Background: an optimization exercise with open tools, aiming at small area and a short achievable clock period. Do not read the settings as production practice.
At most, simulation tests tie the RTL to the original design; equivalence was not proved.
Some runs may be left out. An edit can pass the tests and still lose a function that they never use.
For runs 1 to 8 and 10 to 13, only the layout was checked, not whether the RTL still works.
Power is estimated from default activity; no workload was simulated.

**Run 1: met1 routing**

Scale: 2 px per um.
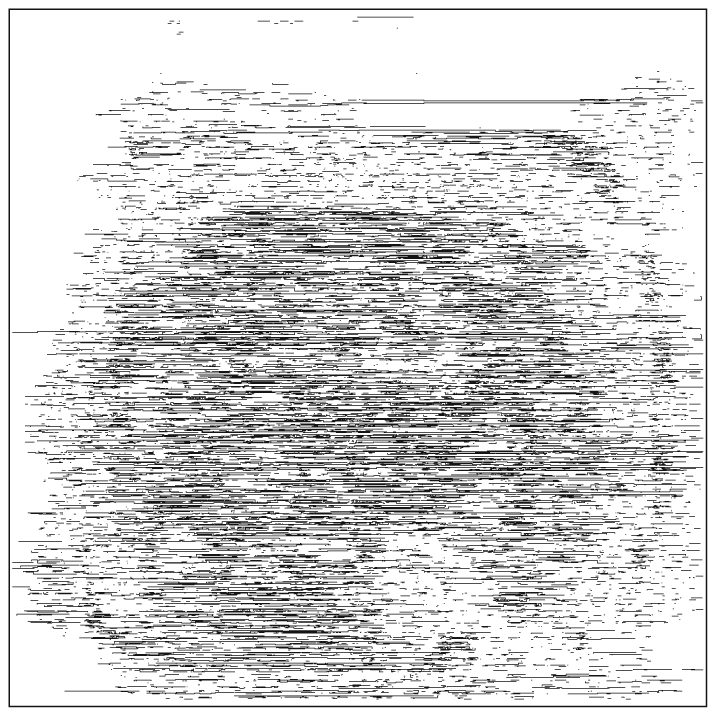
**Run 1: metal 2**

Scale: 1 px per um.
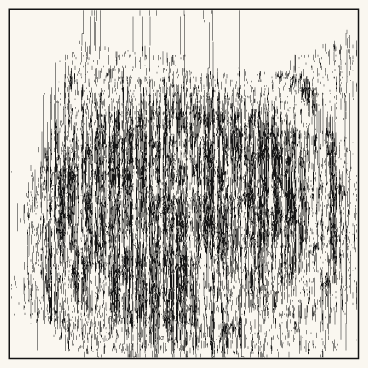
**Run 1: signal wires on met3**

Scale: 2 px per um. Cells faint in the background.
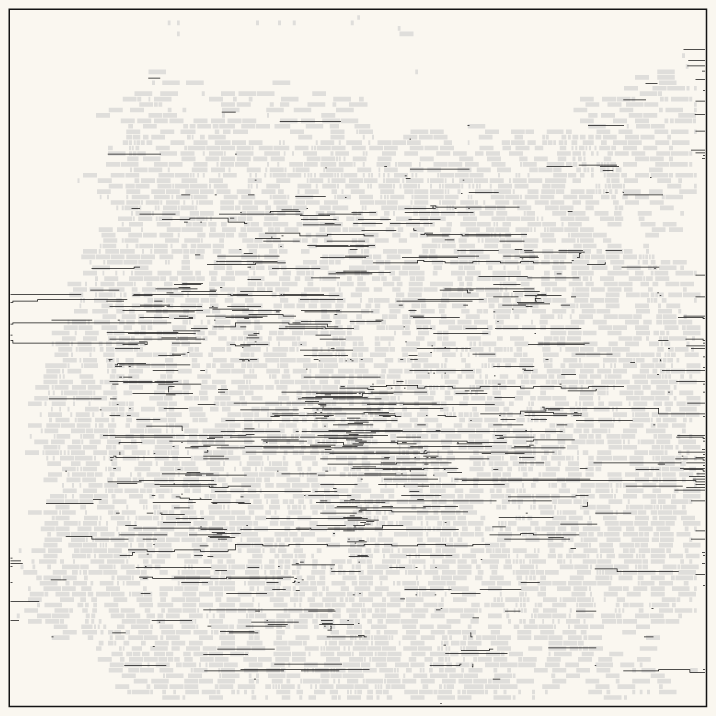
==> flow/design.v, too long to show whole: its modules and the start of the top module <==
// module mult32x32: 4296 lines
module mult32x32 (
  input              i_clk     ,
  input              i_rstn    ,
  input  wire        i_multa_ns,
  input  wire        i_multb_ns,
  input  wire [31:0] i_multa   ,
  input  wire [31:0] i_multb   ,
  output wire [63:0] o_product
);
  // ...
==> flow/run.sh <==
#!/bin/bash
# synth_recipe.tcl (not shown) runs the flow's synth.tcl, then flattens the netlist and writes it again
# the make line also repeats each setting of config.mk as NAME=value (left out here)
make -C /OpenROAD-flow-scripts/flow DESIGN_CONFIG=/design/flow/config.mk WORK_HOME=/design/flow/orfs CLKGATE_MAP_FILE= SYNTH_SCRIPT=/design/flow/synth_recipe.tcl finish
==> flow/config.mk <==
export PLATFORM = sky130hd
export DESIGN_NAME = mult32x32
export DESIGN_NICKNAME = mult32x32
export VERILOG_FILES = /design/flow/design.v
export SDC_FILE = /design/flow/constraint.sdc
export NUM_CORES = 4
export LEC_CHECK = 0
export CAP_MARGIN = 20
export CORE_MARGIN = 2
export CORE_UTILIZATION = 40
export SETUP_SLACK_MARGIN = 1.9
export SLEW_MARGIN = 20
export TNS_END_PERCENT = 100
==> flow/constraint.sdc <==
create_clock -name core_clock -period 4.0 [get_ports {i_clk}]
set_input_delay 0.8000 -clock core_clock [delete_from_list [all_inputs] [get_ports {i_clk}]]
set_output_delay 0.8000 -clock core_clock [all_outputs]
set_load 0.01 [all_outputs]
==> metrics.md, run 1 <==
| Metric | Value |
|---|---|
| Post_cts resized | 483 |
| Final hold violations | 0 |
| DRT met1 WL | around 61 mm |
| Mapped cell area | approximately 47,000 um^2 |
| Starting Density | 0.4021 |
| Final worst slack | approximately 1500 ps |
| Flip-flop and latch power | 17,300 uW |
| Layout cell share with drive strength beyond 1 | 0.3062 |
| Yosys Warn Count | 1 |
| Syn Area/Cell | roughly 11 um^2 |
| Yosys top cell area share | 0.4149 |
| Total CTS buffers | 111 |
| Wire per inst | about 24 um |
| CTS tree | done |
| Pre-CTS setup slack | 407.1 ps |
| Status | finished clean |
| Final worst-path cycle share | 0.6196 |
| Synthesis-to-layout area growth | 26.88% |
| Placed instance area | 53,590 um^2 |
| Tot Pwr | about 47,000 uW |
| PwrDens | 776.4 nW/um^2 |
| Slowest cell on crit path | or4_4 |
| GR Layer Usage met1 | 0.3183 |
| Fraction of area in multi-input gates | 0.4430 |
| Fin util | 0.5102 |
| Final RePlAce weighted congestion | between 0.8 and 0.9 |
| Sw frac | 0.3587 |
| Die H | 347.8 um |
| Minimum clock period | 2478 ps |
| Num ports | about 130 |
| Combinational share of power | 0.399 |
| Sink Count | 1,051 |
| Synth Area in XOR/XNOR | 0.1059 |
| Number of clock buffers in the layout | 154 |
| Rel. slew slack | 0.3291 |
About 'met1 routing':
wire length on this layer	60.5 mm
longest straight run	112 um
share of all routed wire	42%
main direction	horizontal
nets with wire on the layer	4,569

About 'metal 2':
share of all routed wire	46%
nets with wire on the layer	4,243
wire length on this layer	66.2 mm
longest straight run	123 um
met2 Use GR: 0.3839
via count: 30,820

About 'signal wires on met3':
main direction	horizontal
longest straight run	117 um
share of all routed wire	7.1%
final WL: 144.4 mm
met3 track demand over resource: 0.04702

**Run 1: M4 wires**

Scale: 1.5 px per um.
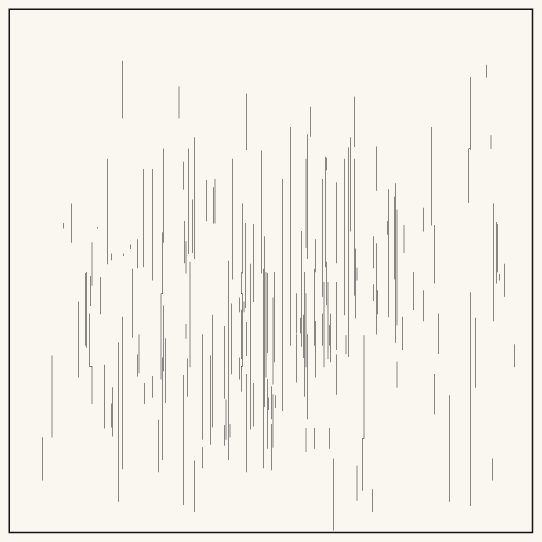

==> run 2, diff against run 1 <==
--- a/flow/config.mk
+++ b/flow/config.mk
@@ -8,6 +8,6 @@
 export CAP_MARGIN = 20
 export CORE_MARGIN = 2
 export CORE_UTILIZATION = 40
-export SETUP_SLACK_MARGIN = 1.9
+export SETUP_SLACK_MARGIN = 1.6
 export SLEW_MARGIN = 20
 export TNS_END_PERCENT = 100
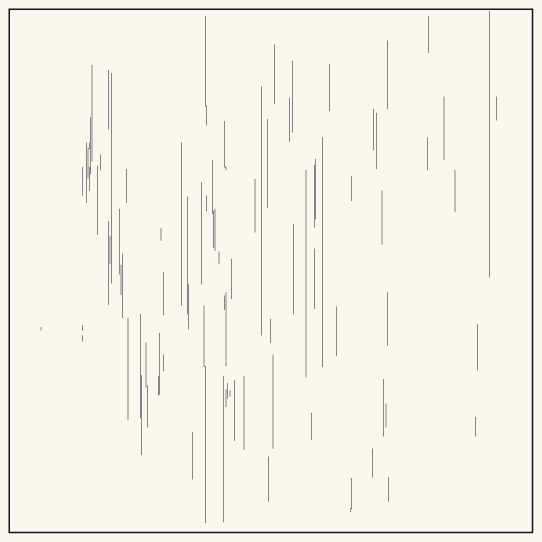
**Above:** run 2 (M4 wires).
Scale: 1.5 px per um.
share of all routed wire	2.9%
wire length on this layer	3,670 um
nets with wire on the layer	52
longest straight run	178 um
final WL: 127.5 mm
via count: 29,410

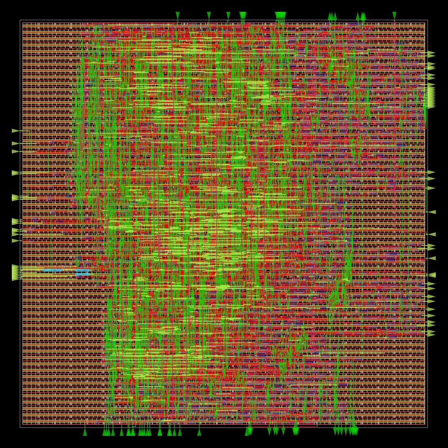
**Above:** run 2 (wires after detailed routing).
met3 WL post-DR: 11.91 mm
DRT met1 WL: 56.11 mm
uppermost layer routed: met5

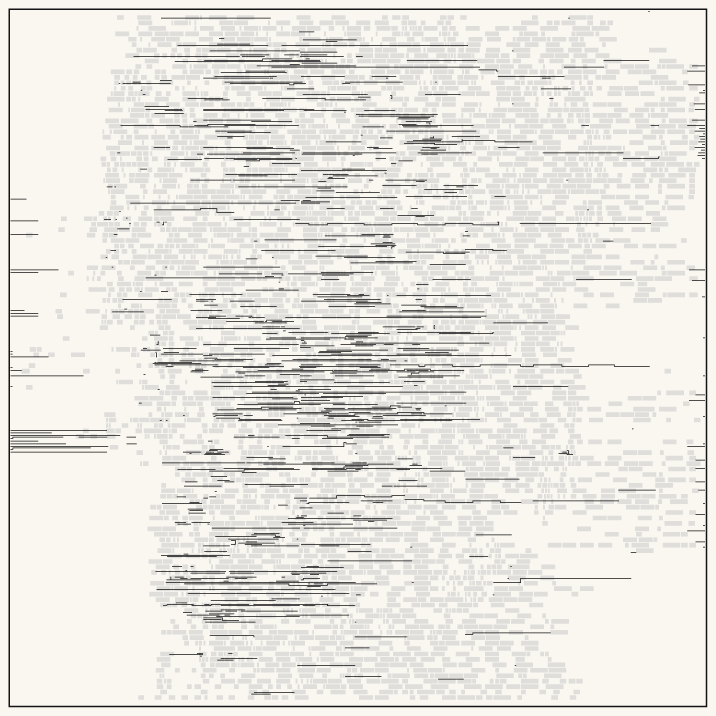
**Above:** run 2 (signal wires on met3).
Scale: 2 px per um. Cells faint in the background.
longest straight run	119 um
nets with wire on the layer	349
met3 track demand over resource: 0.04435

==> run 2 against run 1 <==
Against the previous run: critical path type unchanged; via count is 4.6% lower; design area down 7.7%; total power is 3.4% lower.
==> metrics.md, run 2 <==
| Metric | Value |
|---|---|
| Status | finished clean (unchanged) |
| Sw frac | 0.3615 (was 0.3587) |
| Fin util | 0.4706 (was 0.5102) |
| Final RePlAce weighted congestion | 0.8366 (was 0.8658) |
| CP required | 4570 ps (was 4600 ps) |
| Pre-CTS setup slack | 573.2 ps (was 407.1 ps) |
| Die H | 347.8 um (unchanged) |
| Yosys top cell area share | 0.4149 (unchanged) |
| PwrDens | 813.2 nW/um^2 (was 776.4 nW/um^2) |
| Placed instance area | 50,770 um^2 (was 53,590 um^2) |
| Met2 Use GR | 0.3166 (was 0.3839) |
| Initial antenna violation count | 13 (was 15) |
| Final hold violations | 0 (unchanged) |
| Combinational share of power | 0.391 (was 0.399) |
| Synthesis-to-layout area growth | 17.05% (was 26.88%) |
| Starting Density | 0.4021 (unchanged) |
| Proportion of synthesized area in mux cells | 0.0008732 (unchanged) |
| Sink Count | 1,051 (unchanged) |
| Yosys Warn Count | 1 (unchanged) |
| Slowest cell on crit path | or4_4 (unchanged) |
| Final worst-path cycle share | 0.6290 (was 0.6196) |
| Non-clk buf share | 0.05678 (was 0.06821) |
| Root Driver | clkbuf_16 (unchanged) |
| Mapped cell area | 47,290 um^2 (unchanged) |
| Flip-flop and latch power | 17,300 uW (about the same) |
| Minimum clock period | 2516 ps (was 2478 ps) |
| Tot Pwr | 45,010 uW (was 46,580 uW) |
| Synth Area in Compound Gates | 0.1001 (unchanged) |
| Number of clock buffers in the layout | 148 (was 154) |
| Power Internal | 28,740 uW (was 29,870 uW) |
| Fraction of area in multi-input gates | 0.4191 (was 0.4430) |
| CTS tree | done (unchanged) |
| Fraction of area in registers | 0.3866 (was 0.3569) |
| Wire per inst | 21.89 um (was 24.34 um) |
| Rel. slew slack | 0.4063 (was 0.3291) |
| Num ports | 132 (unchanged) |
| Layout cell share with drive strength beyond 1 | 0.1025 (was 0.3062) |
| Synth Area in XOR/XNOR | 0.1059 (unchanged) |
**Run 2: met1 routing**

Scale: 2 px per um.
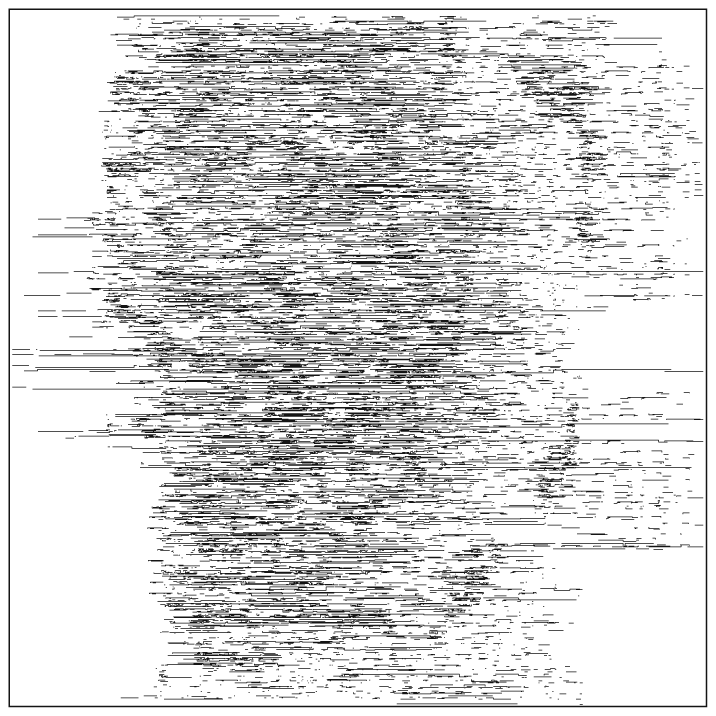

--- run 3: outline of the changes from run 2 ---
flow/design.v: 4297 -> 4324 lines; modules unchanged: 0
  mult32x32: edited, 4296 -> 4323 lines
--- a/flow/config.mk
+++ b/flow/config.mk
@@ -8,6 +8,7 @@
 export CAP_MARGIN = 20
 export CORE_MARGIN = 2
-export CORE_UTILIZATION = 40
-export SETUP_SLACK_MARGIN = 1.6
+export CORE_UTILIZATION = 60
+export PLACE_DENSITY = 0.75
+export SETUP_SLACK_MARGIN = 1.9
 export SLEW_MARGIN = 20
 export TNS_END_PERCENT = 100
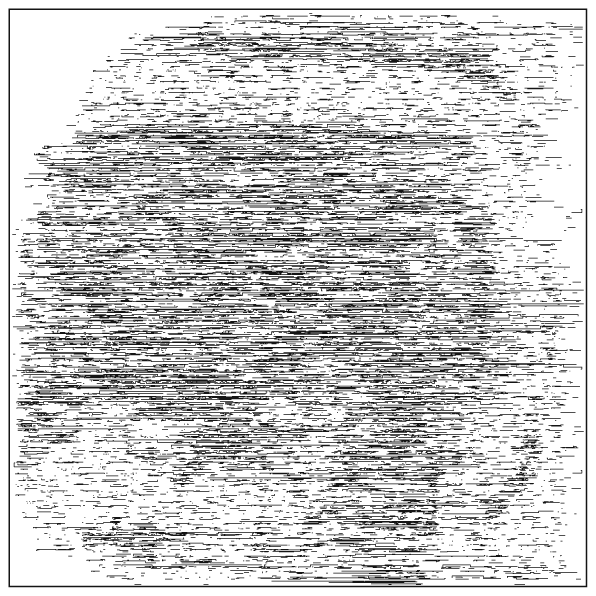
**Above:** run 3 (met1 routing).
Scale: 2 px per um.
share of all routed wire	37%
nets with wire on the layer	4,687
longest straight run	80.5 um
GR Layer Usage met1: 0.4285
via count: 32,480
final WL: 140.0 mm

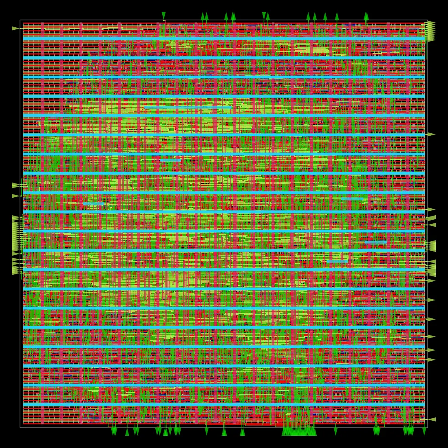
**Above:** run 3 (full-chip view from the flow's report step).
row count: 104
num ports: 132
Die X: 287.8 um

==> run 3 against run 2 <==
Against the previous run: flip-flop and latch count grew 42; first-iteration DRC count rose by 11%; total power is 3.9% higher; still clean on timing, DRC and antenna; critical path type unchanged; core utilization is 28 points higher; clock skew shrank 30 ps; die area shrank 32%; synthesized area increased by 2.2%; highest routed layer unchanged; sequential power rose by 3%; sequential share of layout area decreased by 1.9 points; synthesized cell count grew 1.7%; design area is 9.4% higher.
==> metrics.md, run 3 <==
| Metric | Value |
|---|---|
| Yosys top cell area share | 0.4233 (was 0.4149) |
| Final worst-path cycle share | 0.5365 (was 0.6290) |
| Met2 Use GR | 0.5382 (was 0.3166) |
| Synth Area in Compound Gates | 0.09946 (was 0.1001) |
| Status | finished clean (unchanged) |
| Slowest cell on crit path | o41ai_4 (was or4_4) |
| Reg2reg path depth | 8 (unchanged) |
| CTS tree | done (unchanged) |
| PwrDens | 772.1 nW/um^2 (was 813.2 nW/um^2) |
| Number of port buffers | 131 (unchanged) |
| Sink Count | 1,093 (was 1,051) |
| Uppermost layer routed | met5 (unchanged) |
| Critical Path Stages | 8 (unchanged) |
| Post_cts resized | 362 (was 107) |
| Synth Area in XOR/XNOR | 0.1026 (was 0.1059) |
| Arr. time, crit path | 2750 ps (was 3090 ps) |
| Number of clock buffers in the layout | 138 (was 148) |
| Syn Area/Cell | 11.53 um^2 (was 11.48 um^2) |
| Flip-flop and latch power | 17,800 uW (was 17,300 uW) |
| Multi-input combinational gate total | 2,239 (was 2,198) |
| Fin util | 0.7554 (was 0.4706) |
| Minimum clock period | 2146 ps (was 2516 ps) |
| Final hold violations | 0 (unchanged) |
| Synthesis-to-layout area growth | 25.29% (was 17.05%) |
| Placed instance area | 53,550 um^2 (was 50,770 um^2) |
| Final RePlAce weighted congestion | 0.8840 (was 0.8366) |
| Non-clk buf share | 0.07575 (was 0.05678) |
| Combinational power | 18,000 uW (was 17,600 uW) |
| Setup TNS | 0 ps (unchanged) |
| Tot Pwr | 46,750 uW (was 45,010 uW) |
| DIE AREA | 82,840 um^2 (was 121,000 um^2) |
| Yosys Warn Count | 1 (unchanged) |
| CP Capture Type | flip-flop (unchanged) |
| Peak VDD IR | 443.4 uV (was 712.7 uV) |
| Mapped cell area | 48,330 um^2 (was 47,290 um^2) |
| CP required | 4600 ps (was 4570 ps) |
| Met3 track demand over resource | 0.09485 (was 0.04435) |
| Pre-CTS setup slack | 58.16 ps (was 573.2 ps) |
| Top post-synthesis cells by count | dfxtp_1, inv_1, xnor2_1, fa_1, a22oi_1 (unchanged) |
| Total CTS buffers | 107 (was 104) |
| Proportion of synthesized area in mux cells | 0.0004142 (was 0.0008732) |
| Power Internal | 30,340 uW (was 28,740 uW) |
| Initial antenna violation count | 10 (was 13) |
| Sw frac | 0.3510 (was 0.3615) |
| Starting Density | 0.6029 (was 0.4021) |
| Fraction of area in registers | 0.3675 (was 0.3866) |
| Area taken by multi-input logic gates | 26,390 um^2 (was 23,190 um^2) |
| Root Driver | clkbuf_16 (unchanged) |
| Final worst slack | 1854 ps (was 1484 ps) |
| Fraction of area in multi-input gates | 0.4358 (was 0.4191) |
| Layout cell share with drive strength beyond 1 | 0.2786 (was 0.1025) |
| Sequential area share after synthesis | 0.4601 (was 0.4525) |
| Rel. slew slack | 0.3300 (was 0.4063) |
| Combinational share of power | 0.385 (was 0.391) |
| Post-synthesis simple-gate area fraction | 0.04194 (was 0.04006) |
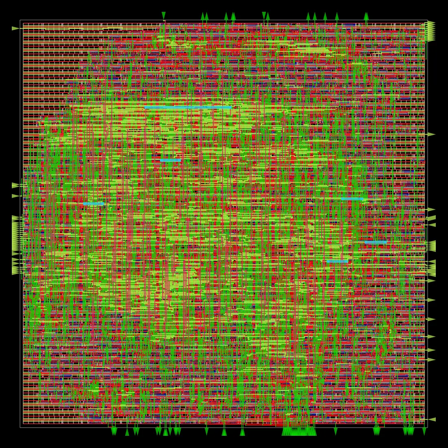
**Above:** run 3 (wires after detailed routing).
total global-route track usage: 0.3383
met3 WL post-DR: 16.51 mm
wire per inst: 25.32 um
DRT met1 WL: 51.12 mm
routed wl met2: 64.31 mm

**Run 3: M4 wires**

Scale: 1.5 px per um.
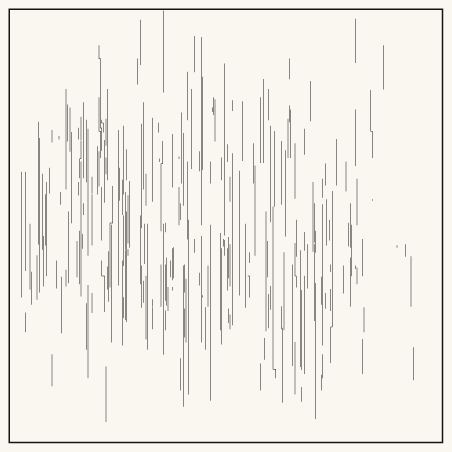

==> run 4, diff against run 3 <==
--- a/flow/config.mk
+++ b/flow/config.mk
@@ -7,8 +7,7 @@
 export LEC_CHECK = 0
 export CAP_MARGIN = 20
 export CORE_MARGIN = 2
-export CORE_UTILIZATION = 60
-export PLACE_DENSITY = 0.75
+export CORE_UTILIZATION = 40
 export SETUP_SLACK_MARGIN = 1.9
 export SLEW_MARGIN = 20
 export TNS_END_PERCENT = 100
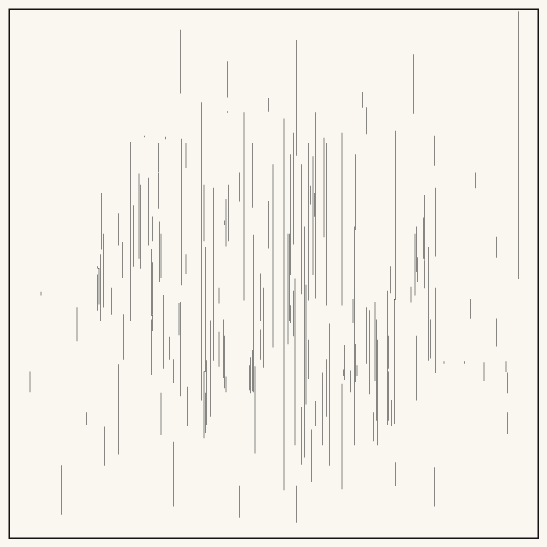
**Above:** run 4 (M4 wires).
Scale: 1.5 px per um.
wire length on this layer	6,870 um
longest straight run	248 um
nets with wire on the layer	92
share of all routed wire	4.8%
main direction	vertical

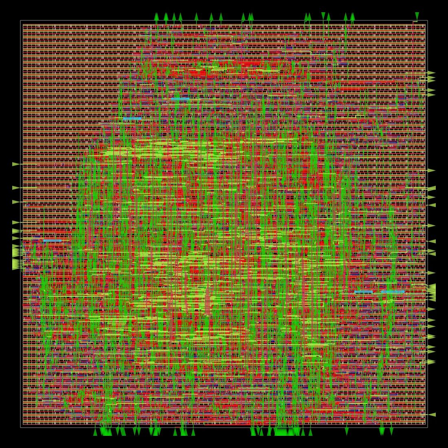
**Above:** run 4 (wires after detailed routing).
routed wl met2: 66.98 mm
DRT met1 WL: 57.74 mm
via count: 31,120
final WL: 143.1 mm

==> run 4 against run 3 <==
Against the previous run: largest power group is now sequential cells; flip-flop and latch count stayed put; still clean on timing, DRC and antenna; critical path type unchanged; synthesized cell count stayed put; maximum frequency is 0.88% higher; core utilization is 25 points lower.
==> metrics.md, run 4 <==
| Metric | Value |
|---|---|
| Multi-input combinational gate total | 2,239 (unchanged) |
| Combinational power | 17,500 uW (was 18,000 uW) |
| Total CTS buffers | 115 (was 107) |
| Fraction of area in multi-input gates | 0.4330 (was 0.4358) |
| Num ports | 132 (unchanged) |
| Final worst-path cycle share | 0.5318 (was 0.5365) |
| Sw frac | 0.3509 (was 0.3510) |
| Met2 Use GR | 0.3835 (was 0.5382) |
| Proportion of synthesized area in mux cells | 0.0004142 (unchanged) |
| Syn Area/Cell | 11.53 um^2 (unchanged) |
| Final hold violations | 0 (unchanged) |
| Area taken by multi-input logic gates | 26,410 um^2 (was 26,390 um^2) |
| Number of port buffers | 131 (unchanged) |
| DIE AREA | 123,600 um^2 (was 82,840 um^2) |
| Mapped cell area | 48,330 um^2 (unchanged) |
| Number of clock buffers in the layout | 174 (was 138) |
| Status | finished clean (unchanged) |
| Top post-synthesis cells by count | dfxtp_1, inv_1, xnor2_1, fa_1, a22oi_1 (unchanged) |
| Initial antenna violation count | 8 (was 10) |
| Power Internal | 30,040 uW (was 30,340 uW) |
| Yosys Warn Count | 1 (unchanged) |
| Total global-route track usage | 0.2359 (was 0.3383) |
| Row count | 127 (was 104) |
| Fraction of area in registers | 0.3649 (was 0.3675) |
| GR Layer Usage met1 | 0.3032 (was 0.4285) |
| Die X | 351.6 um (was 287.8 um) |
| Synth Area in Compound Gates | 0.09946 (unchanged) |
| Die H | 351.6 um (was 287.8 um) |
| Met3 track demand over resource | 0.04668 (was 0.09485) |
| Root Driver | clkbuf_16 (unchanged) |
| Combinational share of power | 0.379 (was 0.385) |
| Peak VDD IR | 391.2 uV (was 443.4 uV) |
| PwrDens | 758.8 nW/um^2 (was 772.1 nW/um^2) |
| Sequential area share after synthesis | 0.4601 (unchanged) |
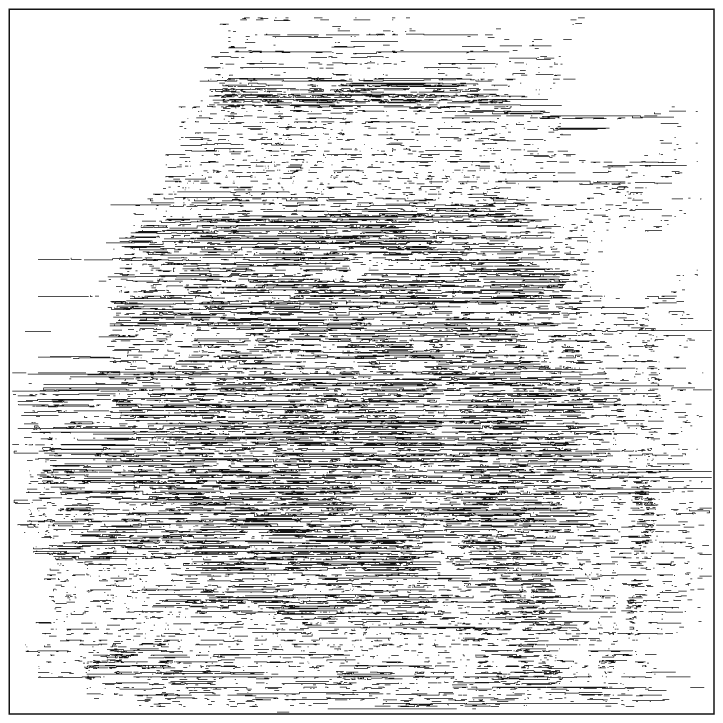
**Above:** run 4 (met1 routing).
Scale: 2 px per um.
nets with wire on the layer	4,642
longest straight run	88.8 um
main direction	horizontal

**Run 4: signal wires on met3**

Scale: 2 px per um. Cells faint in the background.
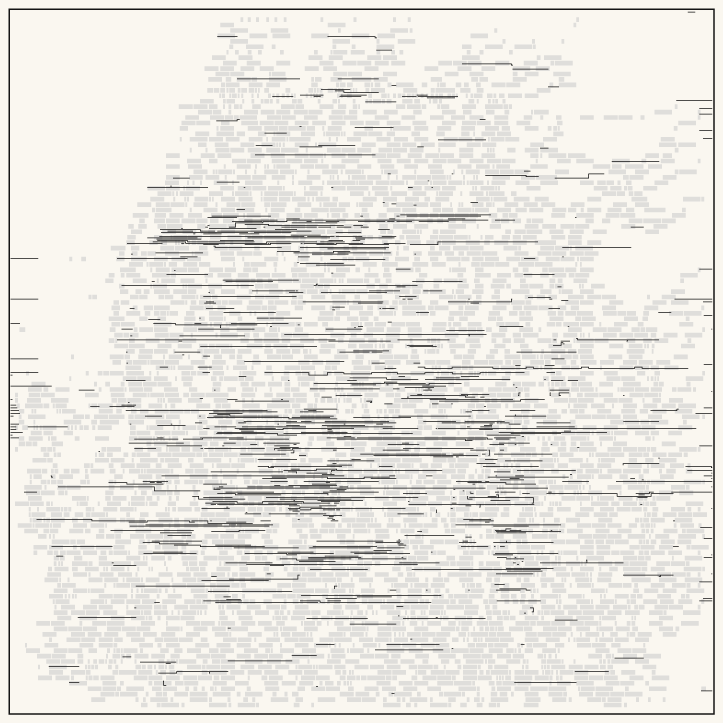

--- run 5: outline of the changes from run 4 ---
flow/design.v: 4324 -> 4920 lines; modules unchanged: 0
  full_adder: new, 10 lines
  half_adder: new, 9 lines
  mult32x32: edited, 4323 -> 4886 lines
  mul_aoi22: new, 3 lines
  mul_ao21: new, 3 lines
  mul_aoi21: new, 3 lines
  mul_oai21: new, 3 lines
==> module half_adder as of run 5 <==
module half_adder(
	input   wire a,
	input   wire b,
	output  wire s,
	output  wire co
);
	assign s  = a ^ b;
	assign co = a & b;
endmodule
==> module mul_aoi21 as of run 5 <==
module mul_aoi21 (input wire a, input wire b, input wire c, output wire y);
assign y = ~((a & b) | c);
endmodule
==> module mul_aoi22 as of run 5 <==
module mul_aoi22 (input wire a, input wire b, input wire c, input wire d, output wire y);
assign y = ~((a & b) | (c & d));
endmodule
==> module full_adder as of run 5 <==
module full_adder(
	input   wire a,
	input   wire b,
	input   wire ci,
	output  wire s,
	output  wire co
);
assign s  = a ^ b ^ ci;
assign co = (a & b) | (a & ci) | (b & ci);
endmodule
==> module mul_oai21 as of run 5 <==
module mul_oai21 (input wire a, input wire b, input wire c, output wire y);
assign y = ~((a | b) & c);
endmodule
==> module mul_ao21 as of run 5 <==
module mul_ao21 (input wire a, input wire b, input wire c, output wire y);
assign y = (a & b) | c;
endmodule
--- a/flow/config.mk
+++ b/flow/config.mk
@@ -9,5 +9,6 @@
 export CORE_MARGIN = 2
 export CORE_UTILIZATION = 40
-export SETUP_SLACK_MARGIN = 1.9
+export SETUP_SLACK_MARGIN = 2.0
 export SLEW_MARGIN = 20
+export SYNTH_HIERARCHICAL = 1
 export TNS_END_PERCENT = 100
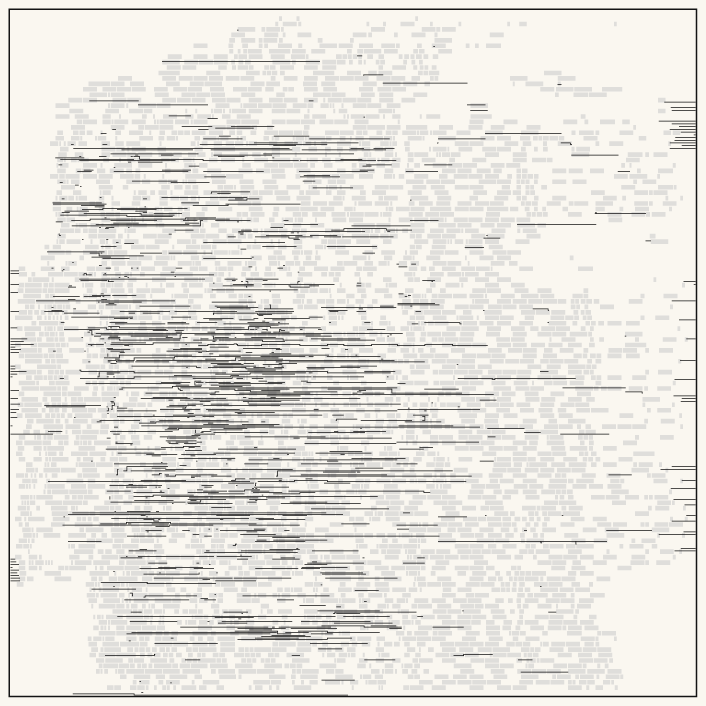
**Above:** run 5 (signal wires on met3).
Scale: 2 px per um. Cells faint in the background.
wire length on this layer	14,500 um
longest straight run	156 um
share of all routed wire	9.8%
nets with wire on the layer	412
main direction	horizontal

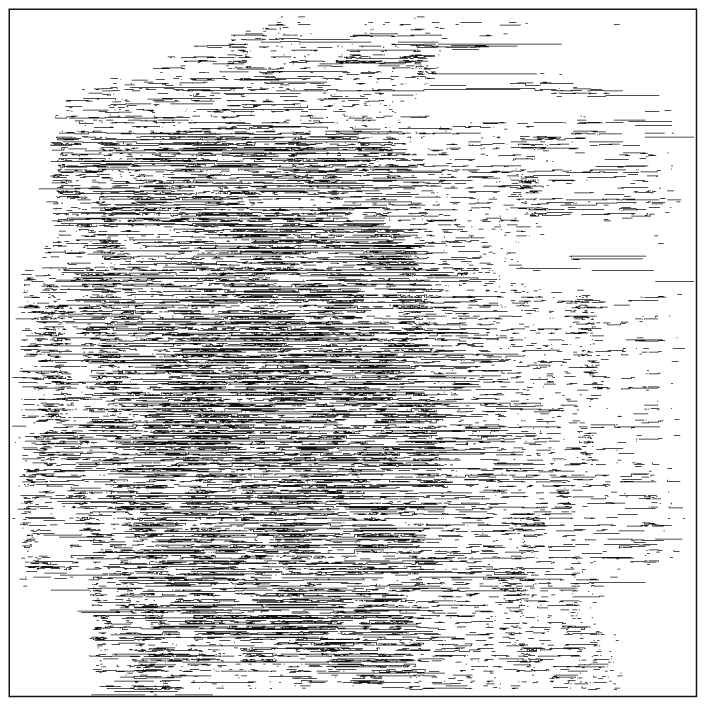
**Above:** run 5 (met1 routing).
Scale: 2 px per um.
longest straight run	116 um
nets with wire on the layer	4,260
share of all routed wire	43%

==> run 5 against run 4 <==
Against the previous run: routed wire length up 3.4%; first-iteration DRC count up 5.5%; clock power down 9.6%; critical path depth down 2; combinational power down 21%; global-route usage up 0.94 points; register-to-register slack better by 90 ps; clock-buffer cell count down 27; cell count down 5.1%; sequential power down 6%; synthesized area down 4.9%; sequential share of layout area down 1.6 points; largest cell class unchanged; highest routed layer unchanged.
==> metrics.md, run 5 <==
| Metric | Value |
|---|---|
| Wire per inst | 25.73 um (was 23.62 um) |
| Total CTS buffers | 103 (was 115) |
| Initial antenna violation count | 16 (was 8) |
| Met2 Use GR | 0.3596 (was 0.3835) |
| Final worst slack | 1961 ps (was 1873 ps) |
| Peak VDD IR | 411.1 uV (was 391.2 uV) |
| GR Layer Usage met1 | 0.3357 (was 0.3032) |
| Top post-synthesis cells by count | dfxtp_1, a22oi_2, xor2_1, nand2_1, fa_1 (was dfxtp_1, inv_1, xnor2_1, fa_1, a22oi_1) |
| Num ports | 132 (unchanged) |
| Sequential area share after synthesis | 0.4177 (was 0.4601) |
| Total global-route track usage | 0.2453 (was 0.2359) |
| Met3 WL post-DR | 14.51 mm (was 11.44 mm) |
| Combinational power | 13,900 uW (was 17,500 uW) |
| Sink Count | 957 (was 1,093) |
| Critical Path Stages | 5 (was 7) |
| Setup TNS | 0 ps (unchanged) |
| Minimum clock period | 2039 ps (was 2127 ps) |
| Final hold violations | 0 (unchanged) |
| Synthesis-to-layout area growth | 21.97% (was 26.19%) |
| Mapped cell area | 45,950 um^2 (was 48,330 um^2) |
| Root Driver | clkbuf_16 (unchanged) |
| Combinational share of power | 0.344 (was 0.379) |
| CP Capture Type | flip-flop (unchanged) |
| Slowest cell on crit path | dfxtp_4 (was o41ai_4) |
| Post-synthesis simple-gate area fraction | 0.06601 (was 0.04194) |
| Die X | 342.9 um (was 351.6 um) |
| Met3 track demand over resource | 0.06815 (was 0.04668) |
| Uppermost layer routed | met5 (unchanged) |
| Number of port buffers | 131 (unchanged) |
| Die H | 342.9 um (was 351.6 um) |
| Syn Area/Cell | 12.57 um^2 (was 11.53 um^2) |
| Multi-input combinational gate total | 2,570 (was 2,239) |
| Post_cts resized | 484 (was 469) |
| Power Internal | 26,230 uW (was 30,040 uW) |
| Tot Pwr | 40,410 uW (was 46,280 uW) |
| Starting Density | 0.4024 (was 0.4028) |
| Rel. slew slack | 0.3982 (was 0.3769) |
| Yosys top cell area share | 0.4139 (was 0.4233) |
| Fraction of area in registers | 0.3490 (was 0.3649) |
| Proportion of synthesized area in mux cells | 0 (was 0.0004142) |
| Layout cell share with drive strength beyond 1 | 0.3572 (was 0.2767) |
| Final RePlAce weighted congestion | 0.8735 (was 0.8567) |
| Area taken by multi-input logic gates | 26,710 um^2 (was 26,410 um^2) |
| Number of clock buffers in the layout | 147 (was 174) |
| Status | finished clean (unchanged) |
| Non-clk buf share | 0.06852 (was 0.06990) |
| Placed instance area | 50,210 um^2 (was 54,470 um^2) |
| Fin util | 0.4908 (was 0.5083) |
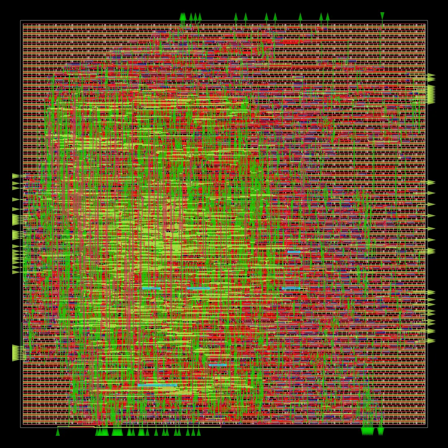
**Above:** run 5 (wires after detailed routing).
routed wl met2: 61.50 mm
via count: 31,570
final WL: 148.0 mm
DRT met1 WL: 64.16 mm

**Run 5: full-chip view from the flow's report step**

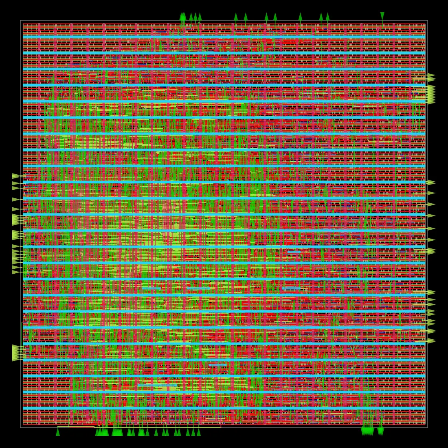

--- run 6: outline of the changes from run 5 ---
flow/design.v: 4920 -> 4020 lines; modules unchanged: 5
  mult32x32: edited, 4886 -> 3989 lines
  removed: mul_aoi22
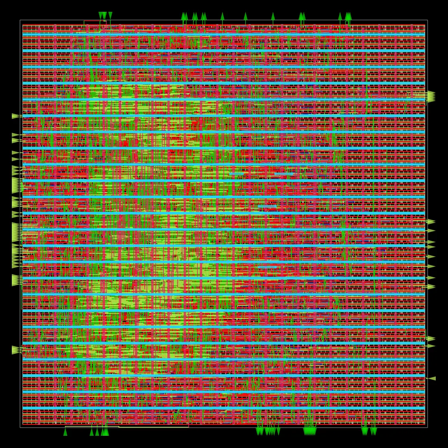
**Above:** run 6 (full-chip view from the flow's report step).
Die H: 341.2 um
DIE AREA: 116,400 um^2
Die X: 341.2 um
Non-Filler Instances: 5,313

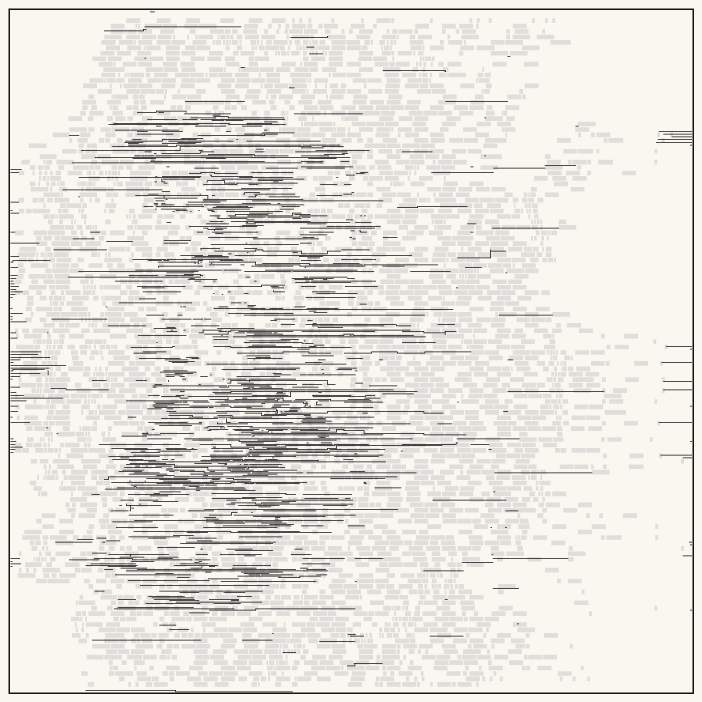
**Above:** run 6 (signal wires on met3).
Scale: 2 px per um. Cells faint in the background.
share of all routed wire	12%
main direction	horizontal
longest straight run	127 um
final WL: 131.1 mm
met3 track demand over resource: 0.06400
via count: 29,460

==> run 6 against run 5 <==
Against the previous run: critical path depth decreased by 1; clock skew decreased by 2.0 ps; sequential share of layout area increased by 2.2 points; via count decreased by 6.7%; highest routed layer unchanged; combinational power about the same.
==> metrics.md, run 6 <==
| Metric | Value |
|---|---|
| Final RePlAce weighted congestion | 0.8942 (was 0.8735) |
| Status | finished clean (unchanged) |
| Root Driver | clkbuf_16 (unchanged) |
| Sequential area share after synthesis | 0.4219 (was 0.4177) |
| Pre-CTS setup slack | 714.2 ps (was 838.5 ps) |
| Total global-route track usage | 0.2123 (was 0.2453) |
| Met2 Use GR | 0.2977 (was 0.3596) |
| Setup TNS | 0 ps (unchanged) |
| Final hold violations | 0 (unchanged) |
| Uppermost layer routed | met5 (unchanged) |
| Synth Area in Compound Gates | 0.2218 (was 0.2383) |
| Met3 WL post-DR | 15.36 mm (was 14.51 mm) |
| CP Capture Type | flip-flop (unchanged) |
| Initial antenna violation count | 11 (was 16) |
| Post_cts resized | 443 (was 484) |
| Fraction of area in registers | 0.3713 (was 0.3490) |
| Final worst-path cycle share | 0.5077 (was 0.5096) |
| CP required | 4540 ps (about the same) |
| Flip-flop and latch power | 16,500 uW (was 16,600 uW) |
| GR Layer Usage met1 | 0.3072 (was 0.3357) |
| Combinational power | 13,700 uW (was 13,900 uW) |
| Top post-synthesis cells by count | dfxtp_1, xnor2_1, a221oi_2, a22o_1, fa_1 (was dfxtp_1, a22oi_2, xor2_1, nand2_1, fa_1) |
| Tot Pwr | 39,760 uW (was 40,410 uW) |
| Non-clk buf share | 0.05349 (was 0.06852) |
| Fraction of area in multi-input gates | 0.4622 (was 0.4767) |
| Total CTS buffers | 98 (was 103) |
| Num ports | 132 (unchanged) |
| Sink Count | 957 (unchanged) |
| Layout cell share with drive strength beyond 1 | 0.2881 (was 0.3572) |
| Number of clock buffers in the layout | 128 (was 147) |
| Power Internal | 25,910 uW (was 26,230 uW) |
| Syn Area/Cell | 12.46 um^2 (was 12.57 um^2) |
| Post-synthesis simple-gate area fraction | 0.02951 (was 0.06601) |
| Routed wl met2 | 52.76 mm (was 61.50 mm) |
| Synthesis-to-layout area growth | 15.49% (was 21.97%) |
| Mapped cell area | 45,490 um^2 (was 45,950 um^2) |
| Starting Density | 0.4038 (was 0.4024) |
| Yosys Warn Count | 7 (unchanged) |
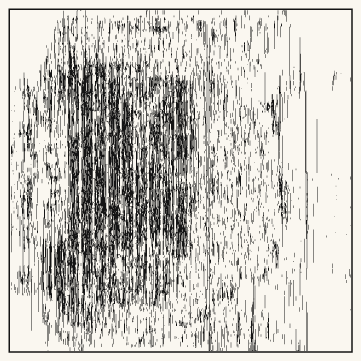
**Above:** run 6 (metal 2).
Scale: 1 px per um.
main direction	vertical
longest straight run	117 um
wire length on this layer	52.8 mm
nets with wire on the layer	3,267
share of all routed wire	40%

**Run 6: wires after detailed routing**

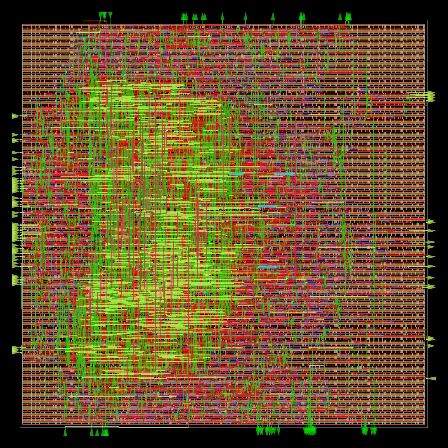

==> run 7: too many edits to list; what changed since run 6 <==
flow/design.v: 4020 -> 4041 lines; modules unchanged: 5
  mult32x32: edited, 3989 -> 4010 lines
==> flow/flow/run.sh (new file) <==
#!/bin/bash
set -euo pipefail
export CTS_ARGS="-sink_clustering_enable -repair_clock_nets -dont_use_dummy_load"
bash standard.sh > standard.log 2>&1
==> flow/standard.sh (new file) <==
#!/bin/bash
# synth_recipe.tcl (not shown) runs the flow's synth.tcl, then flattens the netlist and writes it again
# the make line also repeats each setting of config.mk as NAME=value (left out here)
make -C /OpenROAD-flow-scripts/flow DESIGN_CONFIG=/design/flow/config.mk WORK_HOME=/design/flow/orfs CLKGATE_MAP_FILE= SYNTH_SCRIPT=/design/flow/synth_recipe.tcl "${@:-finish}"
removed: flow/run.sh
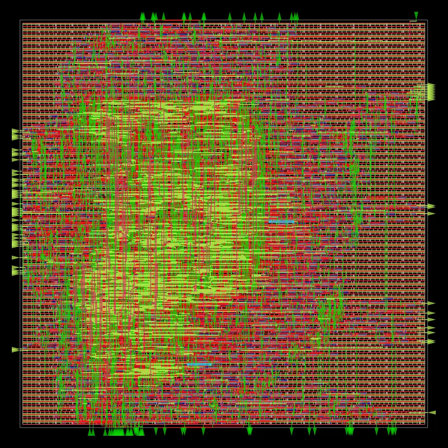
**Above:** run 7 (wires after detailed routing).
routed wl met2: 56.09 mm
met3 WL post-DR: 16.96 mm
DRT met1 WL: 59.20 mm

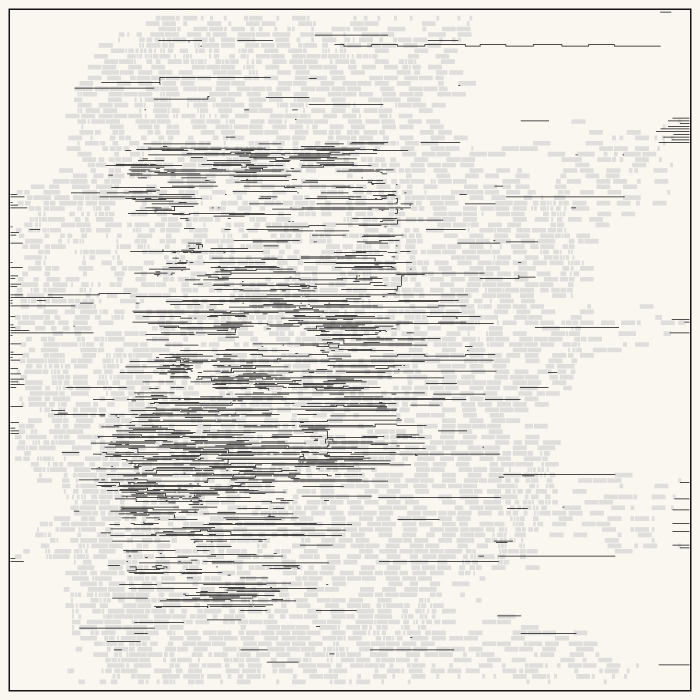
**Above:** run 7 (signal wires on met3).
Scale: 2 px per um. Cells faint in the background.
main direction	horizontal
longest straight run	146 um
met3 track demand over resource: 0.07440
final WL: 138.9 mm
via count: 30,290

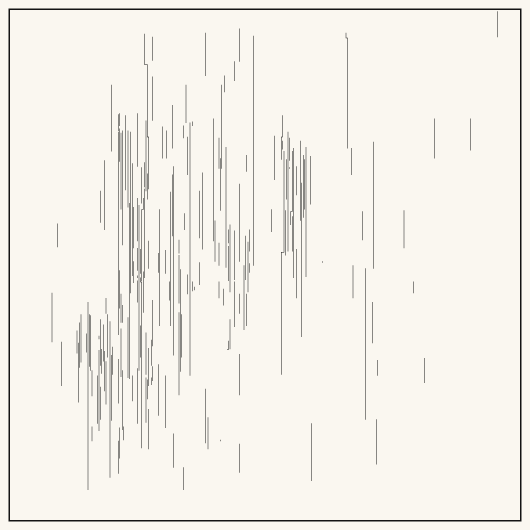
**Above:** run 7 (M4 wires).
Scale: 1.5 px per um.
wire length on this layer	6,620 um
longest straight run	169 um
nets with wire on the layer	98
main direction	vertical

==> run 7 against run 6 <==
Against the previous run: global-route usage up 1.6 points; sequential power shrank 2%; die area decreased by 0.74%; cell count down 0.32%; still clean; register-to-register slack worse by 40 ps.
==> metrics.md, run 7 <==
| Metric | Value |
|---|---|
| Slowest cell on crit path | dfxtp_2 (was dfxtp_1) |
| Final RePlAce weighted congestion | 0.8704 (was 0.8942) |
| Total global-route track usage | 0.2287 (was 0.2123) |
| Setup TNS | 0 ps (unchanged) |
| Die H | 340.0 um (was 341.2 um) |
| Root Driver | clkbuf_16 (unchanged) |
| Number of port buffers | 131 (unchanged) |
| Placed instance area | 47,340 um^2 (was 47,670 um^2) |
| DIE AREA | 115,600 um^2 (was 116,400 um^2) |
| Yosys Warn Count | 7 (unchanged) |
| Num ports | 132 (unchanged) |
| Minimum clock period | 2073 ps (was 2031 ps) |
| Sequential area share after synthesis | 0.4131 (was 0.4219) |
| GR Layer Usage met1 | 0.3157 (was 0.3072) |
| Reg2reg path depth | 11 (was 4) |
| Proportion of synthesized area in mux cells | 0 (unchanged) |
| Rel. slew slack | 0.4566 (was 0.3925) |
| Tot Pwr | 38,550 uW (was 39,760 uW) |
| CP Capture Type | flip-flop (unchanged) |
| Uppermost layer routed | met5 (unchanged) |
| Post_cts resized | 462 (was 443) |
| Status | finished clean (unchanged) |
| Final worst-path cycle share | 0.5181 (was 0.5077) |
| Mapped cell area | 45,150 um^2 (was 45,490 um^2) |
| Synthesis-to-layout area growth | 15.60% (was 15.49%) |
| Total CTS buffers | 98 (unchanged) |
| Final worst slack | 1927 ps (was 1969 ps) |
| Row count | 123 (unchanged) |
**Run 7: met1 routing**

Scale: 2 px per um.
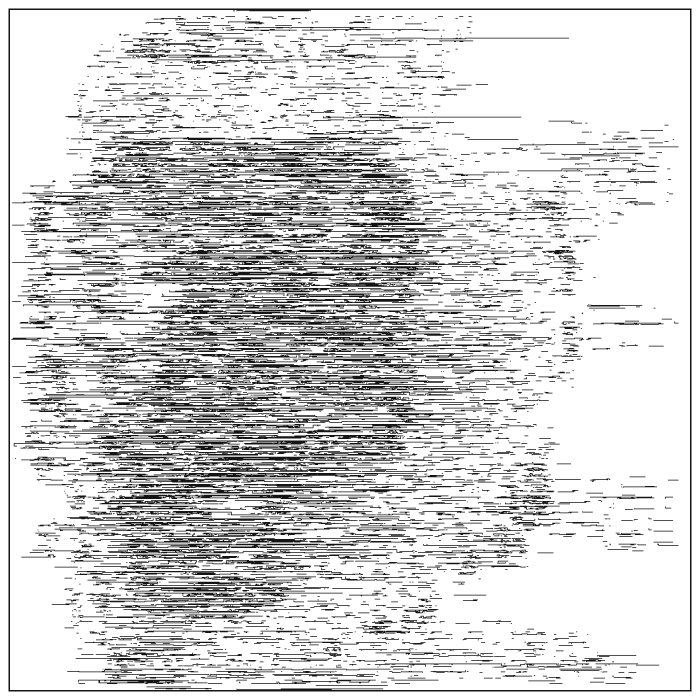

--- run 8: outline of the changes from run 7 ---
flow/design.v: 4041 -> 3845 lines; modules unchanged: 0
  mult32x32: edited, 4010 -> 3844 lines
  removed: full_adder, half_adder, mul_ao21, mul_aoi21, mul_oai21
==> flow/run.sh (new file) <==
#!/bin/bash
# synth_recipe.tcl (not shown) runs the flow's synth.tcl, then flattens the netlist and writes it again
# the make line also repeats each setting of config.mk as NAME=value (left out here)
make -C /OpenROAD-flow-scripts/flow DESIGN_CONFIG=/design/flow/config.mk WORK_HOME=/design/flow/orfs CLKGATE_MAP_FILE= SYNTH_SCRIPT=/design/flow/synth_recipe.tcl finish
--- a/flow/config.mk
+++ b/flow/config.mk
@@ -9,6 +9,5 @@
 export CORE_MARGIN = 2
 export CORE_UTILIZATION = 40
-export SETUP_SLACK_MARGIN = 2.0
+export SETUP_SLACK_MARGIN = 1.9
 export SLEW_MARGIN = 20
-export SYNTH_HIERARCHICAL = 1
 export TNS_END_PERCENT = 100
removed: flow/flow/run.sh
removed: flow/standard.sh
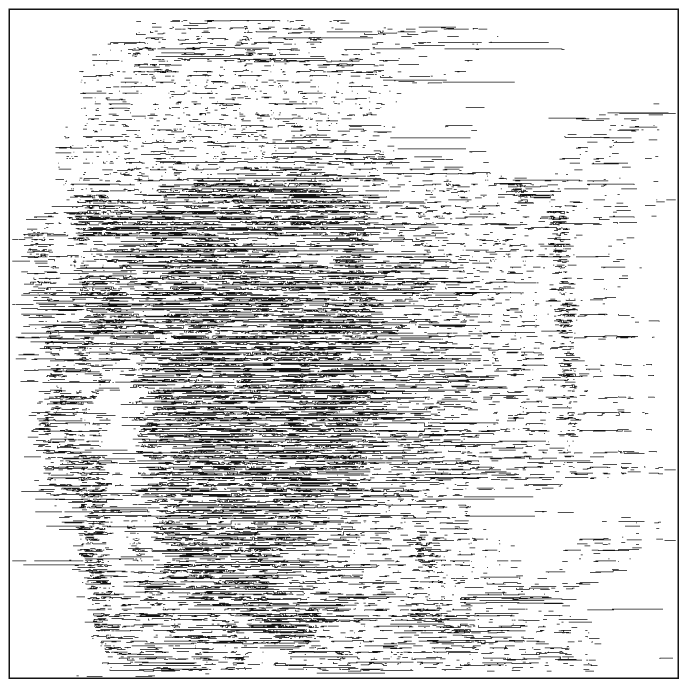
**Above:** run 8 (met1 routing).
Scale: 2 px per um.
main direction	horizontal
longest straight run	77.3 um
wire length on this layer	51.8 mm
final WL: 126.4 mm
GR Layer Usage met1: 0.2930

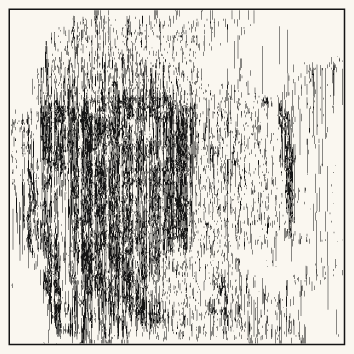
**Above:** run 8 (metal 2).
Scale: 1 px per um.
longest straight run	85.3 um
share of all routed wire	42%
main direction	vertical

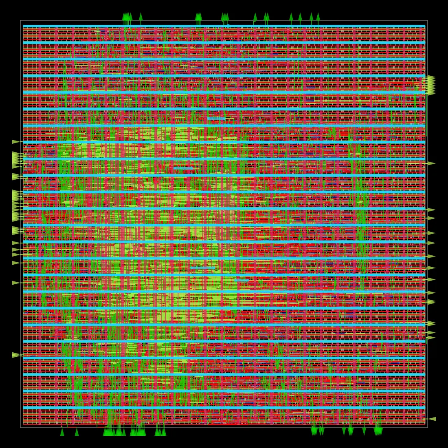
**Above:** run 8 (full-chip view from the flow's report step).
Die X: 333.8 um
row count: 120
fin util: 0.4781

==> run 8 against run 7 <==
Against the previous run: critical path depth down 7; routed wire length down 9.0%; core utilization up 1.3 points; sequential power about the same; first-iteration DRC count up 15%.
==> metrics.md, run 8 <==
| Metric | Value |
|---|---|
| Layout cell share with drive strength beyond 1 | 0.1769 (was 0.2954) |
| Top post-synthesis cells by count | dfxtp_1, xnor2_1, inv_1, a221oi_1, a22o_1 (was dfxtp_1, xnor2_1, a22o_1, a221oi_2, fa_1) |
| Post-synthesis simple-gate area fraction | 0.03596 (was 0.03192) |
| Slowest cell on crit path | dfxtp_1 (was dfxtp_2) |
| Tot Pwr | 39,960 uW (was 38,550 uW) |
| Peak VDD IR | 418.7 uV (was 369.6 uV) |
| Met3 track demand over resource | 0.07329 (was 0.07440) |
| Post_cts resized | 526 (was 462) |
| CTS tree | done (unchanged) |
| Total global-route track usage | 0.2227 (was 0.2287) |
| Sw frac | 0.3473 (was 0.3600) |
| Yosys Warn Count | 1 (was 7) |
| Placed instance area | 46,370 um^2 (was 47,340 um^2) |
| Routed wl met2 | 52.68 mm (was 56.09 mm) |
| Proportion of synthesized area in mux cells | 0.0004890 (was 0) |
| Sequential area share after synthesis | 0.4463 (was 0.4131) |
| CP Capture Type | flip-flop (unchanged) |
| Final RePlAce weighted congestion | 0.9039 (was 0.8704) |
| Met2 Use GR | 0.3283 (was 0.3261) |
| Root Driver | clkbuf_16 (unchanged) |
| PwrDens | 777.6 nW/um^2 (was 738.5 nW/um^2) |
| Multi-input combinational gate total | 2,171 (was 2,241) |
| Total CTS buffers | 98 (unchanged) |
| Mapped cell area | 43,500 um^2 (was 45,150 um^2) |
| Starting Density | 0.4046 (was 0.4025) |
| Synth Area in XOR/XNOR | 0.09665 (was 0.09465) |
| Minimum clock period | 2204 ps (was 2073 ps) |
| Synth Area in Compound Gates | 0.1765 (was 0.2254) |
| Fraction of area in registers | 0.3834 (was 0.3628) |
| Combinational share of power | 0.347 (was 0.386) |
| Num ports | 132 (unchanged) |
| Met3 WL post-DR | 15.14 mm (was 16.96 mm) |
| Via count | 30,290 (unchanged) |
| Fraction of area in multi-input gates | 0.4353 (was 0.4756) |
| Reg2reg path depth | 4 (was 11) |
| Syn Area/Cell | 11.18 um^2 (was 12.32 um^2) |
| Status | finished clean (unchanged) |
| Power Internal | 26,080 uW (was 24,670 uW) |
| CP required | 4530 ps (about the same) |
| Number of port buffers | 131 (unchanged) |
| Wire per inst | 23.39 um (was 26.23 um) |
| Final worst-path cycle share | 0.5510 (was 0.5181) |
| Number of clock buffers in the layout | 128 (was 98) |
| Arr. time, crit path | 2740 ps (was 2600 ps) |
| Final worst slack | 1796 ps (was 1927 ps) |
| Pre-CTS setup slack | 490.5 ps (was 618.1 ps) |
| Area taken by multi-input logic gates | 22,370 um^2 (was 24,830 um^2) |
| Rel. slew slack | 0.3518 (was 0.4566) |
| DRT met1 WL | 51.76 mm (was 59.20 mm) |
| Initial antenna violation count | 12 (was 15) |
| Synthesis-to-layout area growth | 18.16% (was 15.60%) |
| Critical Path Stages | 4 (was 11) |
| Sink Count | 952 (was 930) |
| Flip-flop and latch power | 16,300 uW (was 16,100 uW) |
| Initial DRT Pass Iterations | 6 (unchanged) |
| Uppermost layer routed | met5 (unchanged) |
| Non-Filler Instances | 5,406 (was 5,296) |
| Setup TNS | 0 ps (unchanged) |
**Run 8: signal wires on met3**

Scale: 2 px per um. Cells faint in the background.
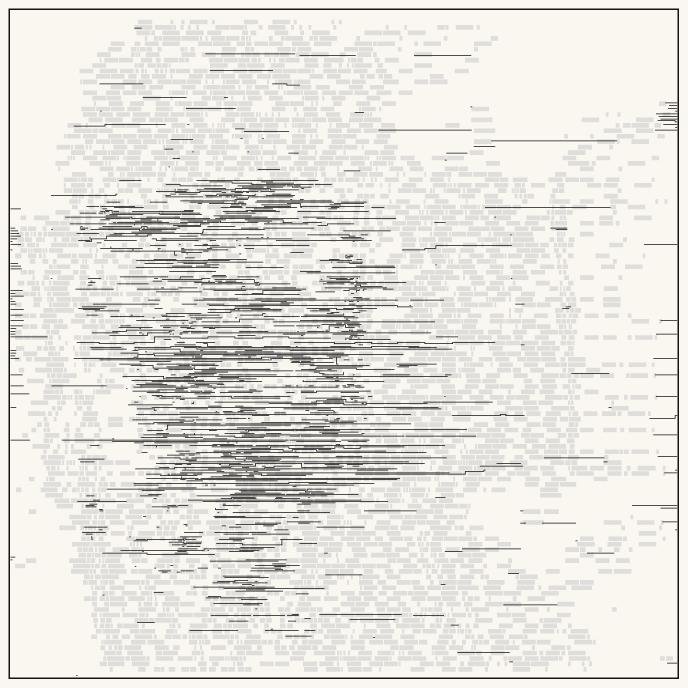

==> run 9, diff against run 8 <==
--- a/flow/design.v
+++ b/flow/design.v
@@ -1,4 +1,25 @@
 `timescale 1ns/1ps
+module full_adder(
+	input   wire a,
+	input   wire b,
+	input   wire ci,
+	output  wire s,
+	output  wire co
+);
+assign s  = a ^ b ^ ci;
+assign co = (a & b) | (a & ci) | (b & ci);
+endmodule
+`timescale 1ns/1ps
+module half_adder(
+	input   wire a,
+	input   wire b,
+	output  wire s,
+	output  wire co
+);
+	assign s  = a ^ b;
+	assign co = a & b;
+endmodule
+`timescale 1ns/1ps
 module mult32x32 (
   input              i_clk     ,
   input              i_rstn    ,
@@ -3837,9 +3858,7 @@
   else        vld <= {vld[5:0], 1'b1};
 end
 reg [63:0] prod_q;
-always @(posedge i_clk or negedge i_rstn) begin
-  if (~i_rstn) prod_q <= 64'b0;
-  else        prod_q <= vld[6] ? pd : 64'b0;
-end
+wire out_en = vld[6] & i_rstn;
+always @(posedge i_clk) prod_q <= out_en ? pd : 64'b0;
 assign o_product = prod_q;
 endmodule
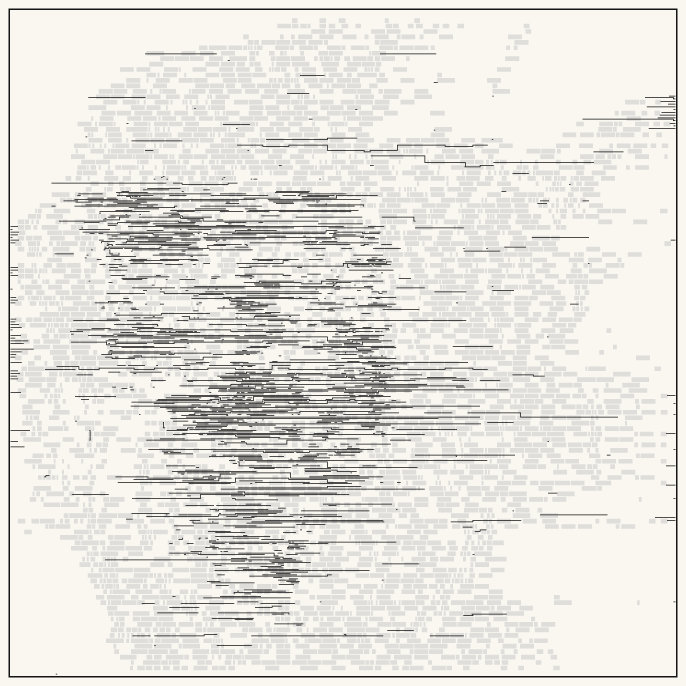
**Above:** run 9 (signal wires on met3).
Scale: 2 px per um. Cells faint in the background.
wire length on this layer	15,300 um
longest straight run	147 um
final WL: 131.3 mm
via count: 30,890

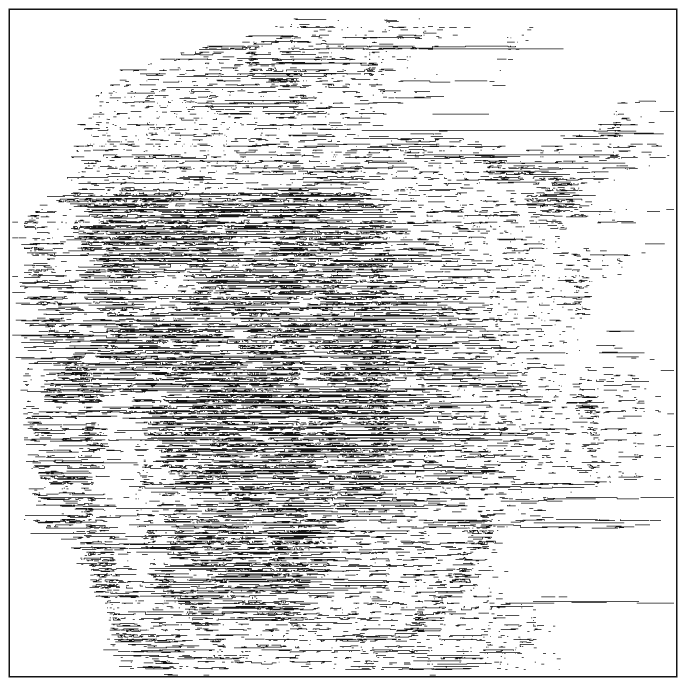
**Above:** run 9 (met1 routing).
Scale: 2 px per um.
main direction	horizontal
longest straight run	117 um
wire length on this layer	53.0 mm

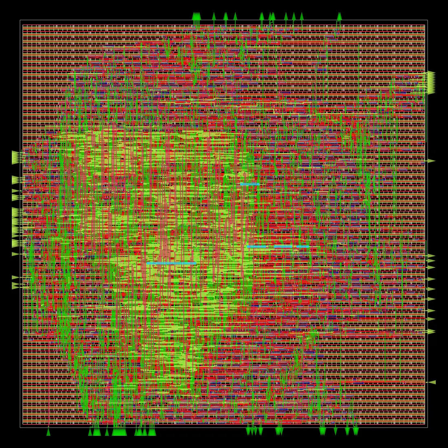
**Above:** run 9 (wires after detailed routing).
met3 WL post-DR: 15.32 mm
DRT met1 WL: 53.02 mm
wire per inst: 24.30 um

==> run 9 against run 8 <==
Against the previous run: still clean on timing, DRC and antenna; critical endpoint is now s1_458$_DFF_P_; via count is 2.0% higher; total power is 0.83% lower; register-to-register slack worse by 60 ps; critical path type is now primary input to flip-flop; first-iteration DRC count is 0.89% higher.
==> metrics.md, run 9 <==
| Metric | Value |
|---|---|
| Sw frac | 0.3542 (was 0.3473) |
| Area taken by multi-input logic gates | 22,500 um^2 (was 22,370 um^2) |
| Arr. time, crit path | 2840 ps (was 2740 ps) |
| Fin util | 0.4782 (was 0.4781) |
| Synth Area in XOR/XNOR | 0.09666 (was 0.09665) |
| Yosys Warn Count | 1 (unchanged) |
| Tot Pwr | 39,630 uW (was 39,960 uW) |
| Starting Density | 0.4040 (was 0.4046) |
| Uppermost layer routed | met5 (unchanged) |
| Initial antenna violation count | 13 (was 12) |
| Synth Area in Compound Gates | 0.1771 (was 0.1765) |
| Post_cts resized | 385 (was 526) |
| Number of port buffers | 131 (unchanged) |
| Row count | 120 (unchanged) |
| Reg2reg path depth | 9 (was 4) |
| Status | finished clean (unchanged) |
| Fraction of area in multi-input gates | 0.4389 (was 0.4353) |
| Number of clock buffers in the layout | 135 (was 128) |
| Mapped cell area | 43,310 um^2 (was 43,500 um^2) |
| Non-clk buf share | 0.05584 (was 0.04932) |
| Flip-flop and latch power | 16,200 uW (was 16,300 uW) |
| Fraction of area in registers | 0.3781 (was 0.3834) |
| CP required | 4570 ps (was 4530 ps) |
| Num ports | 132 (unchanged) |
| Non-Filler Instances | 5,402 (was 5,406) |
| Peak VDD IR | 397.1 uV (was 418.7 uV) |
| Final worst-path cycle share | 0.5662 (was 0.5510) |
| Setup TNS | 0 ps (unchanged) |
| Final RePlAce weighted congestion | 0.9122 (was 0.9039) |
| DIE AREA | 110,900 um^2 (was 111,400 um^2) |
| Final hold violations | 0 (unchanged) |
| Placed instance area | 45,840 um^2 (was 46,370 um^2) |
| CTS tree | done (unchanged) |
| Minimum clock period | 2265 ps (was 2204 ps) |
| CP Capture Type | flip-flop (unchanged) |
| Combinational power | 14,200 uW (was 13,900 uW) |
**Run 9: full-chip view from the flow's report step**

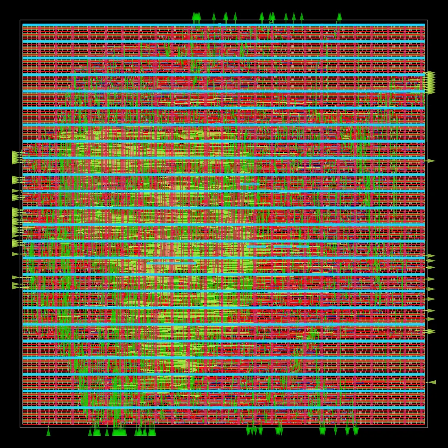

--- run 10: outline of the changes from run 9 ---
flow/design.v: 3864 -> 3866 lines; modules unchanged: 2
  mult32x32: edited, 3842 -> 3844 lines
--- a/flow/config.mk
+++ b/flow/config.mk
@@ -11,3 +11,4 @@
 export SETUP_SLACK_MARGIN = 1.9
 export SLEW_MARGIN = 20
+export SYNTH_HIERARCHICAL = 1
 export TNS_END_PERCENT = 100
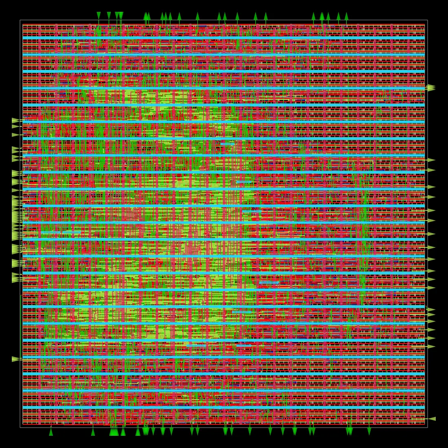
**Above:** run 10 (full-chip view from the flow's report step).
Die X: 330.0 um
Non-Filler Instances: 5,070
fin util: 0.4763

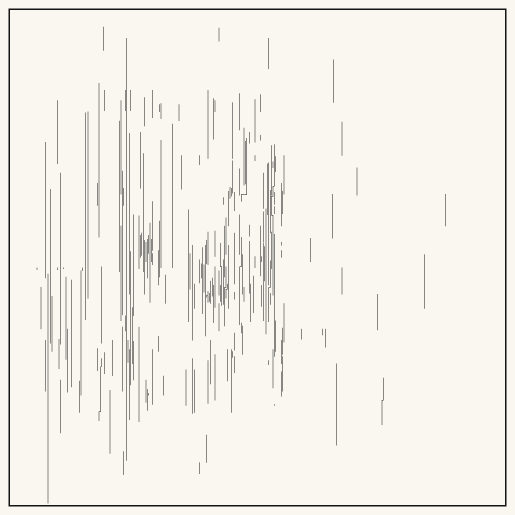
**Above:** run 10 (M4 wires).
Scale: 1.5 px per um.
nets with wire on the layer	127
main direction	vertical
share of all routed wire	5.1%
longest straight run	282 um
via count: 29,420
final WL: 127.8 mm

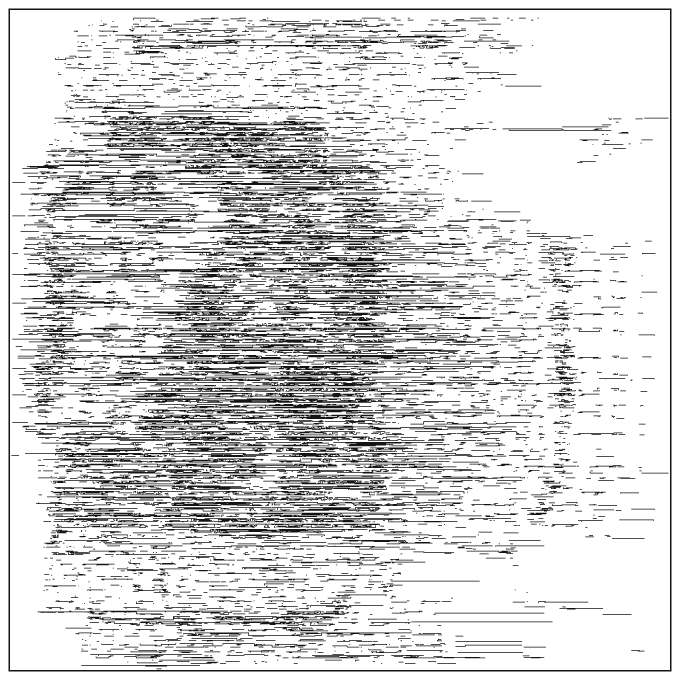
**Above:** run 10 (met1 routing).
Scale: 2 px per um.
wire length on this layer	52.2 mm
main direction	horizontal
share of all routed wire	41%

==> run 10 against run 9 <==
Against the previous run: global-route usage grew 0.14 points; critical path type unchanged; synthesized area shrank 1.9%; via count fell by 4.7%; first-iteration DRC count is 7.1% lower; still clean on timing, DRC and antenna.
==> metrics.md, run 10 <==
| Metric | Value |
|---|---|
| Status | finished clean (unchanged) |
| Reg2reg path depth | 6 (was 9) |
| Mapped cell area | 42,500 um^2 (was 43,310 um^2) |
| Total CTS buffers | 97 (unchanged) |
| Met2 Use GR | 0.3285 (was 0.3347) |
| Combinational power | 12,800 uW (was 14,200 uW) |
| Setup TNS | 0 ps (unchanged) |
| CTS tree | done (unchanged) |
| Proportion of synthesized area in mux cells | 0.0002355 (was 0.0007222) |
| Non-clk buf share | 0.04704 (was 0.05584) |
| Critical Path Stages | 10 (unchanged) |
| Final worst slack | 1645 ps (was 1735 ps) |
| Met3 WL post-DR | 16.16 mm (was 15.32 mm) |
| Num ports | 132 (unchanged) |
| Row count | 119 (was 120) |
| Starting Density | 0.4037 (was 0.4040) |
| Placed instance area | 45,090 um^2 (was 45,840 um^2) |
| Root Driver | clkbuf_16 (unchanged) |
| Multi-input combinational gate total | 2,193 (was 2,191) |
| Initial antenna violation count | 20 (was 13) |
| Area taken by multi-input logic gates | 22,570 um^2 (was 22,500 um^2) |
| Number of port buffers | 131 (unchanged) |
| Number of clock buffers in the layout | 139 (was 135) |
| Sequential area share after synthesis | 0.4568 (was 0.4408) |
| Top post-synthesis cells by count | dfxtp_1, xnor2_1, a221oi_1, a22o_1, clkbuf_1 (was dfxtp_1, xnor2_1, inv_1, clkbuf_1) |
| Sw frac | 0.3397 (was 0.3542) |
| Sink Count | 952 (unchanged) |
| Met3 track demand over resource | 0.08546 (was 0.07954) |
| Rel. slew slack | 0.4246 (was 0.3842) |
| Post-synthesis simple-gate area fraction | 0.03733 (was 0.03874) |
| PwrDens | 777.1 nW/um^2 (was 773.0 nW/um^2) |
| Pre-CTS setup slack | 319.2 ps (was 297.2 ps) |
| Final RePlAce weighted congestion | 0.9002 (was 0.9122) |
| Combinational share of power | 0.329 (was 0.359) |
| Post_cts resized | 484 (was 385) |
| Syn Area/Cell | 11.85 um^2 (was 11.05 um^2) |
| Flip-flop and latch power | 16,500 uW (was 16,200 uW) |
| CP Capture Type | flip-flop (unchanged) |
| Fraction of area in registers | 0.3927 (was 0.3781) |
| Peak VDD IR | 369.8 uV (was 397.1 uV) |
| Yosys Warn Count | 7 (was 1) |
| DIE AREA | 108,900 um^2 (was 110,900 um^2) |
| Synth Area in XOR/XNOR | 0.09872 (was 0.09666) |
| Final hold violations | 0 (unchanged) |
| Wire per inst | 25.21 um (was 24.30 um) |
| GR Layer Usage met1 | 0.3039 (was 0.2961) |
| Total global-route track usage | 0.2298 (was 0.2284) |
| Fraction of area in multi-input gates | 0.4501 (was 0.4389) |
| Power Internal | 25,720 uW (was 25,590 uW) |
**Run 10: signal wires on met3**

Scale: 2 px per um. Cells faint in the background.
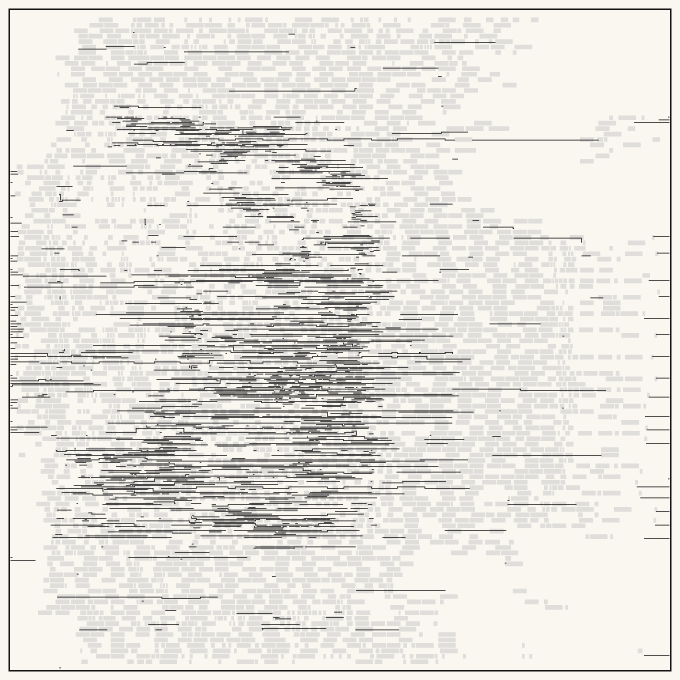

==> run 11: too many edits to list; what changed since run 10 <==
flow/design.v: 3866 -> 4172 lines; modules unchanged: 2
  mult32x32: edited, 3844 -> 4147 lines
  mul_ao21: new, 3 lines
==> module mul_ao21 as of run 11 <==
module mul_ao21 (input wire a, input wire b, input wire c, output wire y);
assign y = (a & b) | c;
endmodule
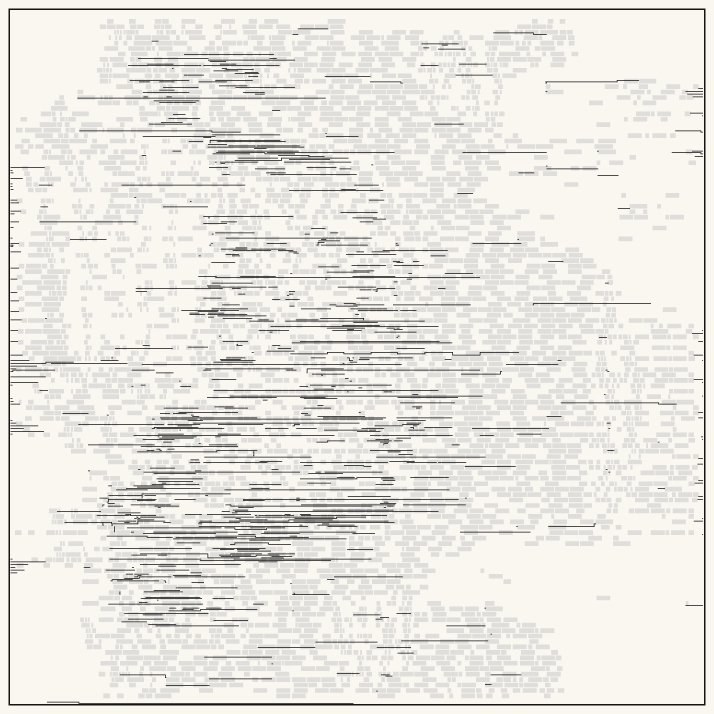
**Above:** run 11 (signal wires on met3).
Scale: 2 px per um. Cells faint in the background.
nets with wire on the layer	364
longest straight run	137 um
share of all routed wire	8.1%
wire length on this layer	11,100 um
main direction	horizontal
met3 track demand over resource: 0.05336
via count: 30,370

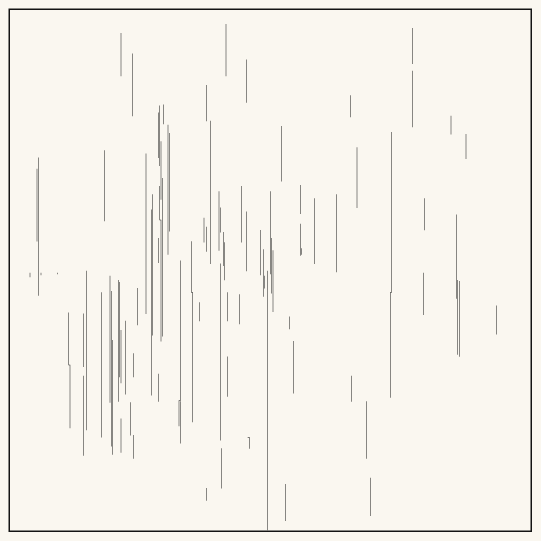
**Above:** run 11 (M4 wires).
Scale: 1.5 px per um.
nets with wire on the layer	59
longest straight run	173 um
wire length on this layer	4,200 um
final WL: 137.0 mm

==> run 11 against run 10 <==
Against the previous run: still clean; total power rose by 2.7%; combinational power rose by 11%; critical path depth fell by 3.
==> metrics.md, run 11 <==
| Metric | Value |
|---|---|
| Status | finished clean (unchanged) |
| CP Capture Type | flip-flop (unchanged) |
| Final RePlAce weighted congestion | 0.8529 (was 0.9002) |
| Non-Filler Instances | 5,519 (was 5,070) |
| Root Driver | clkbuf_16 (unchanged) |
| Fraction of area in registers | 0.3627 (was 0.3927) |
| Placed instance area | 49,470 um^2 (was 45,090 um^2) |
| Uppermost layer routed | met5 (unchanged) |
| Multi-input combinational gate total | 2,402 (was 2,193) |
| DIE AREA | 120,400 um^2 (was 108,900 um^2) |
| CP required | 4540 ps (was 4580 ps) |
| Flip-flop and latch power | 16,600 uW (was 16,500 uW) |
| CTS tree | done (unchanged) |
| Synth Area in XOR/XNOR | 0.09062 (was 0.09872) |
| Critical Path Stages | 7 (was 10) |
| Power Internal | 25,700 uW (was 25,720 uW) |
| Yosys top cell area share | 0.4024 (was 0.4150) |
| Final worst slack | 1839 ps (was 1645 ps) |
| Fraction of area in multi-input gates | 0.4753 (was 0.4501) |
| Rel. slew slack | 0.3525 (was 0.4246) |
| Layout cell share with drive strength beyond 1 | 0.2170 (was 0.1813) |
| Initial antenna violation count | 6 (was 20) |
| Post-synthesis simple-gate area fraction | 0.04634 (was 0.03733) |
| Proportion of synthesized area in mux cells | 0 (was 0.0002355) |
| DRT met1 WL | 62.92 mm (was 52.24 mm) |
| Initial DRT Pass Iterations | 6 (was 13) |
| Row count | 125 (was 119) |
| Peak VDD IR | 359.8 uV (was 369.8 uV) |
| Total CTS buffers | 101 (was 97) |
| PwrDens | 747.3 nW/um^2 (was 777.1 nW/um^2) |
| Combinational power | 14,200 uW (was 12,800 uW) |
| Tot Pwr | 40,010 uW (was 38,960 uW) |
| Die X | 347.0 um (was 330.0 um) |
| Minimum clock period | 2161 ps (was 2355 ps) |
| Number of port buffers | 131 (unchanged) |
| Pre-CTS setup slack | 944.4 ps (was 319.2 ps) |
| Top post-synthesis cells by count | dfxtp_1, xnor2_1, a221oi_2, a22o_1, a21o_1 (was dfxtp_1, xnor2_1, a221oi_1, a22o_1, clkbuf_1) |
| Syn Area/Cell | 12.19 um^2 (was 11.85 um^2) |
| Wire per inst | 24.82 um (was 25.21 um) |
| Starting Density | 0.4039 (was 0.4037) |
| Slowest cell on crit path | fa_1 (was fa_2) |
| Sequential area share after synthesis | 0.4061 (was 0.4568) |
| Setup TNS | 0 ps (unchanged) |
| Non-clk buf share | 0.05452 (was 0.04704) |
| Area taken by multi-input logic gates | 25,450 um^2 (was 22,570 um^2) |
| Combinational share of power | 0.354 (was 0.329) |
| Number of clock buffers in the layout | 137 (was 139) |
| Die H | 347.0 um (was 330.0 um) |
| Yosys Warn Count | 7 (unchanged) |
| Mapped cell area | 47,070 um^2 (was 42,500 um^2) |
| GR Layer Usage met1 | 0.3132 (was 0.3039) |
| Met3 WL post-DR | 11.07 mm (was 16.16 mm) |
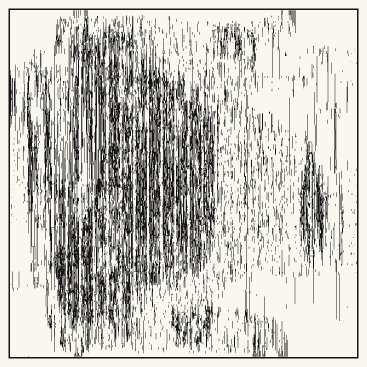
**Above:** run 11 (metal 2).
Scale: 1 px per um.
share of all routed wire	43%
wire length on this layer	58.8 mm
met2 Use GR: 0.3327

**Run 11: full-chip view from the flow's report step**

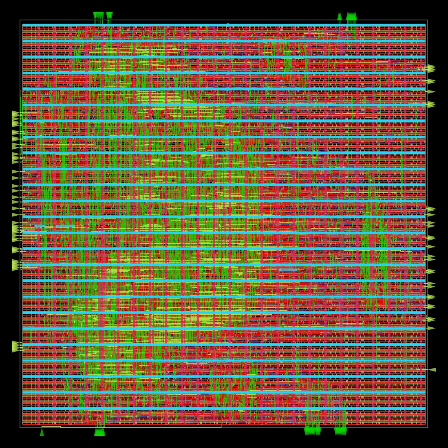

## Run 12: large edit since run 11, in outline
flow/design.v: 4172 -> 3751 lines; modules unchanged: 3
  mult32x32: edited, 4147 -> 3726 lines
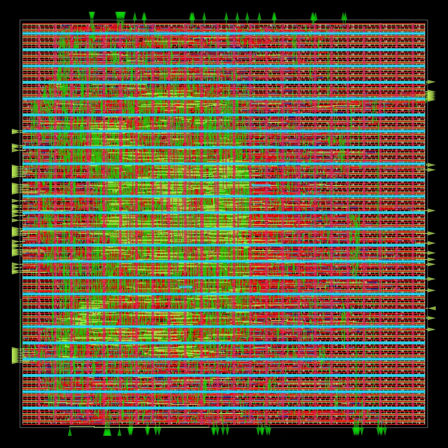
**Above:** run 12 (full-chip view from the flow's report step).
final WL: 125.2 mm
Non-Filler Instances: 5,165
Die H: 340.4 um
fin util: 0.4623
DIE AREA: 115,800 um^2

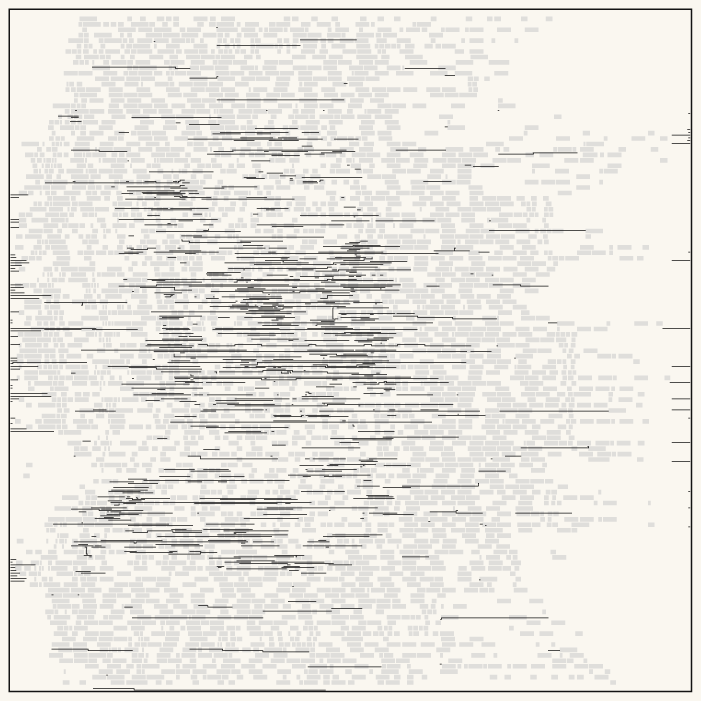
**Above:** run 12 (signal wires on met3).
Scale: 2 px per um. Cells faint in the background.
nets with wire on the layer	331
share of all routed wire	8.8%
longest straight run	156 um
main direction	horizontal
wire length on this layer	11,000 um
via count: 28,340
met3 track demand over resource: 0.05044

==> run 12 against run 11 <==
Against the previous run: still clean on timing, DRC and antenna; sequential power is 2% lower; via count is 6.7% lower; non-clock buffer count is 6 higher; core utilization is 0.27 points higher; synthesized area is 3.8% lower; die area is 3.8% lower; combinational power is 12% lower; synthesized cell count is 8.6% lower; total power is 5.2% lower; largest cell class unchanged; largest power group unchanged.
==> metrics.md, run 12 <==
| Metric | Value |
|---|---|
| Status | finished clean (unchanged) |
| Sequential area share after synthesis | 0.4224 (was 0.4061) |
| CP required | 4520 ps (was 4540 ps) |
| Yosys Warn Count | 7 (unchanged) |
| Met3 WL post-DR | 11.00 mm (was 11.07 mm) |
| Reg2reg path depth | 7 (unchanged) |
| Starting Density | 0.4028 (was 0.4039) |
| Flip-flop and latch power | 16,200 uW (was 16,600 uW) |
| Initial antenna violation count | 11 (was 6) |
| Final worst-path cycle share | 0.5329 (was 0.5403) |
| Synth Area in XOR/XNOR | 0.09367 (was 0.09062) |
| Routed wl met2 | 53.72 mm (was 58.77 mm) |
| Root Driver | clkbuf_16 (unchanged) |
| Combinational share of power | 0.331 (was 0.354) |
| Fraction of area in multi-input gates | 0.4624 (was 0.4753) |
| Placed instance area | 47,090 um^2 (was 49,470 um^2) |
| Setup TNS | 0 ps (unchanged) |
| Tot Pwr | 37,920 uW (was 40,010 uW) |
| Yosys top cell area share | 0.4185 (was 0.4024) |
| Final worst slack | 1868 ps (was 1839 ps) |
| Sink Count | 953 (unchanged) |
| Arr. time, crit path | 2650 ps (was 2700 ps) |
| Fraction of area in registers | 0.3726 (was 0.3627) |
| Total global-route track usage | 0.2074 (was 0.2224) |
| Peak VDD IR | 376.3 uV (was 359.8 uV) |
| CP Capture Type | flip-flop (unchanged) |
| DRT met1 WL | 56.83 mm (was 62.92 mm) |
| Final RePlAce weighted congestion | 0.8628 (was 0.8529) |
| Number of clock buffers in the layout | 136 (was 137) |
| Non-clk buf share | 0.06043 (was 0.05452) |
| Proportion of synthesized area in mux cells | 0 (unchanged) |
| Synth Area in Compound Gates | 0.2177 (was 0.2299) |
| Power Internal | 25,150 uW (was 25,700 uW) |
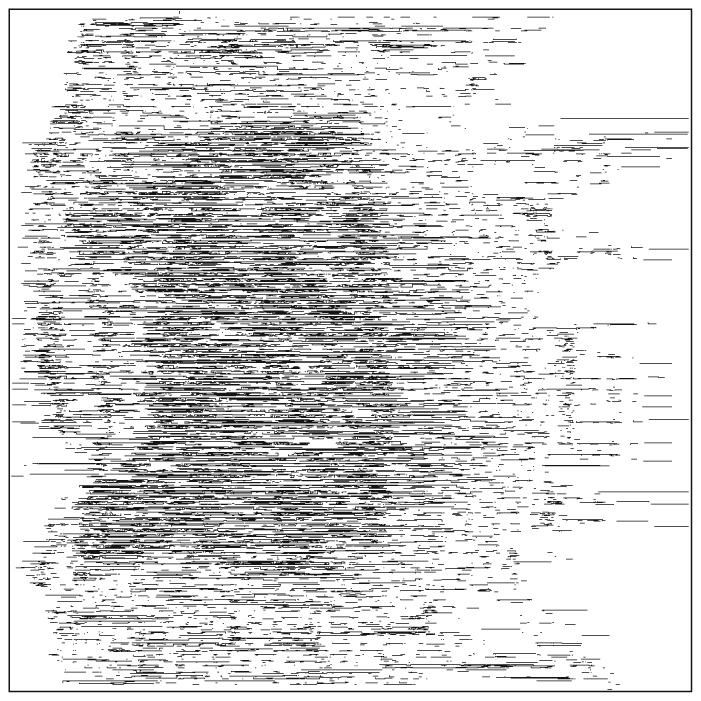
**Above:** run 12 (met1 routing).
Scale: 2 px per um.
share of all routed wire	45%
longest straight run	116 um
wire length on this layer	56.8 mm
main direction	horizontal
nets with wire on the layer	3,829
GR Layer Usage met1: 0.2946

**Run 12: metal 2**

Scale: 1 px per um.
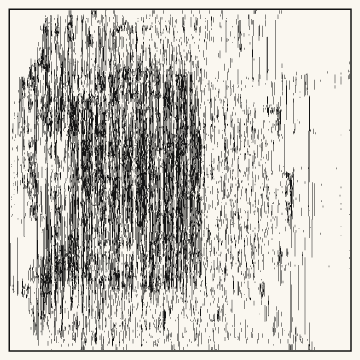

==> run 13, diff against run 12 <==
--- a/flow/config.mk
+++ b/flow/config.mk
@@ -7,7 +7,8 @@
 export LEC_CHECK = 0
 export CAP_MARGIN = 20
 export CORE_MARGIN = 2
-export CORE_UTILIZATION = 40
+export CORE_UTILIZATION = 50
+export CTS_CLUSTER_SIZE = 30
 export SETUP_SLACK_MARGIN = 1.9
 export SLEW_MARGIN = 20
 export SYNTH_HIERARCHICAL = 1
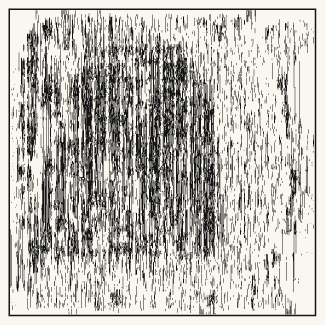
**Above:** run 13 (metal 2).
Scale: 1 px per um.
wire length on this layer	55.0 mm
share of all routed wire	41%
nets with wire on the layer	3,373

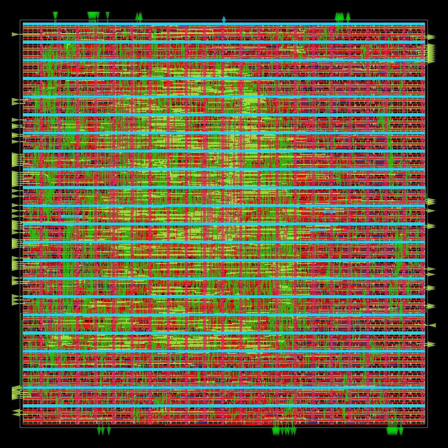
**Above:** run 13 (full-chip view from the flow's report step).
Die X: 304.8 um
row count: 110
Die H: 304.8 um
final WL: 134.5 mm

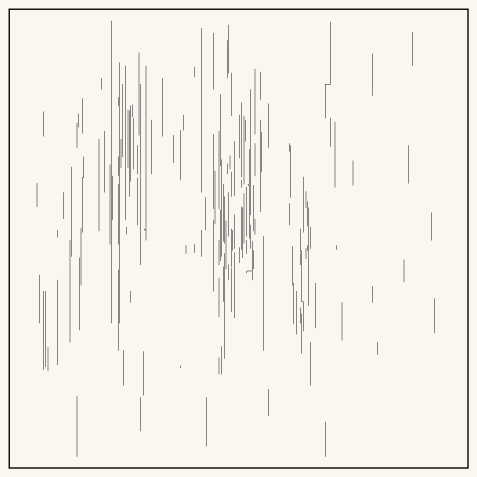
**Above:** run 13 (M4 wires).
Scale: 1.5 px per um.
longest straight run	201 um
nets with wire on the layer	84
wire length on this layer	5,020 um
main direction	vertical
via count: 29,450

==> run 13 against run 12 <==
Against the previous run: global-route usage grew 7.2 points; clock-buffer cell count shrank 3; total power grew 1.1%; critical endpoint is now s2_1178$_DFF_P_; synthesized area is the same; sequential power is essentially flat; combinational power is essentially flat; still clean on timing, DRC and antenna; flip-flop and latch count is the same.
==> metrics.md, run 13 <==
| Metric | Value |
|---|---|
| Rel. slew slack | 0.4073 (was 0.3989) |
| CTS tree | done (unchanged) |
| Wire per inst | 27.83 um (was 24.24 um) |
| Fraction of area in registers | 0.3761 (was 0.3726) |
| Fin util | 0.5731 (was 0.4623) |
| Synth Area in XOR/XNOR | 0.09367 (unchanged) |
| Routed wl met2 | 54.99 mm (was 53.72 mm) |
| Starting Density | 0.5035 (was 0.4028) |
| Area taken by multi-input logic gates | 23,970 um^2 (was 24,010 um^2) |
| Met3 WL post-DR | 14.31 mm (was 11.00 mm) |
| Combinational power | 12,800 uW (was 12,500 uW) |
| DRT met1 WL | 60.11 mm (was 56.83 mm) |
| Status | finished clean (unchanged) |
| Total CTS buffers | 94 (was 97) |
| Non-Filler Instances | 4,831 (was 5,165) |
| Arr. time, crit path | 2720 ps (was 2650 ps) |
| Sink Count | 953 (unchanged) |
| DIE AREA | 92,930 um^2 (was 115,800 um^2) |
| Number of clock buffers in the layout | 133 (was 136) |
| Fraction of area in multi-input gates | 0.4653 (was 0.4624) |
| GR Layer Usage met1 | 0.4046 (was 0.2946) |
| Met2 Use GR | 0.4028 (was 0.3079) |
| PwrDens | 744.7 nW/um^2 (was 730.2 nW/um^2) |
| Yosys top cell area share | 0.4185 (unchanged) |
| Final hold violations | 0 (unchanged) |
| Proportion of synthesized area in mux cells | 0 (unchanged) |
| Layout cell share with drive strength beyond 1 | 0.2338 (about the same) |
| Flip-flop and latch power | 16,400 uW (was 16,200 uW) |
| Num ports | 132 (unchanged) |
| Final RePlAce weighted congestion | 0.9151 (was 0.8628) |
| Reg2reg path depth | 4 (was 7) |
| Uppermost layer routed | met5 (unchanged) |
| Non-clk buf share | 0.06139 (was 0.06043) |
| Yosys Warn Count | 7 (unchanged) |
| Synth Area in Compound Gates | 0.2177 (unchanged) |
| Placed instance area | 46,780 um^2 (was 47,090 um^2) |
| Peak VDD IR | 446.9 uV (was 376.3 uV) |
| Post-synthesis simple-gate area fraction | 0.03520 (unchanged) |
| Sequential area share after synthesis | 0.4224 (unchanged) |
| Synthesis-to-layout area growth | 13.82% (was 14.76%) |
| CP required | 4520 ps (about the same) |
| Initial DRT Pass Iterations | 8 (was 6) |
| CP Capture Type | flip-flop (unchanged) |
**Run 13: signal wires on met3**

Scale: 2 px per um. Cells faint in the background.
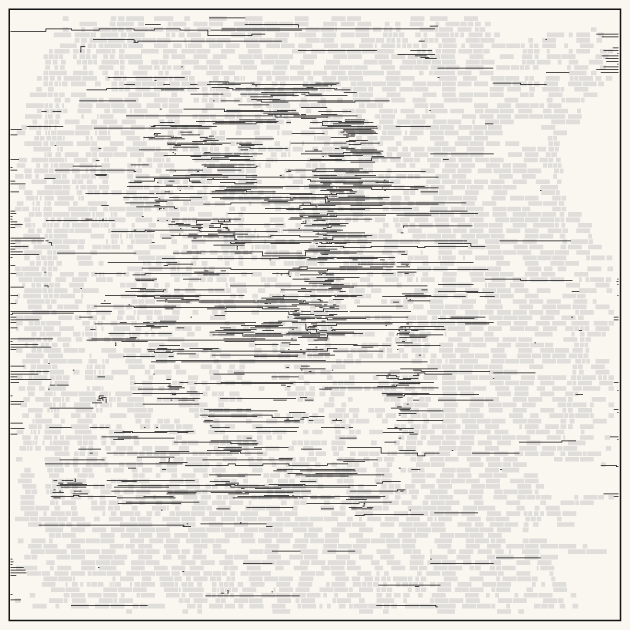

## Run 14: large edit since run 13, in outline
flow/design.v: 3751 -> 3759 lines; modules unchanged: 3
  mult32x32: edited, 3726 -> 3734 lines
--- a/flow/config.mk
+++ b/flow/config.mk
@@ -8,6 +8,5 @@
 export CAP_MARGIN = 20
 export CORE_MARGIN = 2
-export CORE_UTILIZATION = 50
-export CTS_CLUSTER_SIZE = 30
+export CORE_UTILIZATION = 40
 export SETUP_SLACK_MARGIN = 1.9
 export SLEW_MARGIN = 20
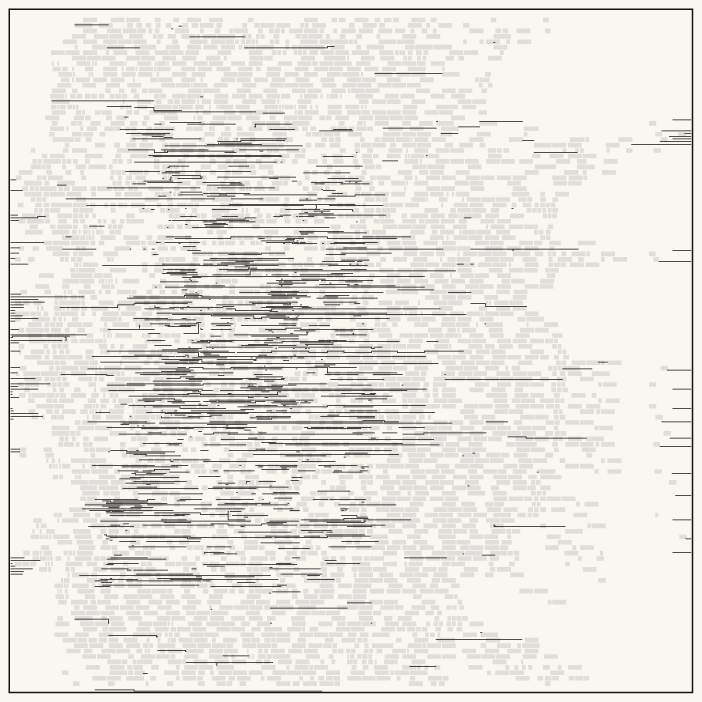
**Above:** run 14 (signal wires on met3).
Scale: 2 px per um. Cells faint in the background.
longest straight run	146 um
main direction	horizontal
nets with wire on the layer	339
share of all routed wire	11%
wire length on this layer	13,900 um
final WL: 128.3 mm
via count: 28,690
met3 track demand over resource: 0.06350

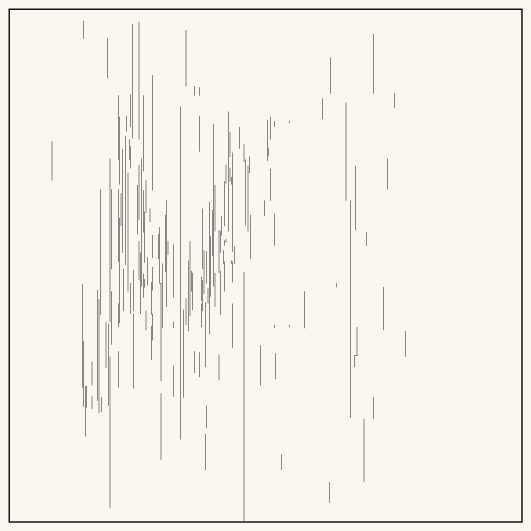
**Above:** run 14 (M4 wires).
Scale: 1.5 px per um.
share of all routed wire	4.1%
longest straight run	222 um
wire length on this layer	5,200 um

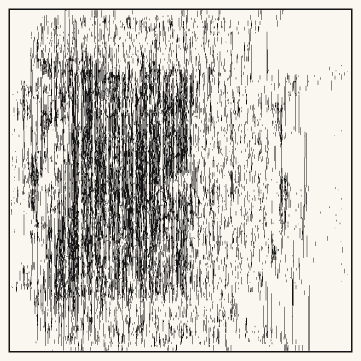
**Above:** run 14 (metal 2).
Scale: 1 px per um.
share of all routed wire	40%
longest straight run	115 um
met2 Use GR: 0.3028

==> run 14 against run 13 <==
Against the previous run: routed wire length decreased by 4.6%; clock-buffer cell count down 11; highest routed layer unchanged; design area increased by 0.37%; still clean.
==> metrics.md, run 14 <==
| Metric | Value |
|---|---|
| PwrDens | 744.9 nW/um^2 (was 744.7 nW/um^2) |
| Initial DRT Pass Iterations | 7 (was 8) |
| Fraction of area in registers | 0.3762 (was 0.3761) |
| Area taken by multi-input logic gates | 23,930 um^2 (was 23,970 um^2) |
| Final hold violations | 0 (unchanged) |
| Wire per inst | 24.90 um (was 27.83 um) |
| Mapped cell area | 45,400 um^2 (was 45,250 um^2) |
| DRT met1 WL | 57.22 mm (was 60.11 mm) |
| GR Layer Usage met1 | 0.3045 (was 0.4046) |
| Synth Area in XOR/XNOR | 0.09336 (was 0.09367) |
| Rel. slew slack | 0.3805 (was 0.4073) |
| Post-synthesis simple-gate area fraction | 0.03519 (was 0.03520) |
| Die X | 340.9 um (was 304.8 um) |
| Sequential area share after synthesis | 0.4227 (was 0.4224) |
| Synth Area in Compound Gates | 0.2178 (was 0.2177) |
| Top post-synthesis cells by count | dfxtp_1, xnor2_1, a221oi_2, a22o_1, fa_1 (was dfxtp_1, xnor2_1, a22o_1, a221oi_2, fa_1) |
| Non-Filler Instances | 5,154 (was 4,831) |
| CTS tree | done (unchanged) |
| CP required | 4550 ps (was 4520 ps) |
| Slowest cell on crit path | fa_1 (was dfxtp_2) |
| Yosys Warn Count | 7 (unchanged) |
| Routed wl met2 | 51.95 mm (was 54.99 mm) |
| Initial antenna violation count | 12 (was 18) |
| Met3 WL post-DR | 13.92 mm (was 14.31 mm) |
| Peak VDD IR | 455.8 uV (was 446.9 uV) |
| Pre-CTS setup slack | 581.1 ps (was 834.5 ps) |
| DIE AREA | 116,200 um^2 (was 92,930 um^2) |
| Final worst-path cycle share | 0.5260 (was 0.5501) |
| Row count | 123 (was 110) |
| Yosys top cell area share | 0.4189 (was 0.4185) |
| Non-clk buf share | 0.04947 (was 0.06139) |
| Multi-input combinational gate total | 2,143 (was 2,141) |
| Placed instance area | 47,350 um^2 (was 46,780 um^2) |
| Total global-route track usage | 0.2142 (was 0.2791) |
| Setup TNS | 0 ps (unchanged) |
| Layout cell share with drive strength beyond 1 | 0.2259 (was 0.2338) |
| Post_cts resized | 270 (was 264) |
| Critical Path Stages | 4 (unchanged) |
| Number of port buffers | 131 (unchanged) |
| Sink Count | 957 (was 953) |
| Most Crowded Layer GR | met1 (unchanged) |
| Fin util | 0.4595 (was 0.5731) |
| Final RePlAce weighted congestion | 0.8577 (was 0.9151) |
| Final worst slack | 1896 ps (was 1800 ps) |
| Die H | 340.9 um (was 304.8 um) |
| Number of clock buffers in the layout | 122 (was 133) |
| Uppermost layer routed | met5 (unchanged) |
| Proportion of synthesized area in mux cells | 0 (unchanged) |
| Total CTS buffers | 97 (was 94) |
| Reg2reg path depth | 4 (unchanged) |
| Num ports | 132 (unchanged) |
| Status | finished clean (unchanged) |
| CP Capture Type | flip-flop (unchanged) |
| Fraction of area in multi-input gates | 0.4628 (was 0.4653) |
| Syn Area/Cell | 12.72 um^2 (was 12.82 um^2) |
| Sw frac | 0.3373 (was 0.3402) |
| Tot Pwr | 38,510 uW (was 38,360 uW) |
**Run 14: wires after detailed routing**

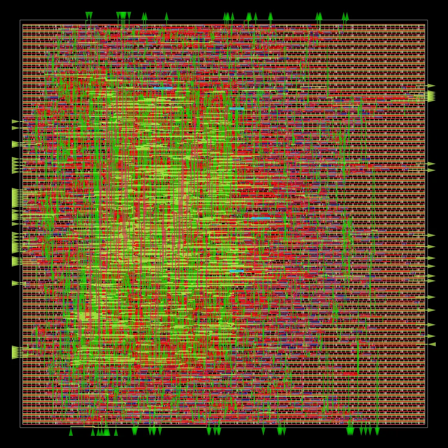

==> run 15, diff against run 14 <==
--- a/flow/config.mk
+++ b/flow/config.mk
@@ -8,7 +8,7 @@
 export CAP_MARGIN = 20
 export CORE_MARGIN = 2
 export CORE_UTILIZATION = 40
-export SETUP_SLACK_MARGIN = 1.9
+export SETUP_SLACK_MARGIN = 1.8
 export SLEW_MARGIN = 20
 export SYNTH_HIERARCHICAL = 1
 export TNS_END_PERCENT = 100
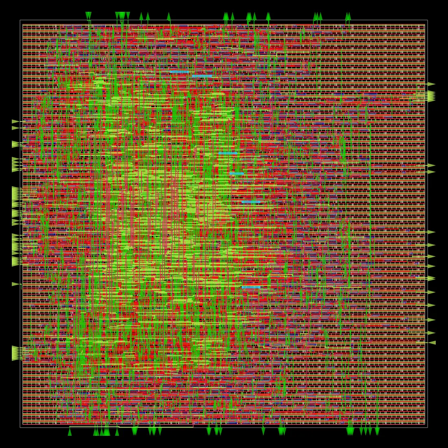
**Above:** run 15 (wires after detailed routing).
met3 WL post-DR: 13.44 mm
DRT met1 WL: 56.36 mm
wire per inst: 24.70 um

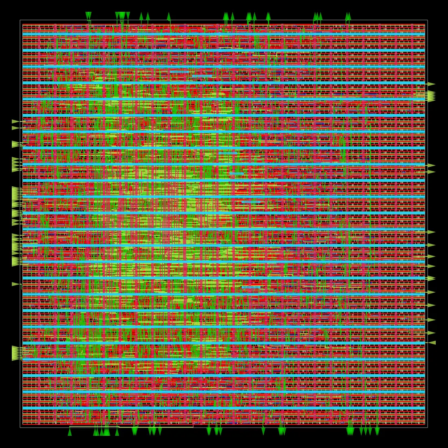
**Above:** run 15 (full-chip view from the flow's report step).
row count: 123
DIE AREA: 116,200 um^2
fin util: 0.4540
Die X: 340.9 um

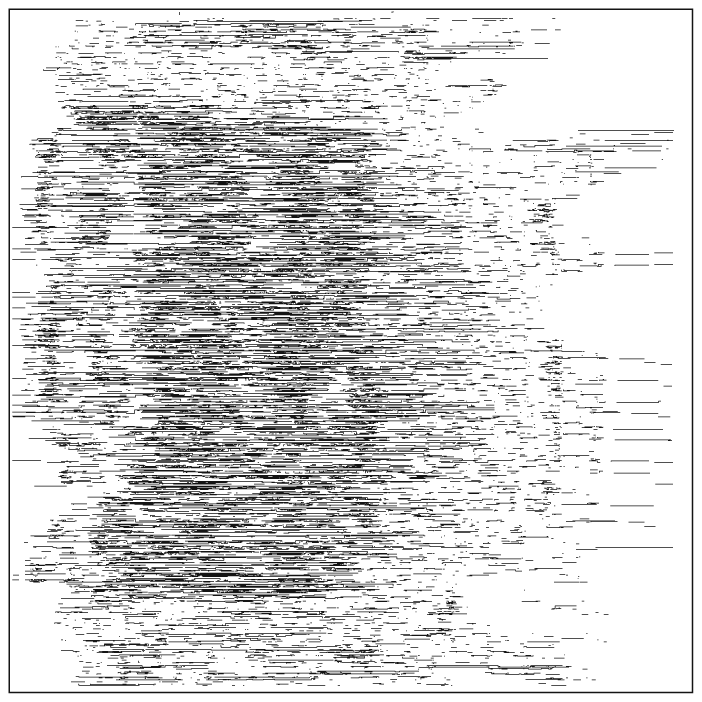
**Above:** run 15 (met1 routing).
Scale: 2 px per um.
longest straight run	97.1 um
wire length on this layer	56.4 mm
GR Layer Usage met1: 0.2985
final WL: 126.5 mm
via count: 28,540

==> run 15 against run 14 <==
Against the previous run: design area shrank 1.2%; cell count shrank 0.64%; first-iteration DRC count decreased by 0.80%; flip-flop and latch count unchanged; non-clock buffer count shrank 33; via count is 0.55% lower; synthesized area unchanged; synthesized cell count is the same; combinational power barely moved; largest power group unchanged.
==> metrics.md, run 15 <==
| Metric | Value |
|---|---|
| Power Internal | 25,140 uW (was 25,520 uW) |
| Minimum clock period | 2296 ps (was 2104 ps) |
| Most Crowded Layer GR | met2 (was met1) |
| Flip-flop and latch power | 16,400 uW (about the same) |
| CTS tree | done (unchanged) |
| Yosys Warn Count | 7 (unchanged) |
| Peak VDD IR | 401.3 uV (was 455.8 uV) |
| Num ports | 132 (unchanged) |
| Total CTS buffers | 98 (was 97) |
| PwrDens | 745.5 nW/um^2 (was 744.9 nW/um^2) |
| Slowest cell on crit path | dfxtp_1 (was fa_1) |
| Synth Area in Compound Gates | 0.2178 (unchanged) |
| Sw frac | 0.3397 (was 0.3373) |
| Fraction of area in multi-input gates | 0.4672 (was 0.4628) |
| Setup TNS | 0 ps (unchanged) |
| Final RePlAce weighted congestion | 0.8827 (was 0.8577) |
| Number of port buffers | 131 (unchanged) |
| Top post-synthesis cells by count | dfxtp_1, xnor2_1, a221oi_2, a22o_1, fa_1 (unchanged) |
| Tot Pwr | 38,080 uW (was 38,510 uW) |
| Syn Area/Cell | 12.72 um^2 (unchanged) |
| CP Capture Type | flip-flop (unchanged) |
| Post_cts resized | 164 (was 270) |
| Non-clk buf share | 0.04218 (was 0.04947) |
| Pre-CTS setup slack | 590.6 ps (was 581.1 ps) |
| Multi-input combinational gate total | 2,142 (was 2,143) |
| Area taken by multi-input logic gates | 23,860 um^2 (was 23,930 um^2) |
| Reg2reg path depth | 4 (unchanged) |
| Uppermost layer routed | met5 (unchanged) |
| Combinational share of power | 0.324 (was 0.323) |
| Placed instance area | 47,310 um^2 (was 47,350 um^2) |
| Arr. time, crit path | 2850 ps (was 2650 ps) |
| Sink Count | 957 (unchanged) |
| Total global-route track usage | 0.2146 (was 0.2142) |
| Fraction of area in registers | 0.3798 (was 0.3762) |
| Yosys top cell area share | 0.4189 (unchanged) |
| Rel. slew slack | 0.3276 (was 0.3805) |
| Mapped cell area | 45,400 um^2 (unchanged) |
| Initial antenna violation count | 15 (was 12) |
| Met3 track demand over resource | 0.07002 (was 0.06350) |
| Met2 Use GR | 0.3037 (was 0.3028) |
| Routed wl met2 | 51.34 mm (was 51.95 mm) |
| Sequential area share after synthesis | 0.4227 (unchanged) |
| Critical Path Stages | 4 (unchanged) |
| Starting Density | 0.4036 (unchanged) |
| Root Driver | clkbuf_16 (unchanged) |
| Status | finished clean (unchanged) |
| Number of clock buffers in the layout | 127 (was 122) |
| Final worst slack | 1704 ps (was 1896 ps) |
| Combinational power | 12,300 uW (was 12,500 uW) |
| Synthesis-to-layout area growth | 12.50% (was 13.86%) |
| Proportion of synthesized area in mux cells | 0 (unchanged) |
| Final hold violations | 0 (unchanged) |
**Run 15: M4 wires**

Scale: 1.5 px per um.
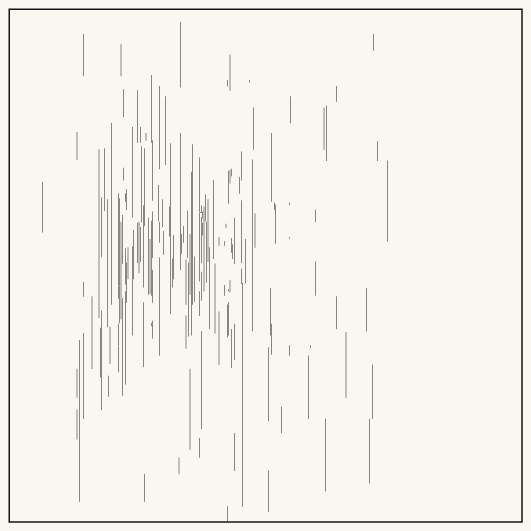

==> run 16, diff against run 15 <==
--- a/flow/config.mk
+++ b/flow/config.mk
@@ -8,7 +8,7 @@
 export CAP_MARGIN = 20
 export CORE_MARGIN = 2
 export CORE_UTILIZATION = 40
-export SETUP_SLACK_MARGIN = 1.8
+export SETUP_SLACK_MARGIN = 2.2
 export SLEW_MARGIN = 20
 export SYNTH_HIERARCHICAL = 1
 export TNS_END_PERCENT = 100
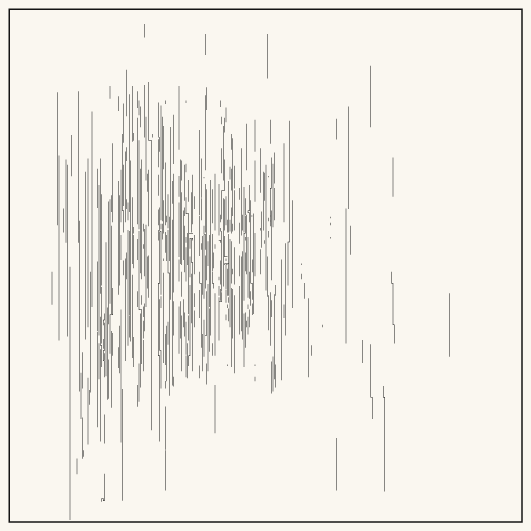
**Above:** run 16 (M4 wires).
Scale: 1.5 px per um.
main direction	vertical
share of all routed wire	7.5%
wire length on this layer	11,800 um
via count: 32,360
final WL: 157.3 mm

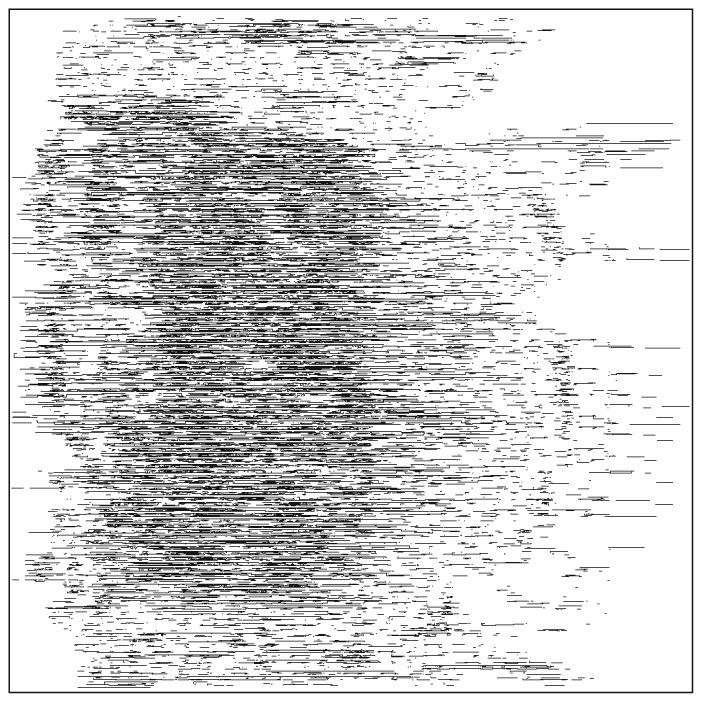
**Above:** run 16 (met1 routing).
Scale: 2 px per um.
main direction	horizontal
share of all routed wire	39%
longest straight run	112 um
wire length on this layer	60.8 mm
nets with wire on the layer	4,185

==> run 16 against run 15 <==
Against the previous run: still clean on timing, DRC and antenna; clock power up 2.2%; total power rose by 6.9%; non-clock buffer count up 370; routed wire length rose by 24%; synthesized area did not move; critical path type unchanged; largest power group unchanged.
==> metrics.md, run 16 <==
| Metric | Value |
|---|---|
| Power Internal | 26,730 uW (was 25,140 uW) |
| Wire per inst | 28.62 um (was 24.70 um) |
| Status | finished clean (unchanged) |
| Fin util | 0.5186 (was 0.4540) |
| Non-Filler Instances | 5,497 (was 5,121) |
| Area taken by multi-input logic gates | 25,320 um^2 (was 23,860 um^2) |
| Total global-route track usage | 0.2588 (was 0.2146) |
| DRT met1 WL | 60.81 mm (was 56.36 mm) |
| Root Driver | clkbuf_16 (unchanged) |
| Reg2reg path depth | 6 (was 4) |
| Multi-input combinational gate total | 2,144 (was 2,142) |
| GR Layer Usage met1 | 0.3280 (was 0.2985) |
| Die X | 340.9 um (unchanged) |
| Uppermost layer routed | met5 (unchanged) |
| Rel. slew slack | 0.4550 (was 0.3276) |
| Minimum clock period | 2047 ps (was 2296 ps) |
| Num ports | 132 (unchanged) |
| Combinational share of power | 0.365 (was 0.324) |
| Final RePlAce weighted congestion | 0.8560 (was 0.8827) |
| Sw frac | 0.3434 (was 0.3397) |
| Synthesis-to-layout area growth | 28.48% (was 12.50%) |
| Post_cts resized | 903 (was 164) |
| Non-clk buf share | 0.1314 (was 0.04218) |
| Pre-CTS setup slack | 565.0 ps (was 590.6 ps) |
| Flip-flop and latch power | 16,300 uW (was 16,400 uW) |
| Top post-synthesis cells by count | dfxtp_1, xnor2_1, a221oi_2, a22o_1, fa_1 (unchanged) |
| PwrDens | 697.9 nW/um^2 (was 745.5 nW/um^2) |
| Layout cell share with drive strength beyond 1 | 0.3723 (was 0.2052) |
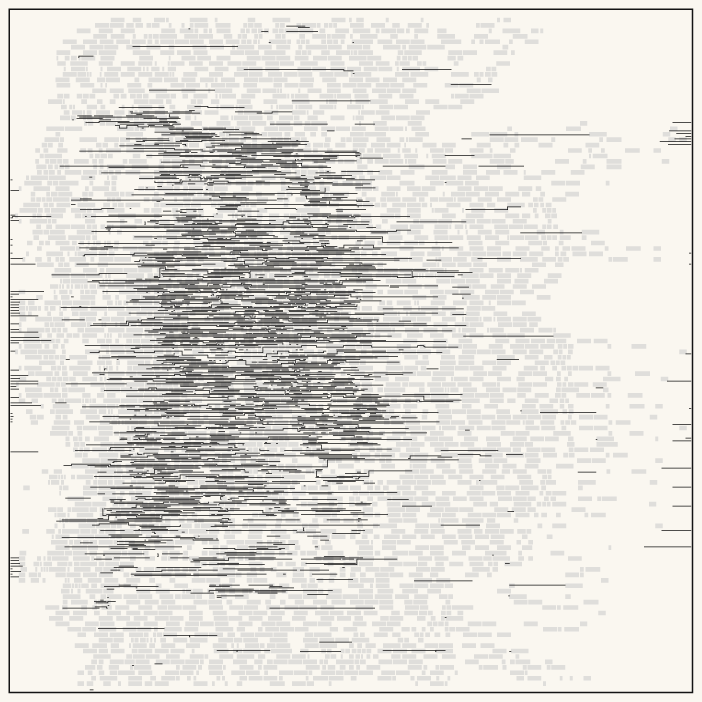
**Above:** run 16 (signal wires on met3).
Scale: 2 px per um. Cells faint in the background.
nets with wire on the layer	579
longest straight run	137 um
main direction	horizontal
wire length on this layer	23.6 mm
met3 track demand over resource: 0.1257

**Run 16: metal 2**

Scale: 1 px per um.
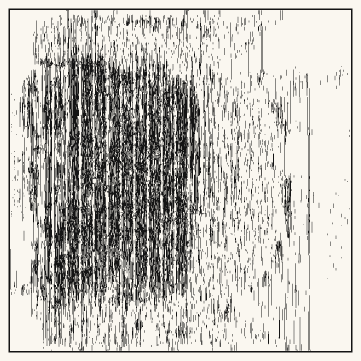

==> run 17, diff against run 16 <==
--- a/flow/config.mk
+++ b/flow/config.mk
@@ -8,7 +8,8 @@
 export CAP_MARGIN = 20
 export CORE_MARGIN = 2
 export CORE_UTILIZATION = 40
-export SETUP_SLACK_MARGIN = 2.2
+export CTS_BUF_LIST = sky130_fd_sc_hd__clkbuf_8
+export SETUP_SLACK_MARGIN = 2.0
 export SLEW_MARGIN = 20
 export SYNTH_HIERARCHICAL = 1
 export TNS_END_PERCENT = 100
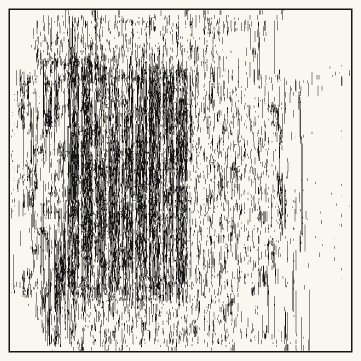
**Above:** run 17 (metal 2).
Scale: 1 px per um.
share of all routed wire	40%
wire length on this layer	52.9 mm

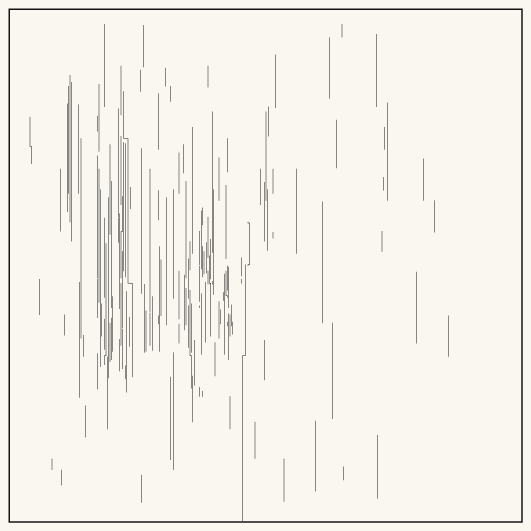
**Above:** run 17 (M4 wires).
Scale: 1.5 px per um.
main direction	vertical
nets with wire on the layer	96
wire length on this layer	6,220 um
via count: 29,240
final WL: 131.2 mm

==> run 17 against run 16 <==
Against the previous run: still clean on timing, DRC and antenna; routed wire length shrank 17%; maximum frequency shrank 2.5%; total power shrank 6.1%; first-iteration DRC count shrank 35%; core utilization shrank 5.4 points; clock power shrank 6.9%; combinational power shrank 13%; clock skew grew 10 ps; critical path depth shrank 2; register-to-register slack lost 50 ps; non-clock buffer count shrank 290; via count shrank 9.6%; critical path type unchanged.
==> metrics.md, run 17 <==
| Metric | Value |
|---|---|
| Layout cell share with drive strength beyond 1 | 0.2714 (was 0.3723) |
| Synth Area in Compound Gates | 0.2178 (unchanged) |
| CP Capture Type | flip-flop (unchanged) |
| Syn Area/Cell | 12.72 um^2 (unchanged) |
| Number of port buffers | 131 (unchanged) |
| Sw frac | 0.3418 (was 0.3434) |
| Synth Area in XOR/XNOR | 0.09336 (unchanged) |
| Fraction of area in registers | 0.3735 (was 0.3362) |
| CTS tree | done (unchanged) |
| Yosys top cell area share | 0.4189 (unchanged) |
| Final RePlAce weighted congestion | 0.8622 (was 0.8560) |
| Fraction of area in multi-input gates | 0.4594 (was 0.4340) |
| Final hold violations | 0 (unchanged) |
| Initial antenna violation count | 16 (was 24) |
| GR Layer Usage met1 | 0.3058 (was 0.3280) |
| Routed wl met2 | 52.92 mm (was 60.75 mm) |
| Number of clock buffers in the layout | 189 (was 124) |
| Post_cts resized | 477 (was 903) |
| Rel. slew slack | 0.4592 (was 0.4550) |
| Combinational power | 12,900 uW (was 14,800 uW) |
| Sequential area share after synthesis | 0.4227 (unchanged) |
| Top post-synthesis cells by count | dfxtp_1, xnor2_1, a221oi_2, a22o_1, fa_1 (unchanged) |
| Pre-CTS setup slack | 629.8 ps (was 565.0 ps) |
| Peak VDD IR | 320.0 uV (was 407.7 uV) |
| Slowest cell on crit path | dfxtp_2 (was fa_2) |
| Power Internal | 25,160 uW (was 26,730 uW) |
| Die X | 340.9 um (unchanged) |
| Row count | 123 (unchanged) |
| Post-synthesis simple-gate area fraction | 0.03519 (unchanged) |
| Placed instance area | 47,340 um^2 (was 47,230 um^2) |
| Synthesis-to-layout area growth | 15.19% (was 28.48%) |
| Setup TNS | 0 ps (unchanged) |
| Multi-input combinational gate total | 2,142 (was 2,144) |
| Critical Path Stages | 4 (was 6) |
| Status | finished clean (unchanged) |
| Total global-route track usage | 0.2169 (was 0.2588) |
| Yosys Warn Count | 7 (unchanged) |
| Combinational share of power | 0.338 (was 0.365) |
| Final worst-path cycle share | 0.5251 (was 0.5117) |
| DIE AREA | 116,200 um^2 (unchanged) |
| PwrDens | 730.9 nW/um^2 (was 697.9 nW/um^2) |
| Reg2reg path depth | 4 (was 6) |
| DRT met1 WL | 57.89 mm (was 60.81 mm) |
| Proportion of synthesized area in mux cells | 0 (unchanged) |
| Root Driver | clkbuf_8 (was clkbuf_16) |
| Minimum clock period | 2100 ps (was 2047 ps) |
| Initial DRT Pass Iterations | 6 (was 13) |
| Met3 WL post-DR | 14.18 mm (was 23.57 mm) |
| Final worst slack | 1900 ps (was 1953 ps) |
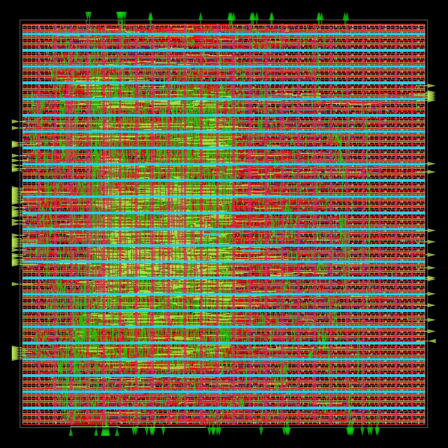
**Above:** run 17 (full-chip view from the flow's report step).
Non-Filler Instances: 5,293
Final Cell Area: 52,300 um^2
Die H: 340.9 um

**Run 17: wires after detailed routing**

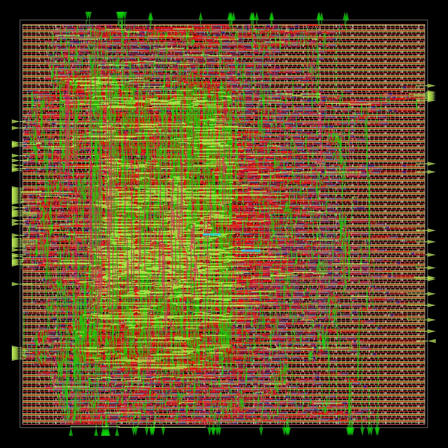

==> run 18, diff against run 17 <==
--- a/flow/config.mk
+++ b/flow/config.mk
@@ -8,7 +8,6 @@
 export CAP_MARGIN = 20
 export CORE_MARGIN = 2
 export CORE_UTILIZATION = 40
-export CTS_BUF_LIST = sky130_fd_sc_hd__clkbuf_8
 export SETUP_SLACK_MARGIN = 2.0
 export SLEW_MARGIN = 20
 export SYNTH_HIERARCHICAL = 1
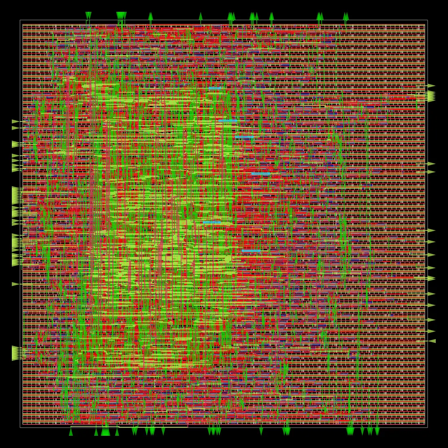
**Above:** run 18 (wires after detailed routing).
total global-route track usage: 0.2136
met3 WL post-DR: 13.68 mm

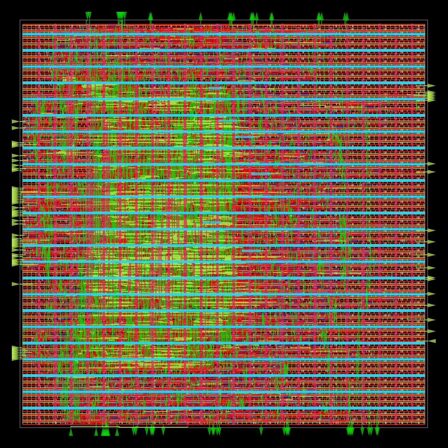
**Above:** run 18 (full-chip view from the flow's report step).
Final Cell Area: 51,740 um^2
final WL: 128.8 mm
fin util: 0.4599
Non-Filler Instances: 5,176

==> run 18 against run 17 <==
Against the previous run: first-iteration DRC count fell by 1.5%; critical path depth did not move; sequential power barely moved; still clean on timing, DRC and antenna; clock-buffer cell count fell by 47; core utilization fell by 0.50 points.
==> metrics.md, run 18 <==
| Metric | Value |
|---|---|
| Yosys top cell area share | 0.4189 (unchanged) |
| DRT met1 WL | 57.37 mm (was 57.89 mm) |
| Final RePlAce weighted congestion | 0.8622 (unchanged) |
| Combinational share of power | 0.333 (was 0.338) |
| Reg2reg path depth | 4 (unchanged) |
| Die H | 340.9 um (unchanged) |
| CP Capture Type | flip-flop (unchanged) |
| Number of port buffers | 131 (unchanged) |
| Peak VDD IR | 344.5 uV (was 320.0 uV) |
| Proportion of synthesized area in mux cells | 0 (unchanged) |
| Fraction of area in registers | 0.3766 (was 0.3735) |
| Final worst slack | 1969 ps (was 1900 ps) |
| Arr. time, crit path | 2600 ps (was 2790 ps) |
| DIE AREA | 116,200 um^2 (unchanged) |
| CTS tree | done (unchanged) |
| PwrDens | 740.6 nW/um^2 (was 730.9 nW/um^2) |
| Met2 Use GR | 0.3001 (was 0.3031) |
| Status | finished clean (unchanged) |
| Final hold violations | 0 (unchanged) |
| Row count | 123 (unchanged) |
| Area taken by multi-input logic gates | 24,090 um^2 (was 24,030 um^2) |
| Non-clk buf share | 0.04972 (was 0.05983) |
| Yosys Warn Count | 7 (unchanged) |
| Setup TNS | 0 ps (unchanged) |
| Final worst-path cycle share | 0.5079 (was 0.5251) |
| Synth Area in XOR/XNOR | 0.09336 (unchanged) |
| Pre-CTS setup slack | 629.8 ps (unchanged) |
| Placed instance area | 47,340 um^2 (unchanged) |
| Mapped cell area | 45,400 um^2 (unchanged) |
| Flip-flop and latch power | 16,400 uW (about the same) |
| Sequential area share after synthesis | 0.4227 (unchanged) |
| Initial antenna violation count | 14 (was 16) |
| Root Driver | clkbuf_16 (was clkbuf_8) |
| Routed wl met2 | 52.10 mm (was 52.92 mm) |
| Fraction of area in multi-input gates | 0.4656 (was 0.4594) |
| Number of clock buffers in the layout | 142 (was 189) |
| Num ports | 132 (unchanged) |
| Power Internal | 25,310 uW (was 25,160 uW) |
| Critical Path Stages | 4 (unchanged) |
| Uppermost layer routed | met5 (unchanged) |
| Sw frac | 0.3395 (was 0.3418) |
| Synth Area in Compound Gates | 0.2178 (unchanged) |
| Rel. slew slack | 0.4629 (was 0.4592) |
| Wire per inst | 24.89 um (was 24.79 um) |
| Initial DRT Pass Iterations | 8 (was 6) |
| Total CTS buffers | 99 (was 156) |
| CP required | 4570 ps (was 4690 ps) |
| Minimum clock period | 2031 ps (was 2100 ps) |
| Met3 track demand over resource | 0.06256 (was 0.06601) |
| Starting Density | 0.4036 (unchanged) |
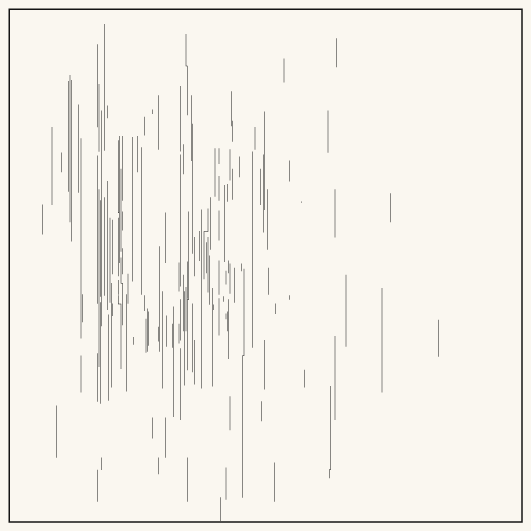
**Above:** run 18 (M4 wires).
Scale: 1.5 px per um.
main direction	vertical
nets with wire on the layer	84
longest straight run	144 um
share of all routed wire	4.3%
via count: 28,720

[re-timing with driven ports]
How much do the figures lean on ideal ports? The routed layouts below were timed once more, with nothing changed but the port constraints. Step 1 sets driving cells, clkbuf_16 on the clock port and buf_2 on the other inputs (assumed; they add their load-dependent delay and slew). Step 2, shift: input delay + t, output delay - t, t = (earliest + latest rising clock arrival at the registers) / 2. This alone moves slack from input paths to output paths. Slacks: ideal / step 1 / step 2; pairs: ideal / step 1.
run | shift t [ns] | setup WS [ns] | hold slack, ns | pins driven straight from the clock port
run 1 | 0.780 | 1.522 / 1.522 / 1.069 | 0.110 / 0.071 / 0.319 | 1
run 2 | 0.744 | 1.484 / 1.484 / 0.741 | 0.066 / 0.049 / 0.292 | 1
run 3 | 0.746 | 1.854 / 1.828 / 1.081 | 0.171 / 0.127 / 0.308 | 1
run 4 | 0.792 | 1.873 / 1.873 / 1.140 | 0.095 / 0.039 / 0.281 | 1
run 5 | 0.764 | 1.961 / 1.961 / 1.235 | 0.042 / -0.006 / 0.301 | 1
run 6 | 0.750 | 1.969 / 1.969 / 1.359 | 0.279 / 0.235 / 0.310 | 1
run 7 | 0.712 | 1.927 / 1.927 / 1.429 | 0.292 / 0.238 / 0.312 | 1
run 8 | 0.766 | 1.796 / 1.796 / 1.116 | 0.203 / 0.175 / 0.279 | 1
run 9 | 0.760 | 1.735 / 1.744 / 1.002 | 0.207 / 0.174 / 0.304 | 1
run 10 | 0.758 | 1.645 / 1.673 / 0.915 | 0.182 / 0.136 / 0.321 | 1
run 11 | 0.758 | 1.839 / 1.839 / 1.254 | 0.317 / 0.278 / 0.317 | 1
run 12 | 0.744 | 1.868 / 1.868 / 1.247 | 0.307 / 0.260 / 0.311 | 1
run 13 | 0.741 | 1.800 / 1.800 / 1.221 | 0.311 / 0.259 / 0.320 | 1
run 14 | 0.746 | 1.896 / 1.886 / 1.236 | 0.299 / 0.253 / 0.308 | 1
run 15 | 0.746 | 1.704 / 1.704 / 1.115 | 0.317 / 0.306 / 0.317 | 1
run 16 | 0.774 | 1.953 / 1.953 / 1.423 | 0.218 / 0.176 / 0.312 | 1
run 17 | 0.888 | 1.900 / 1.880 / 1.117 | 0.164 / 0.121 / 0.308 | 1
run 18 | 0.736 | 1.969 / 1.969 / 1.343 | 0.289 / 0.258 / 0.305 | 1
After both steps every run listed still meets setup and hold. For run 17, which loses most, drivers alone change the setup slack by -0.020 ns; drivers and shift together by -0.783 ns.
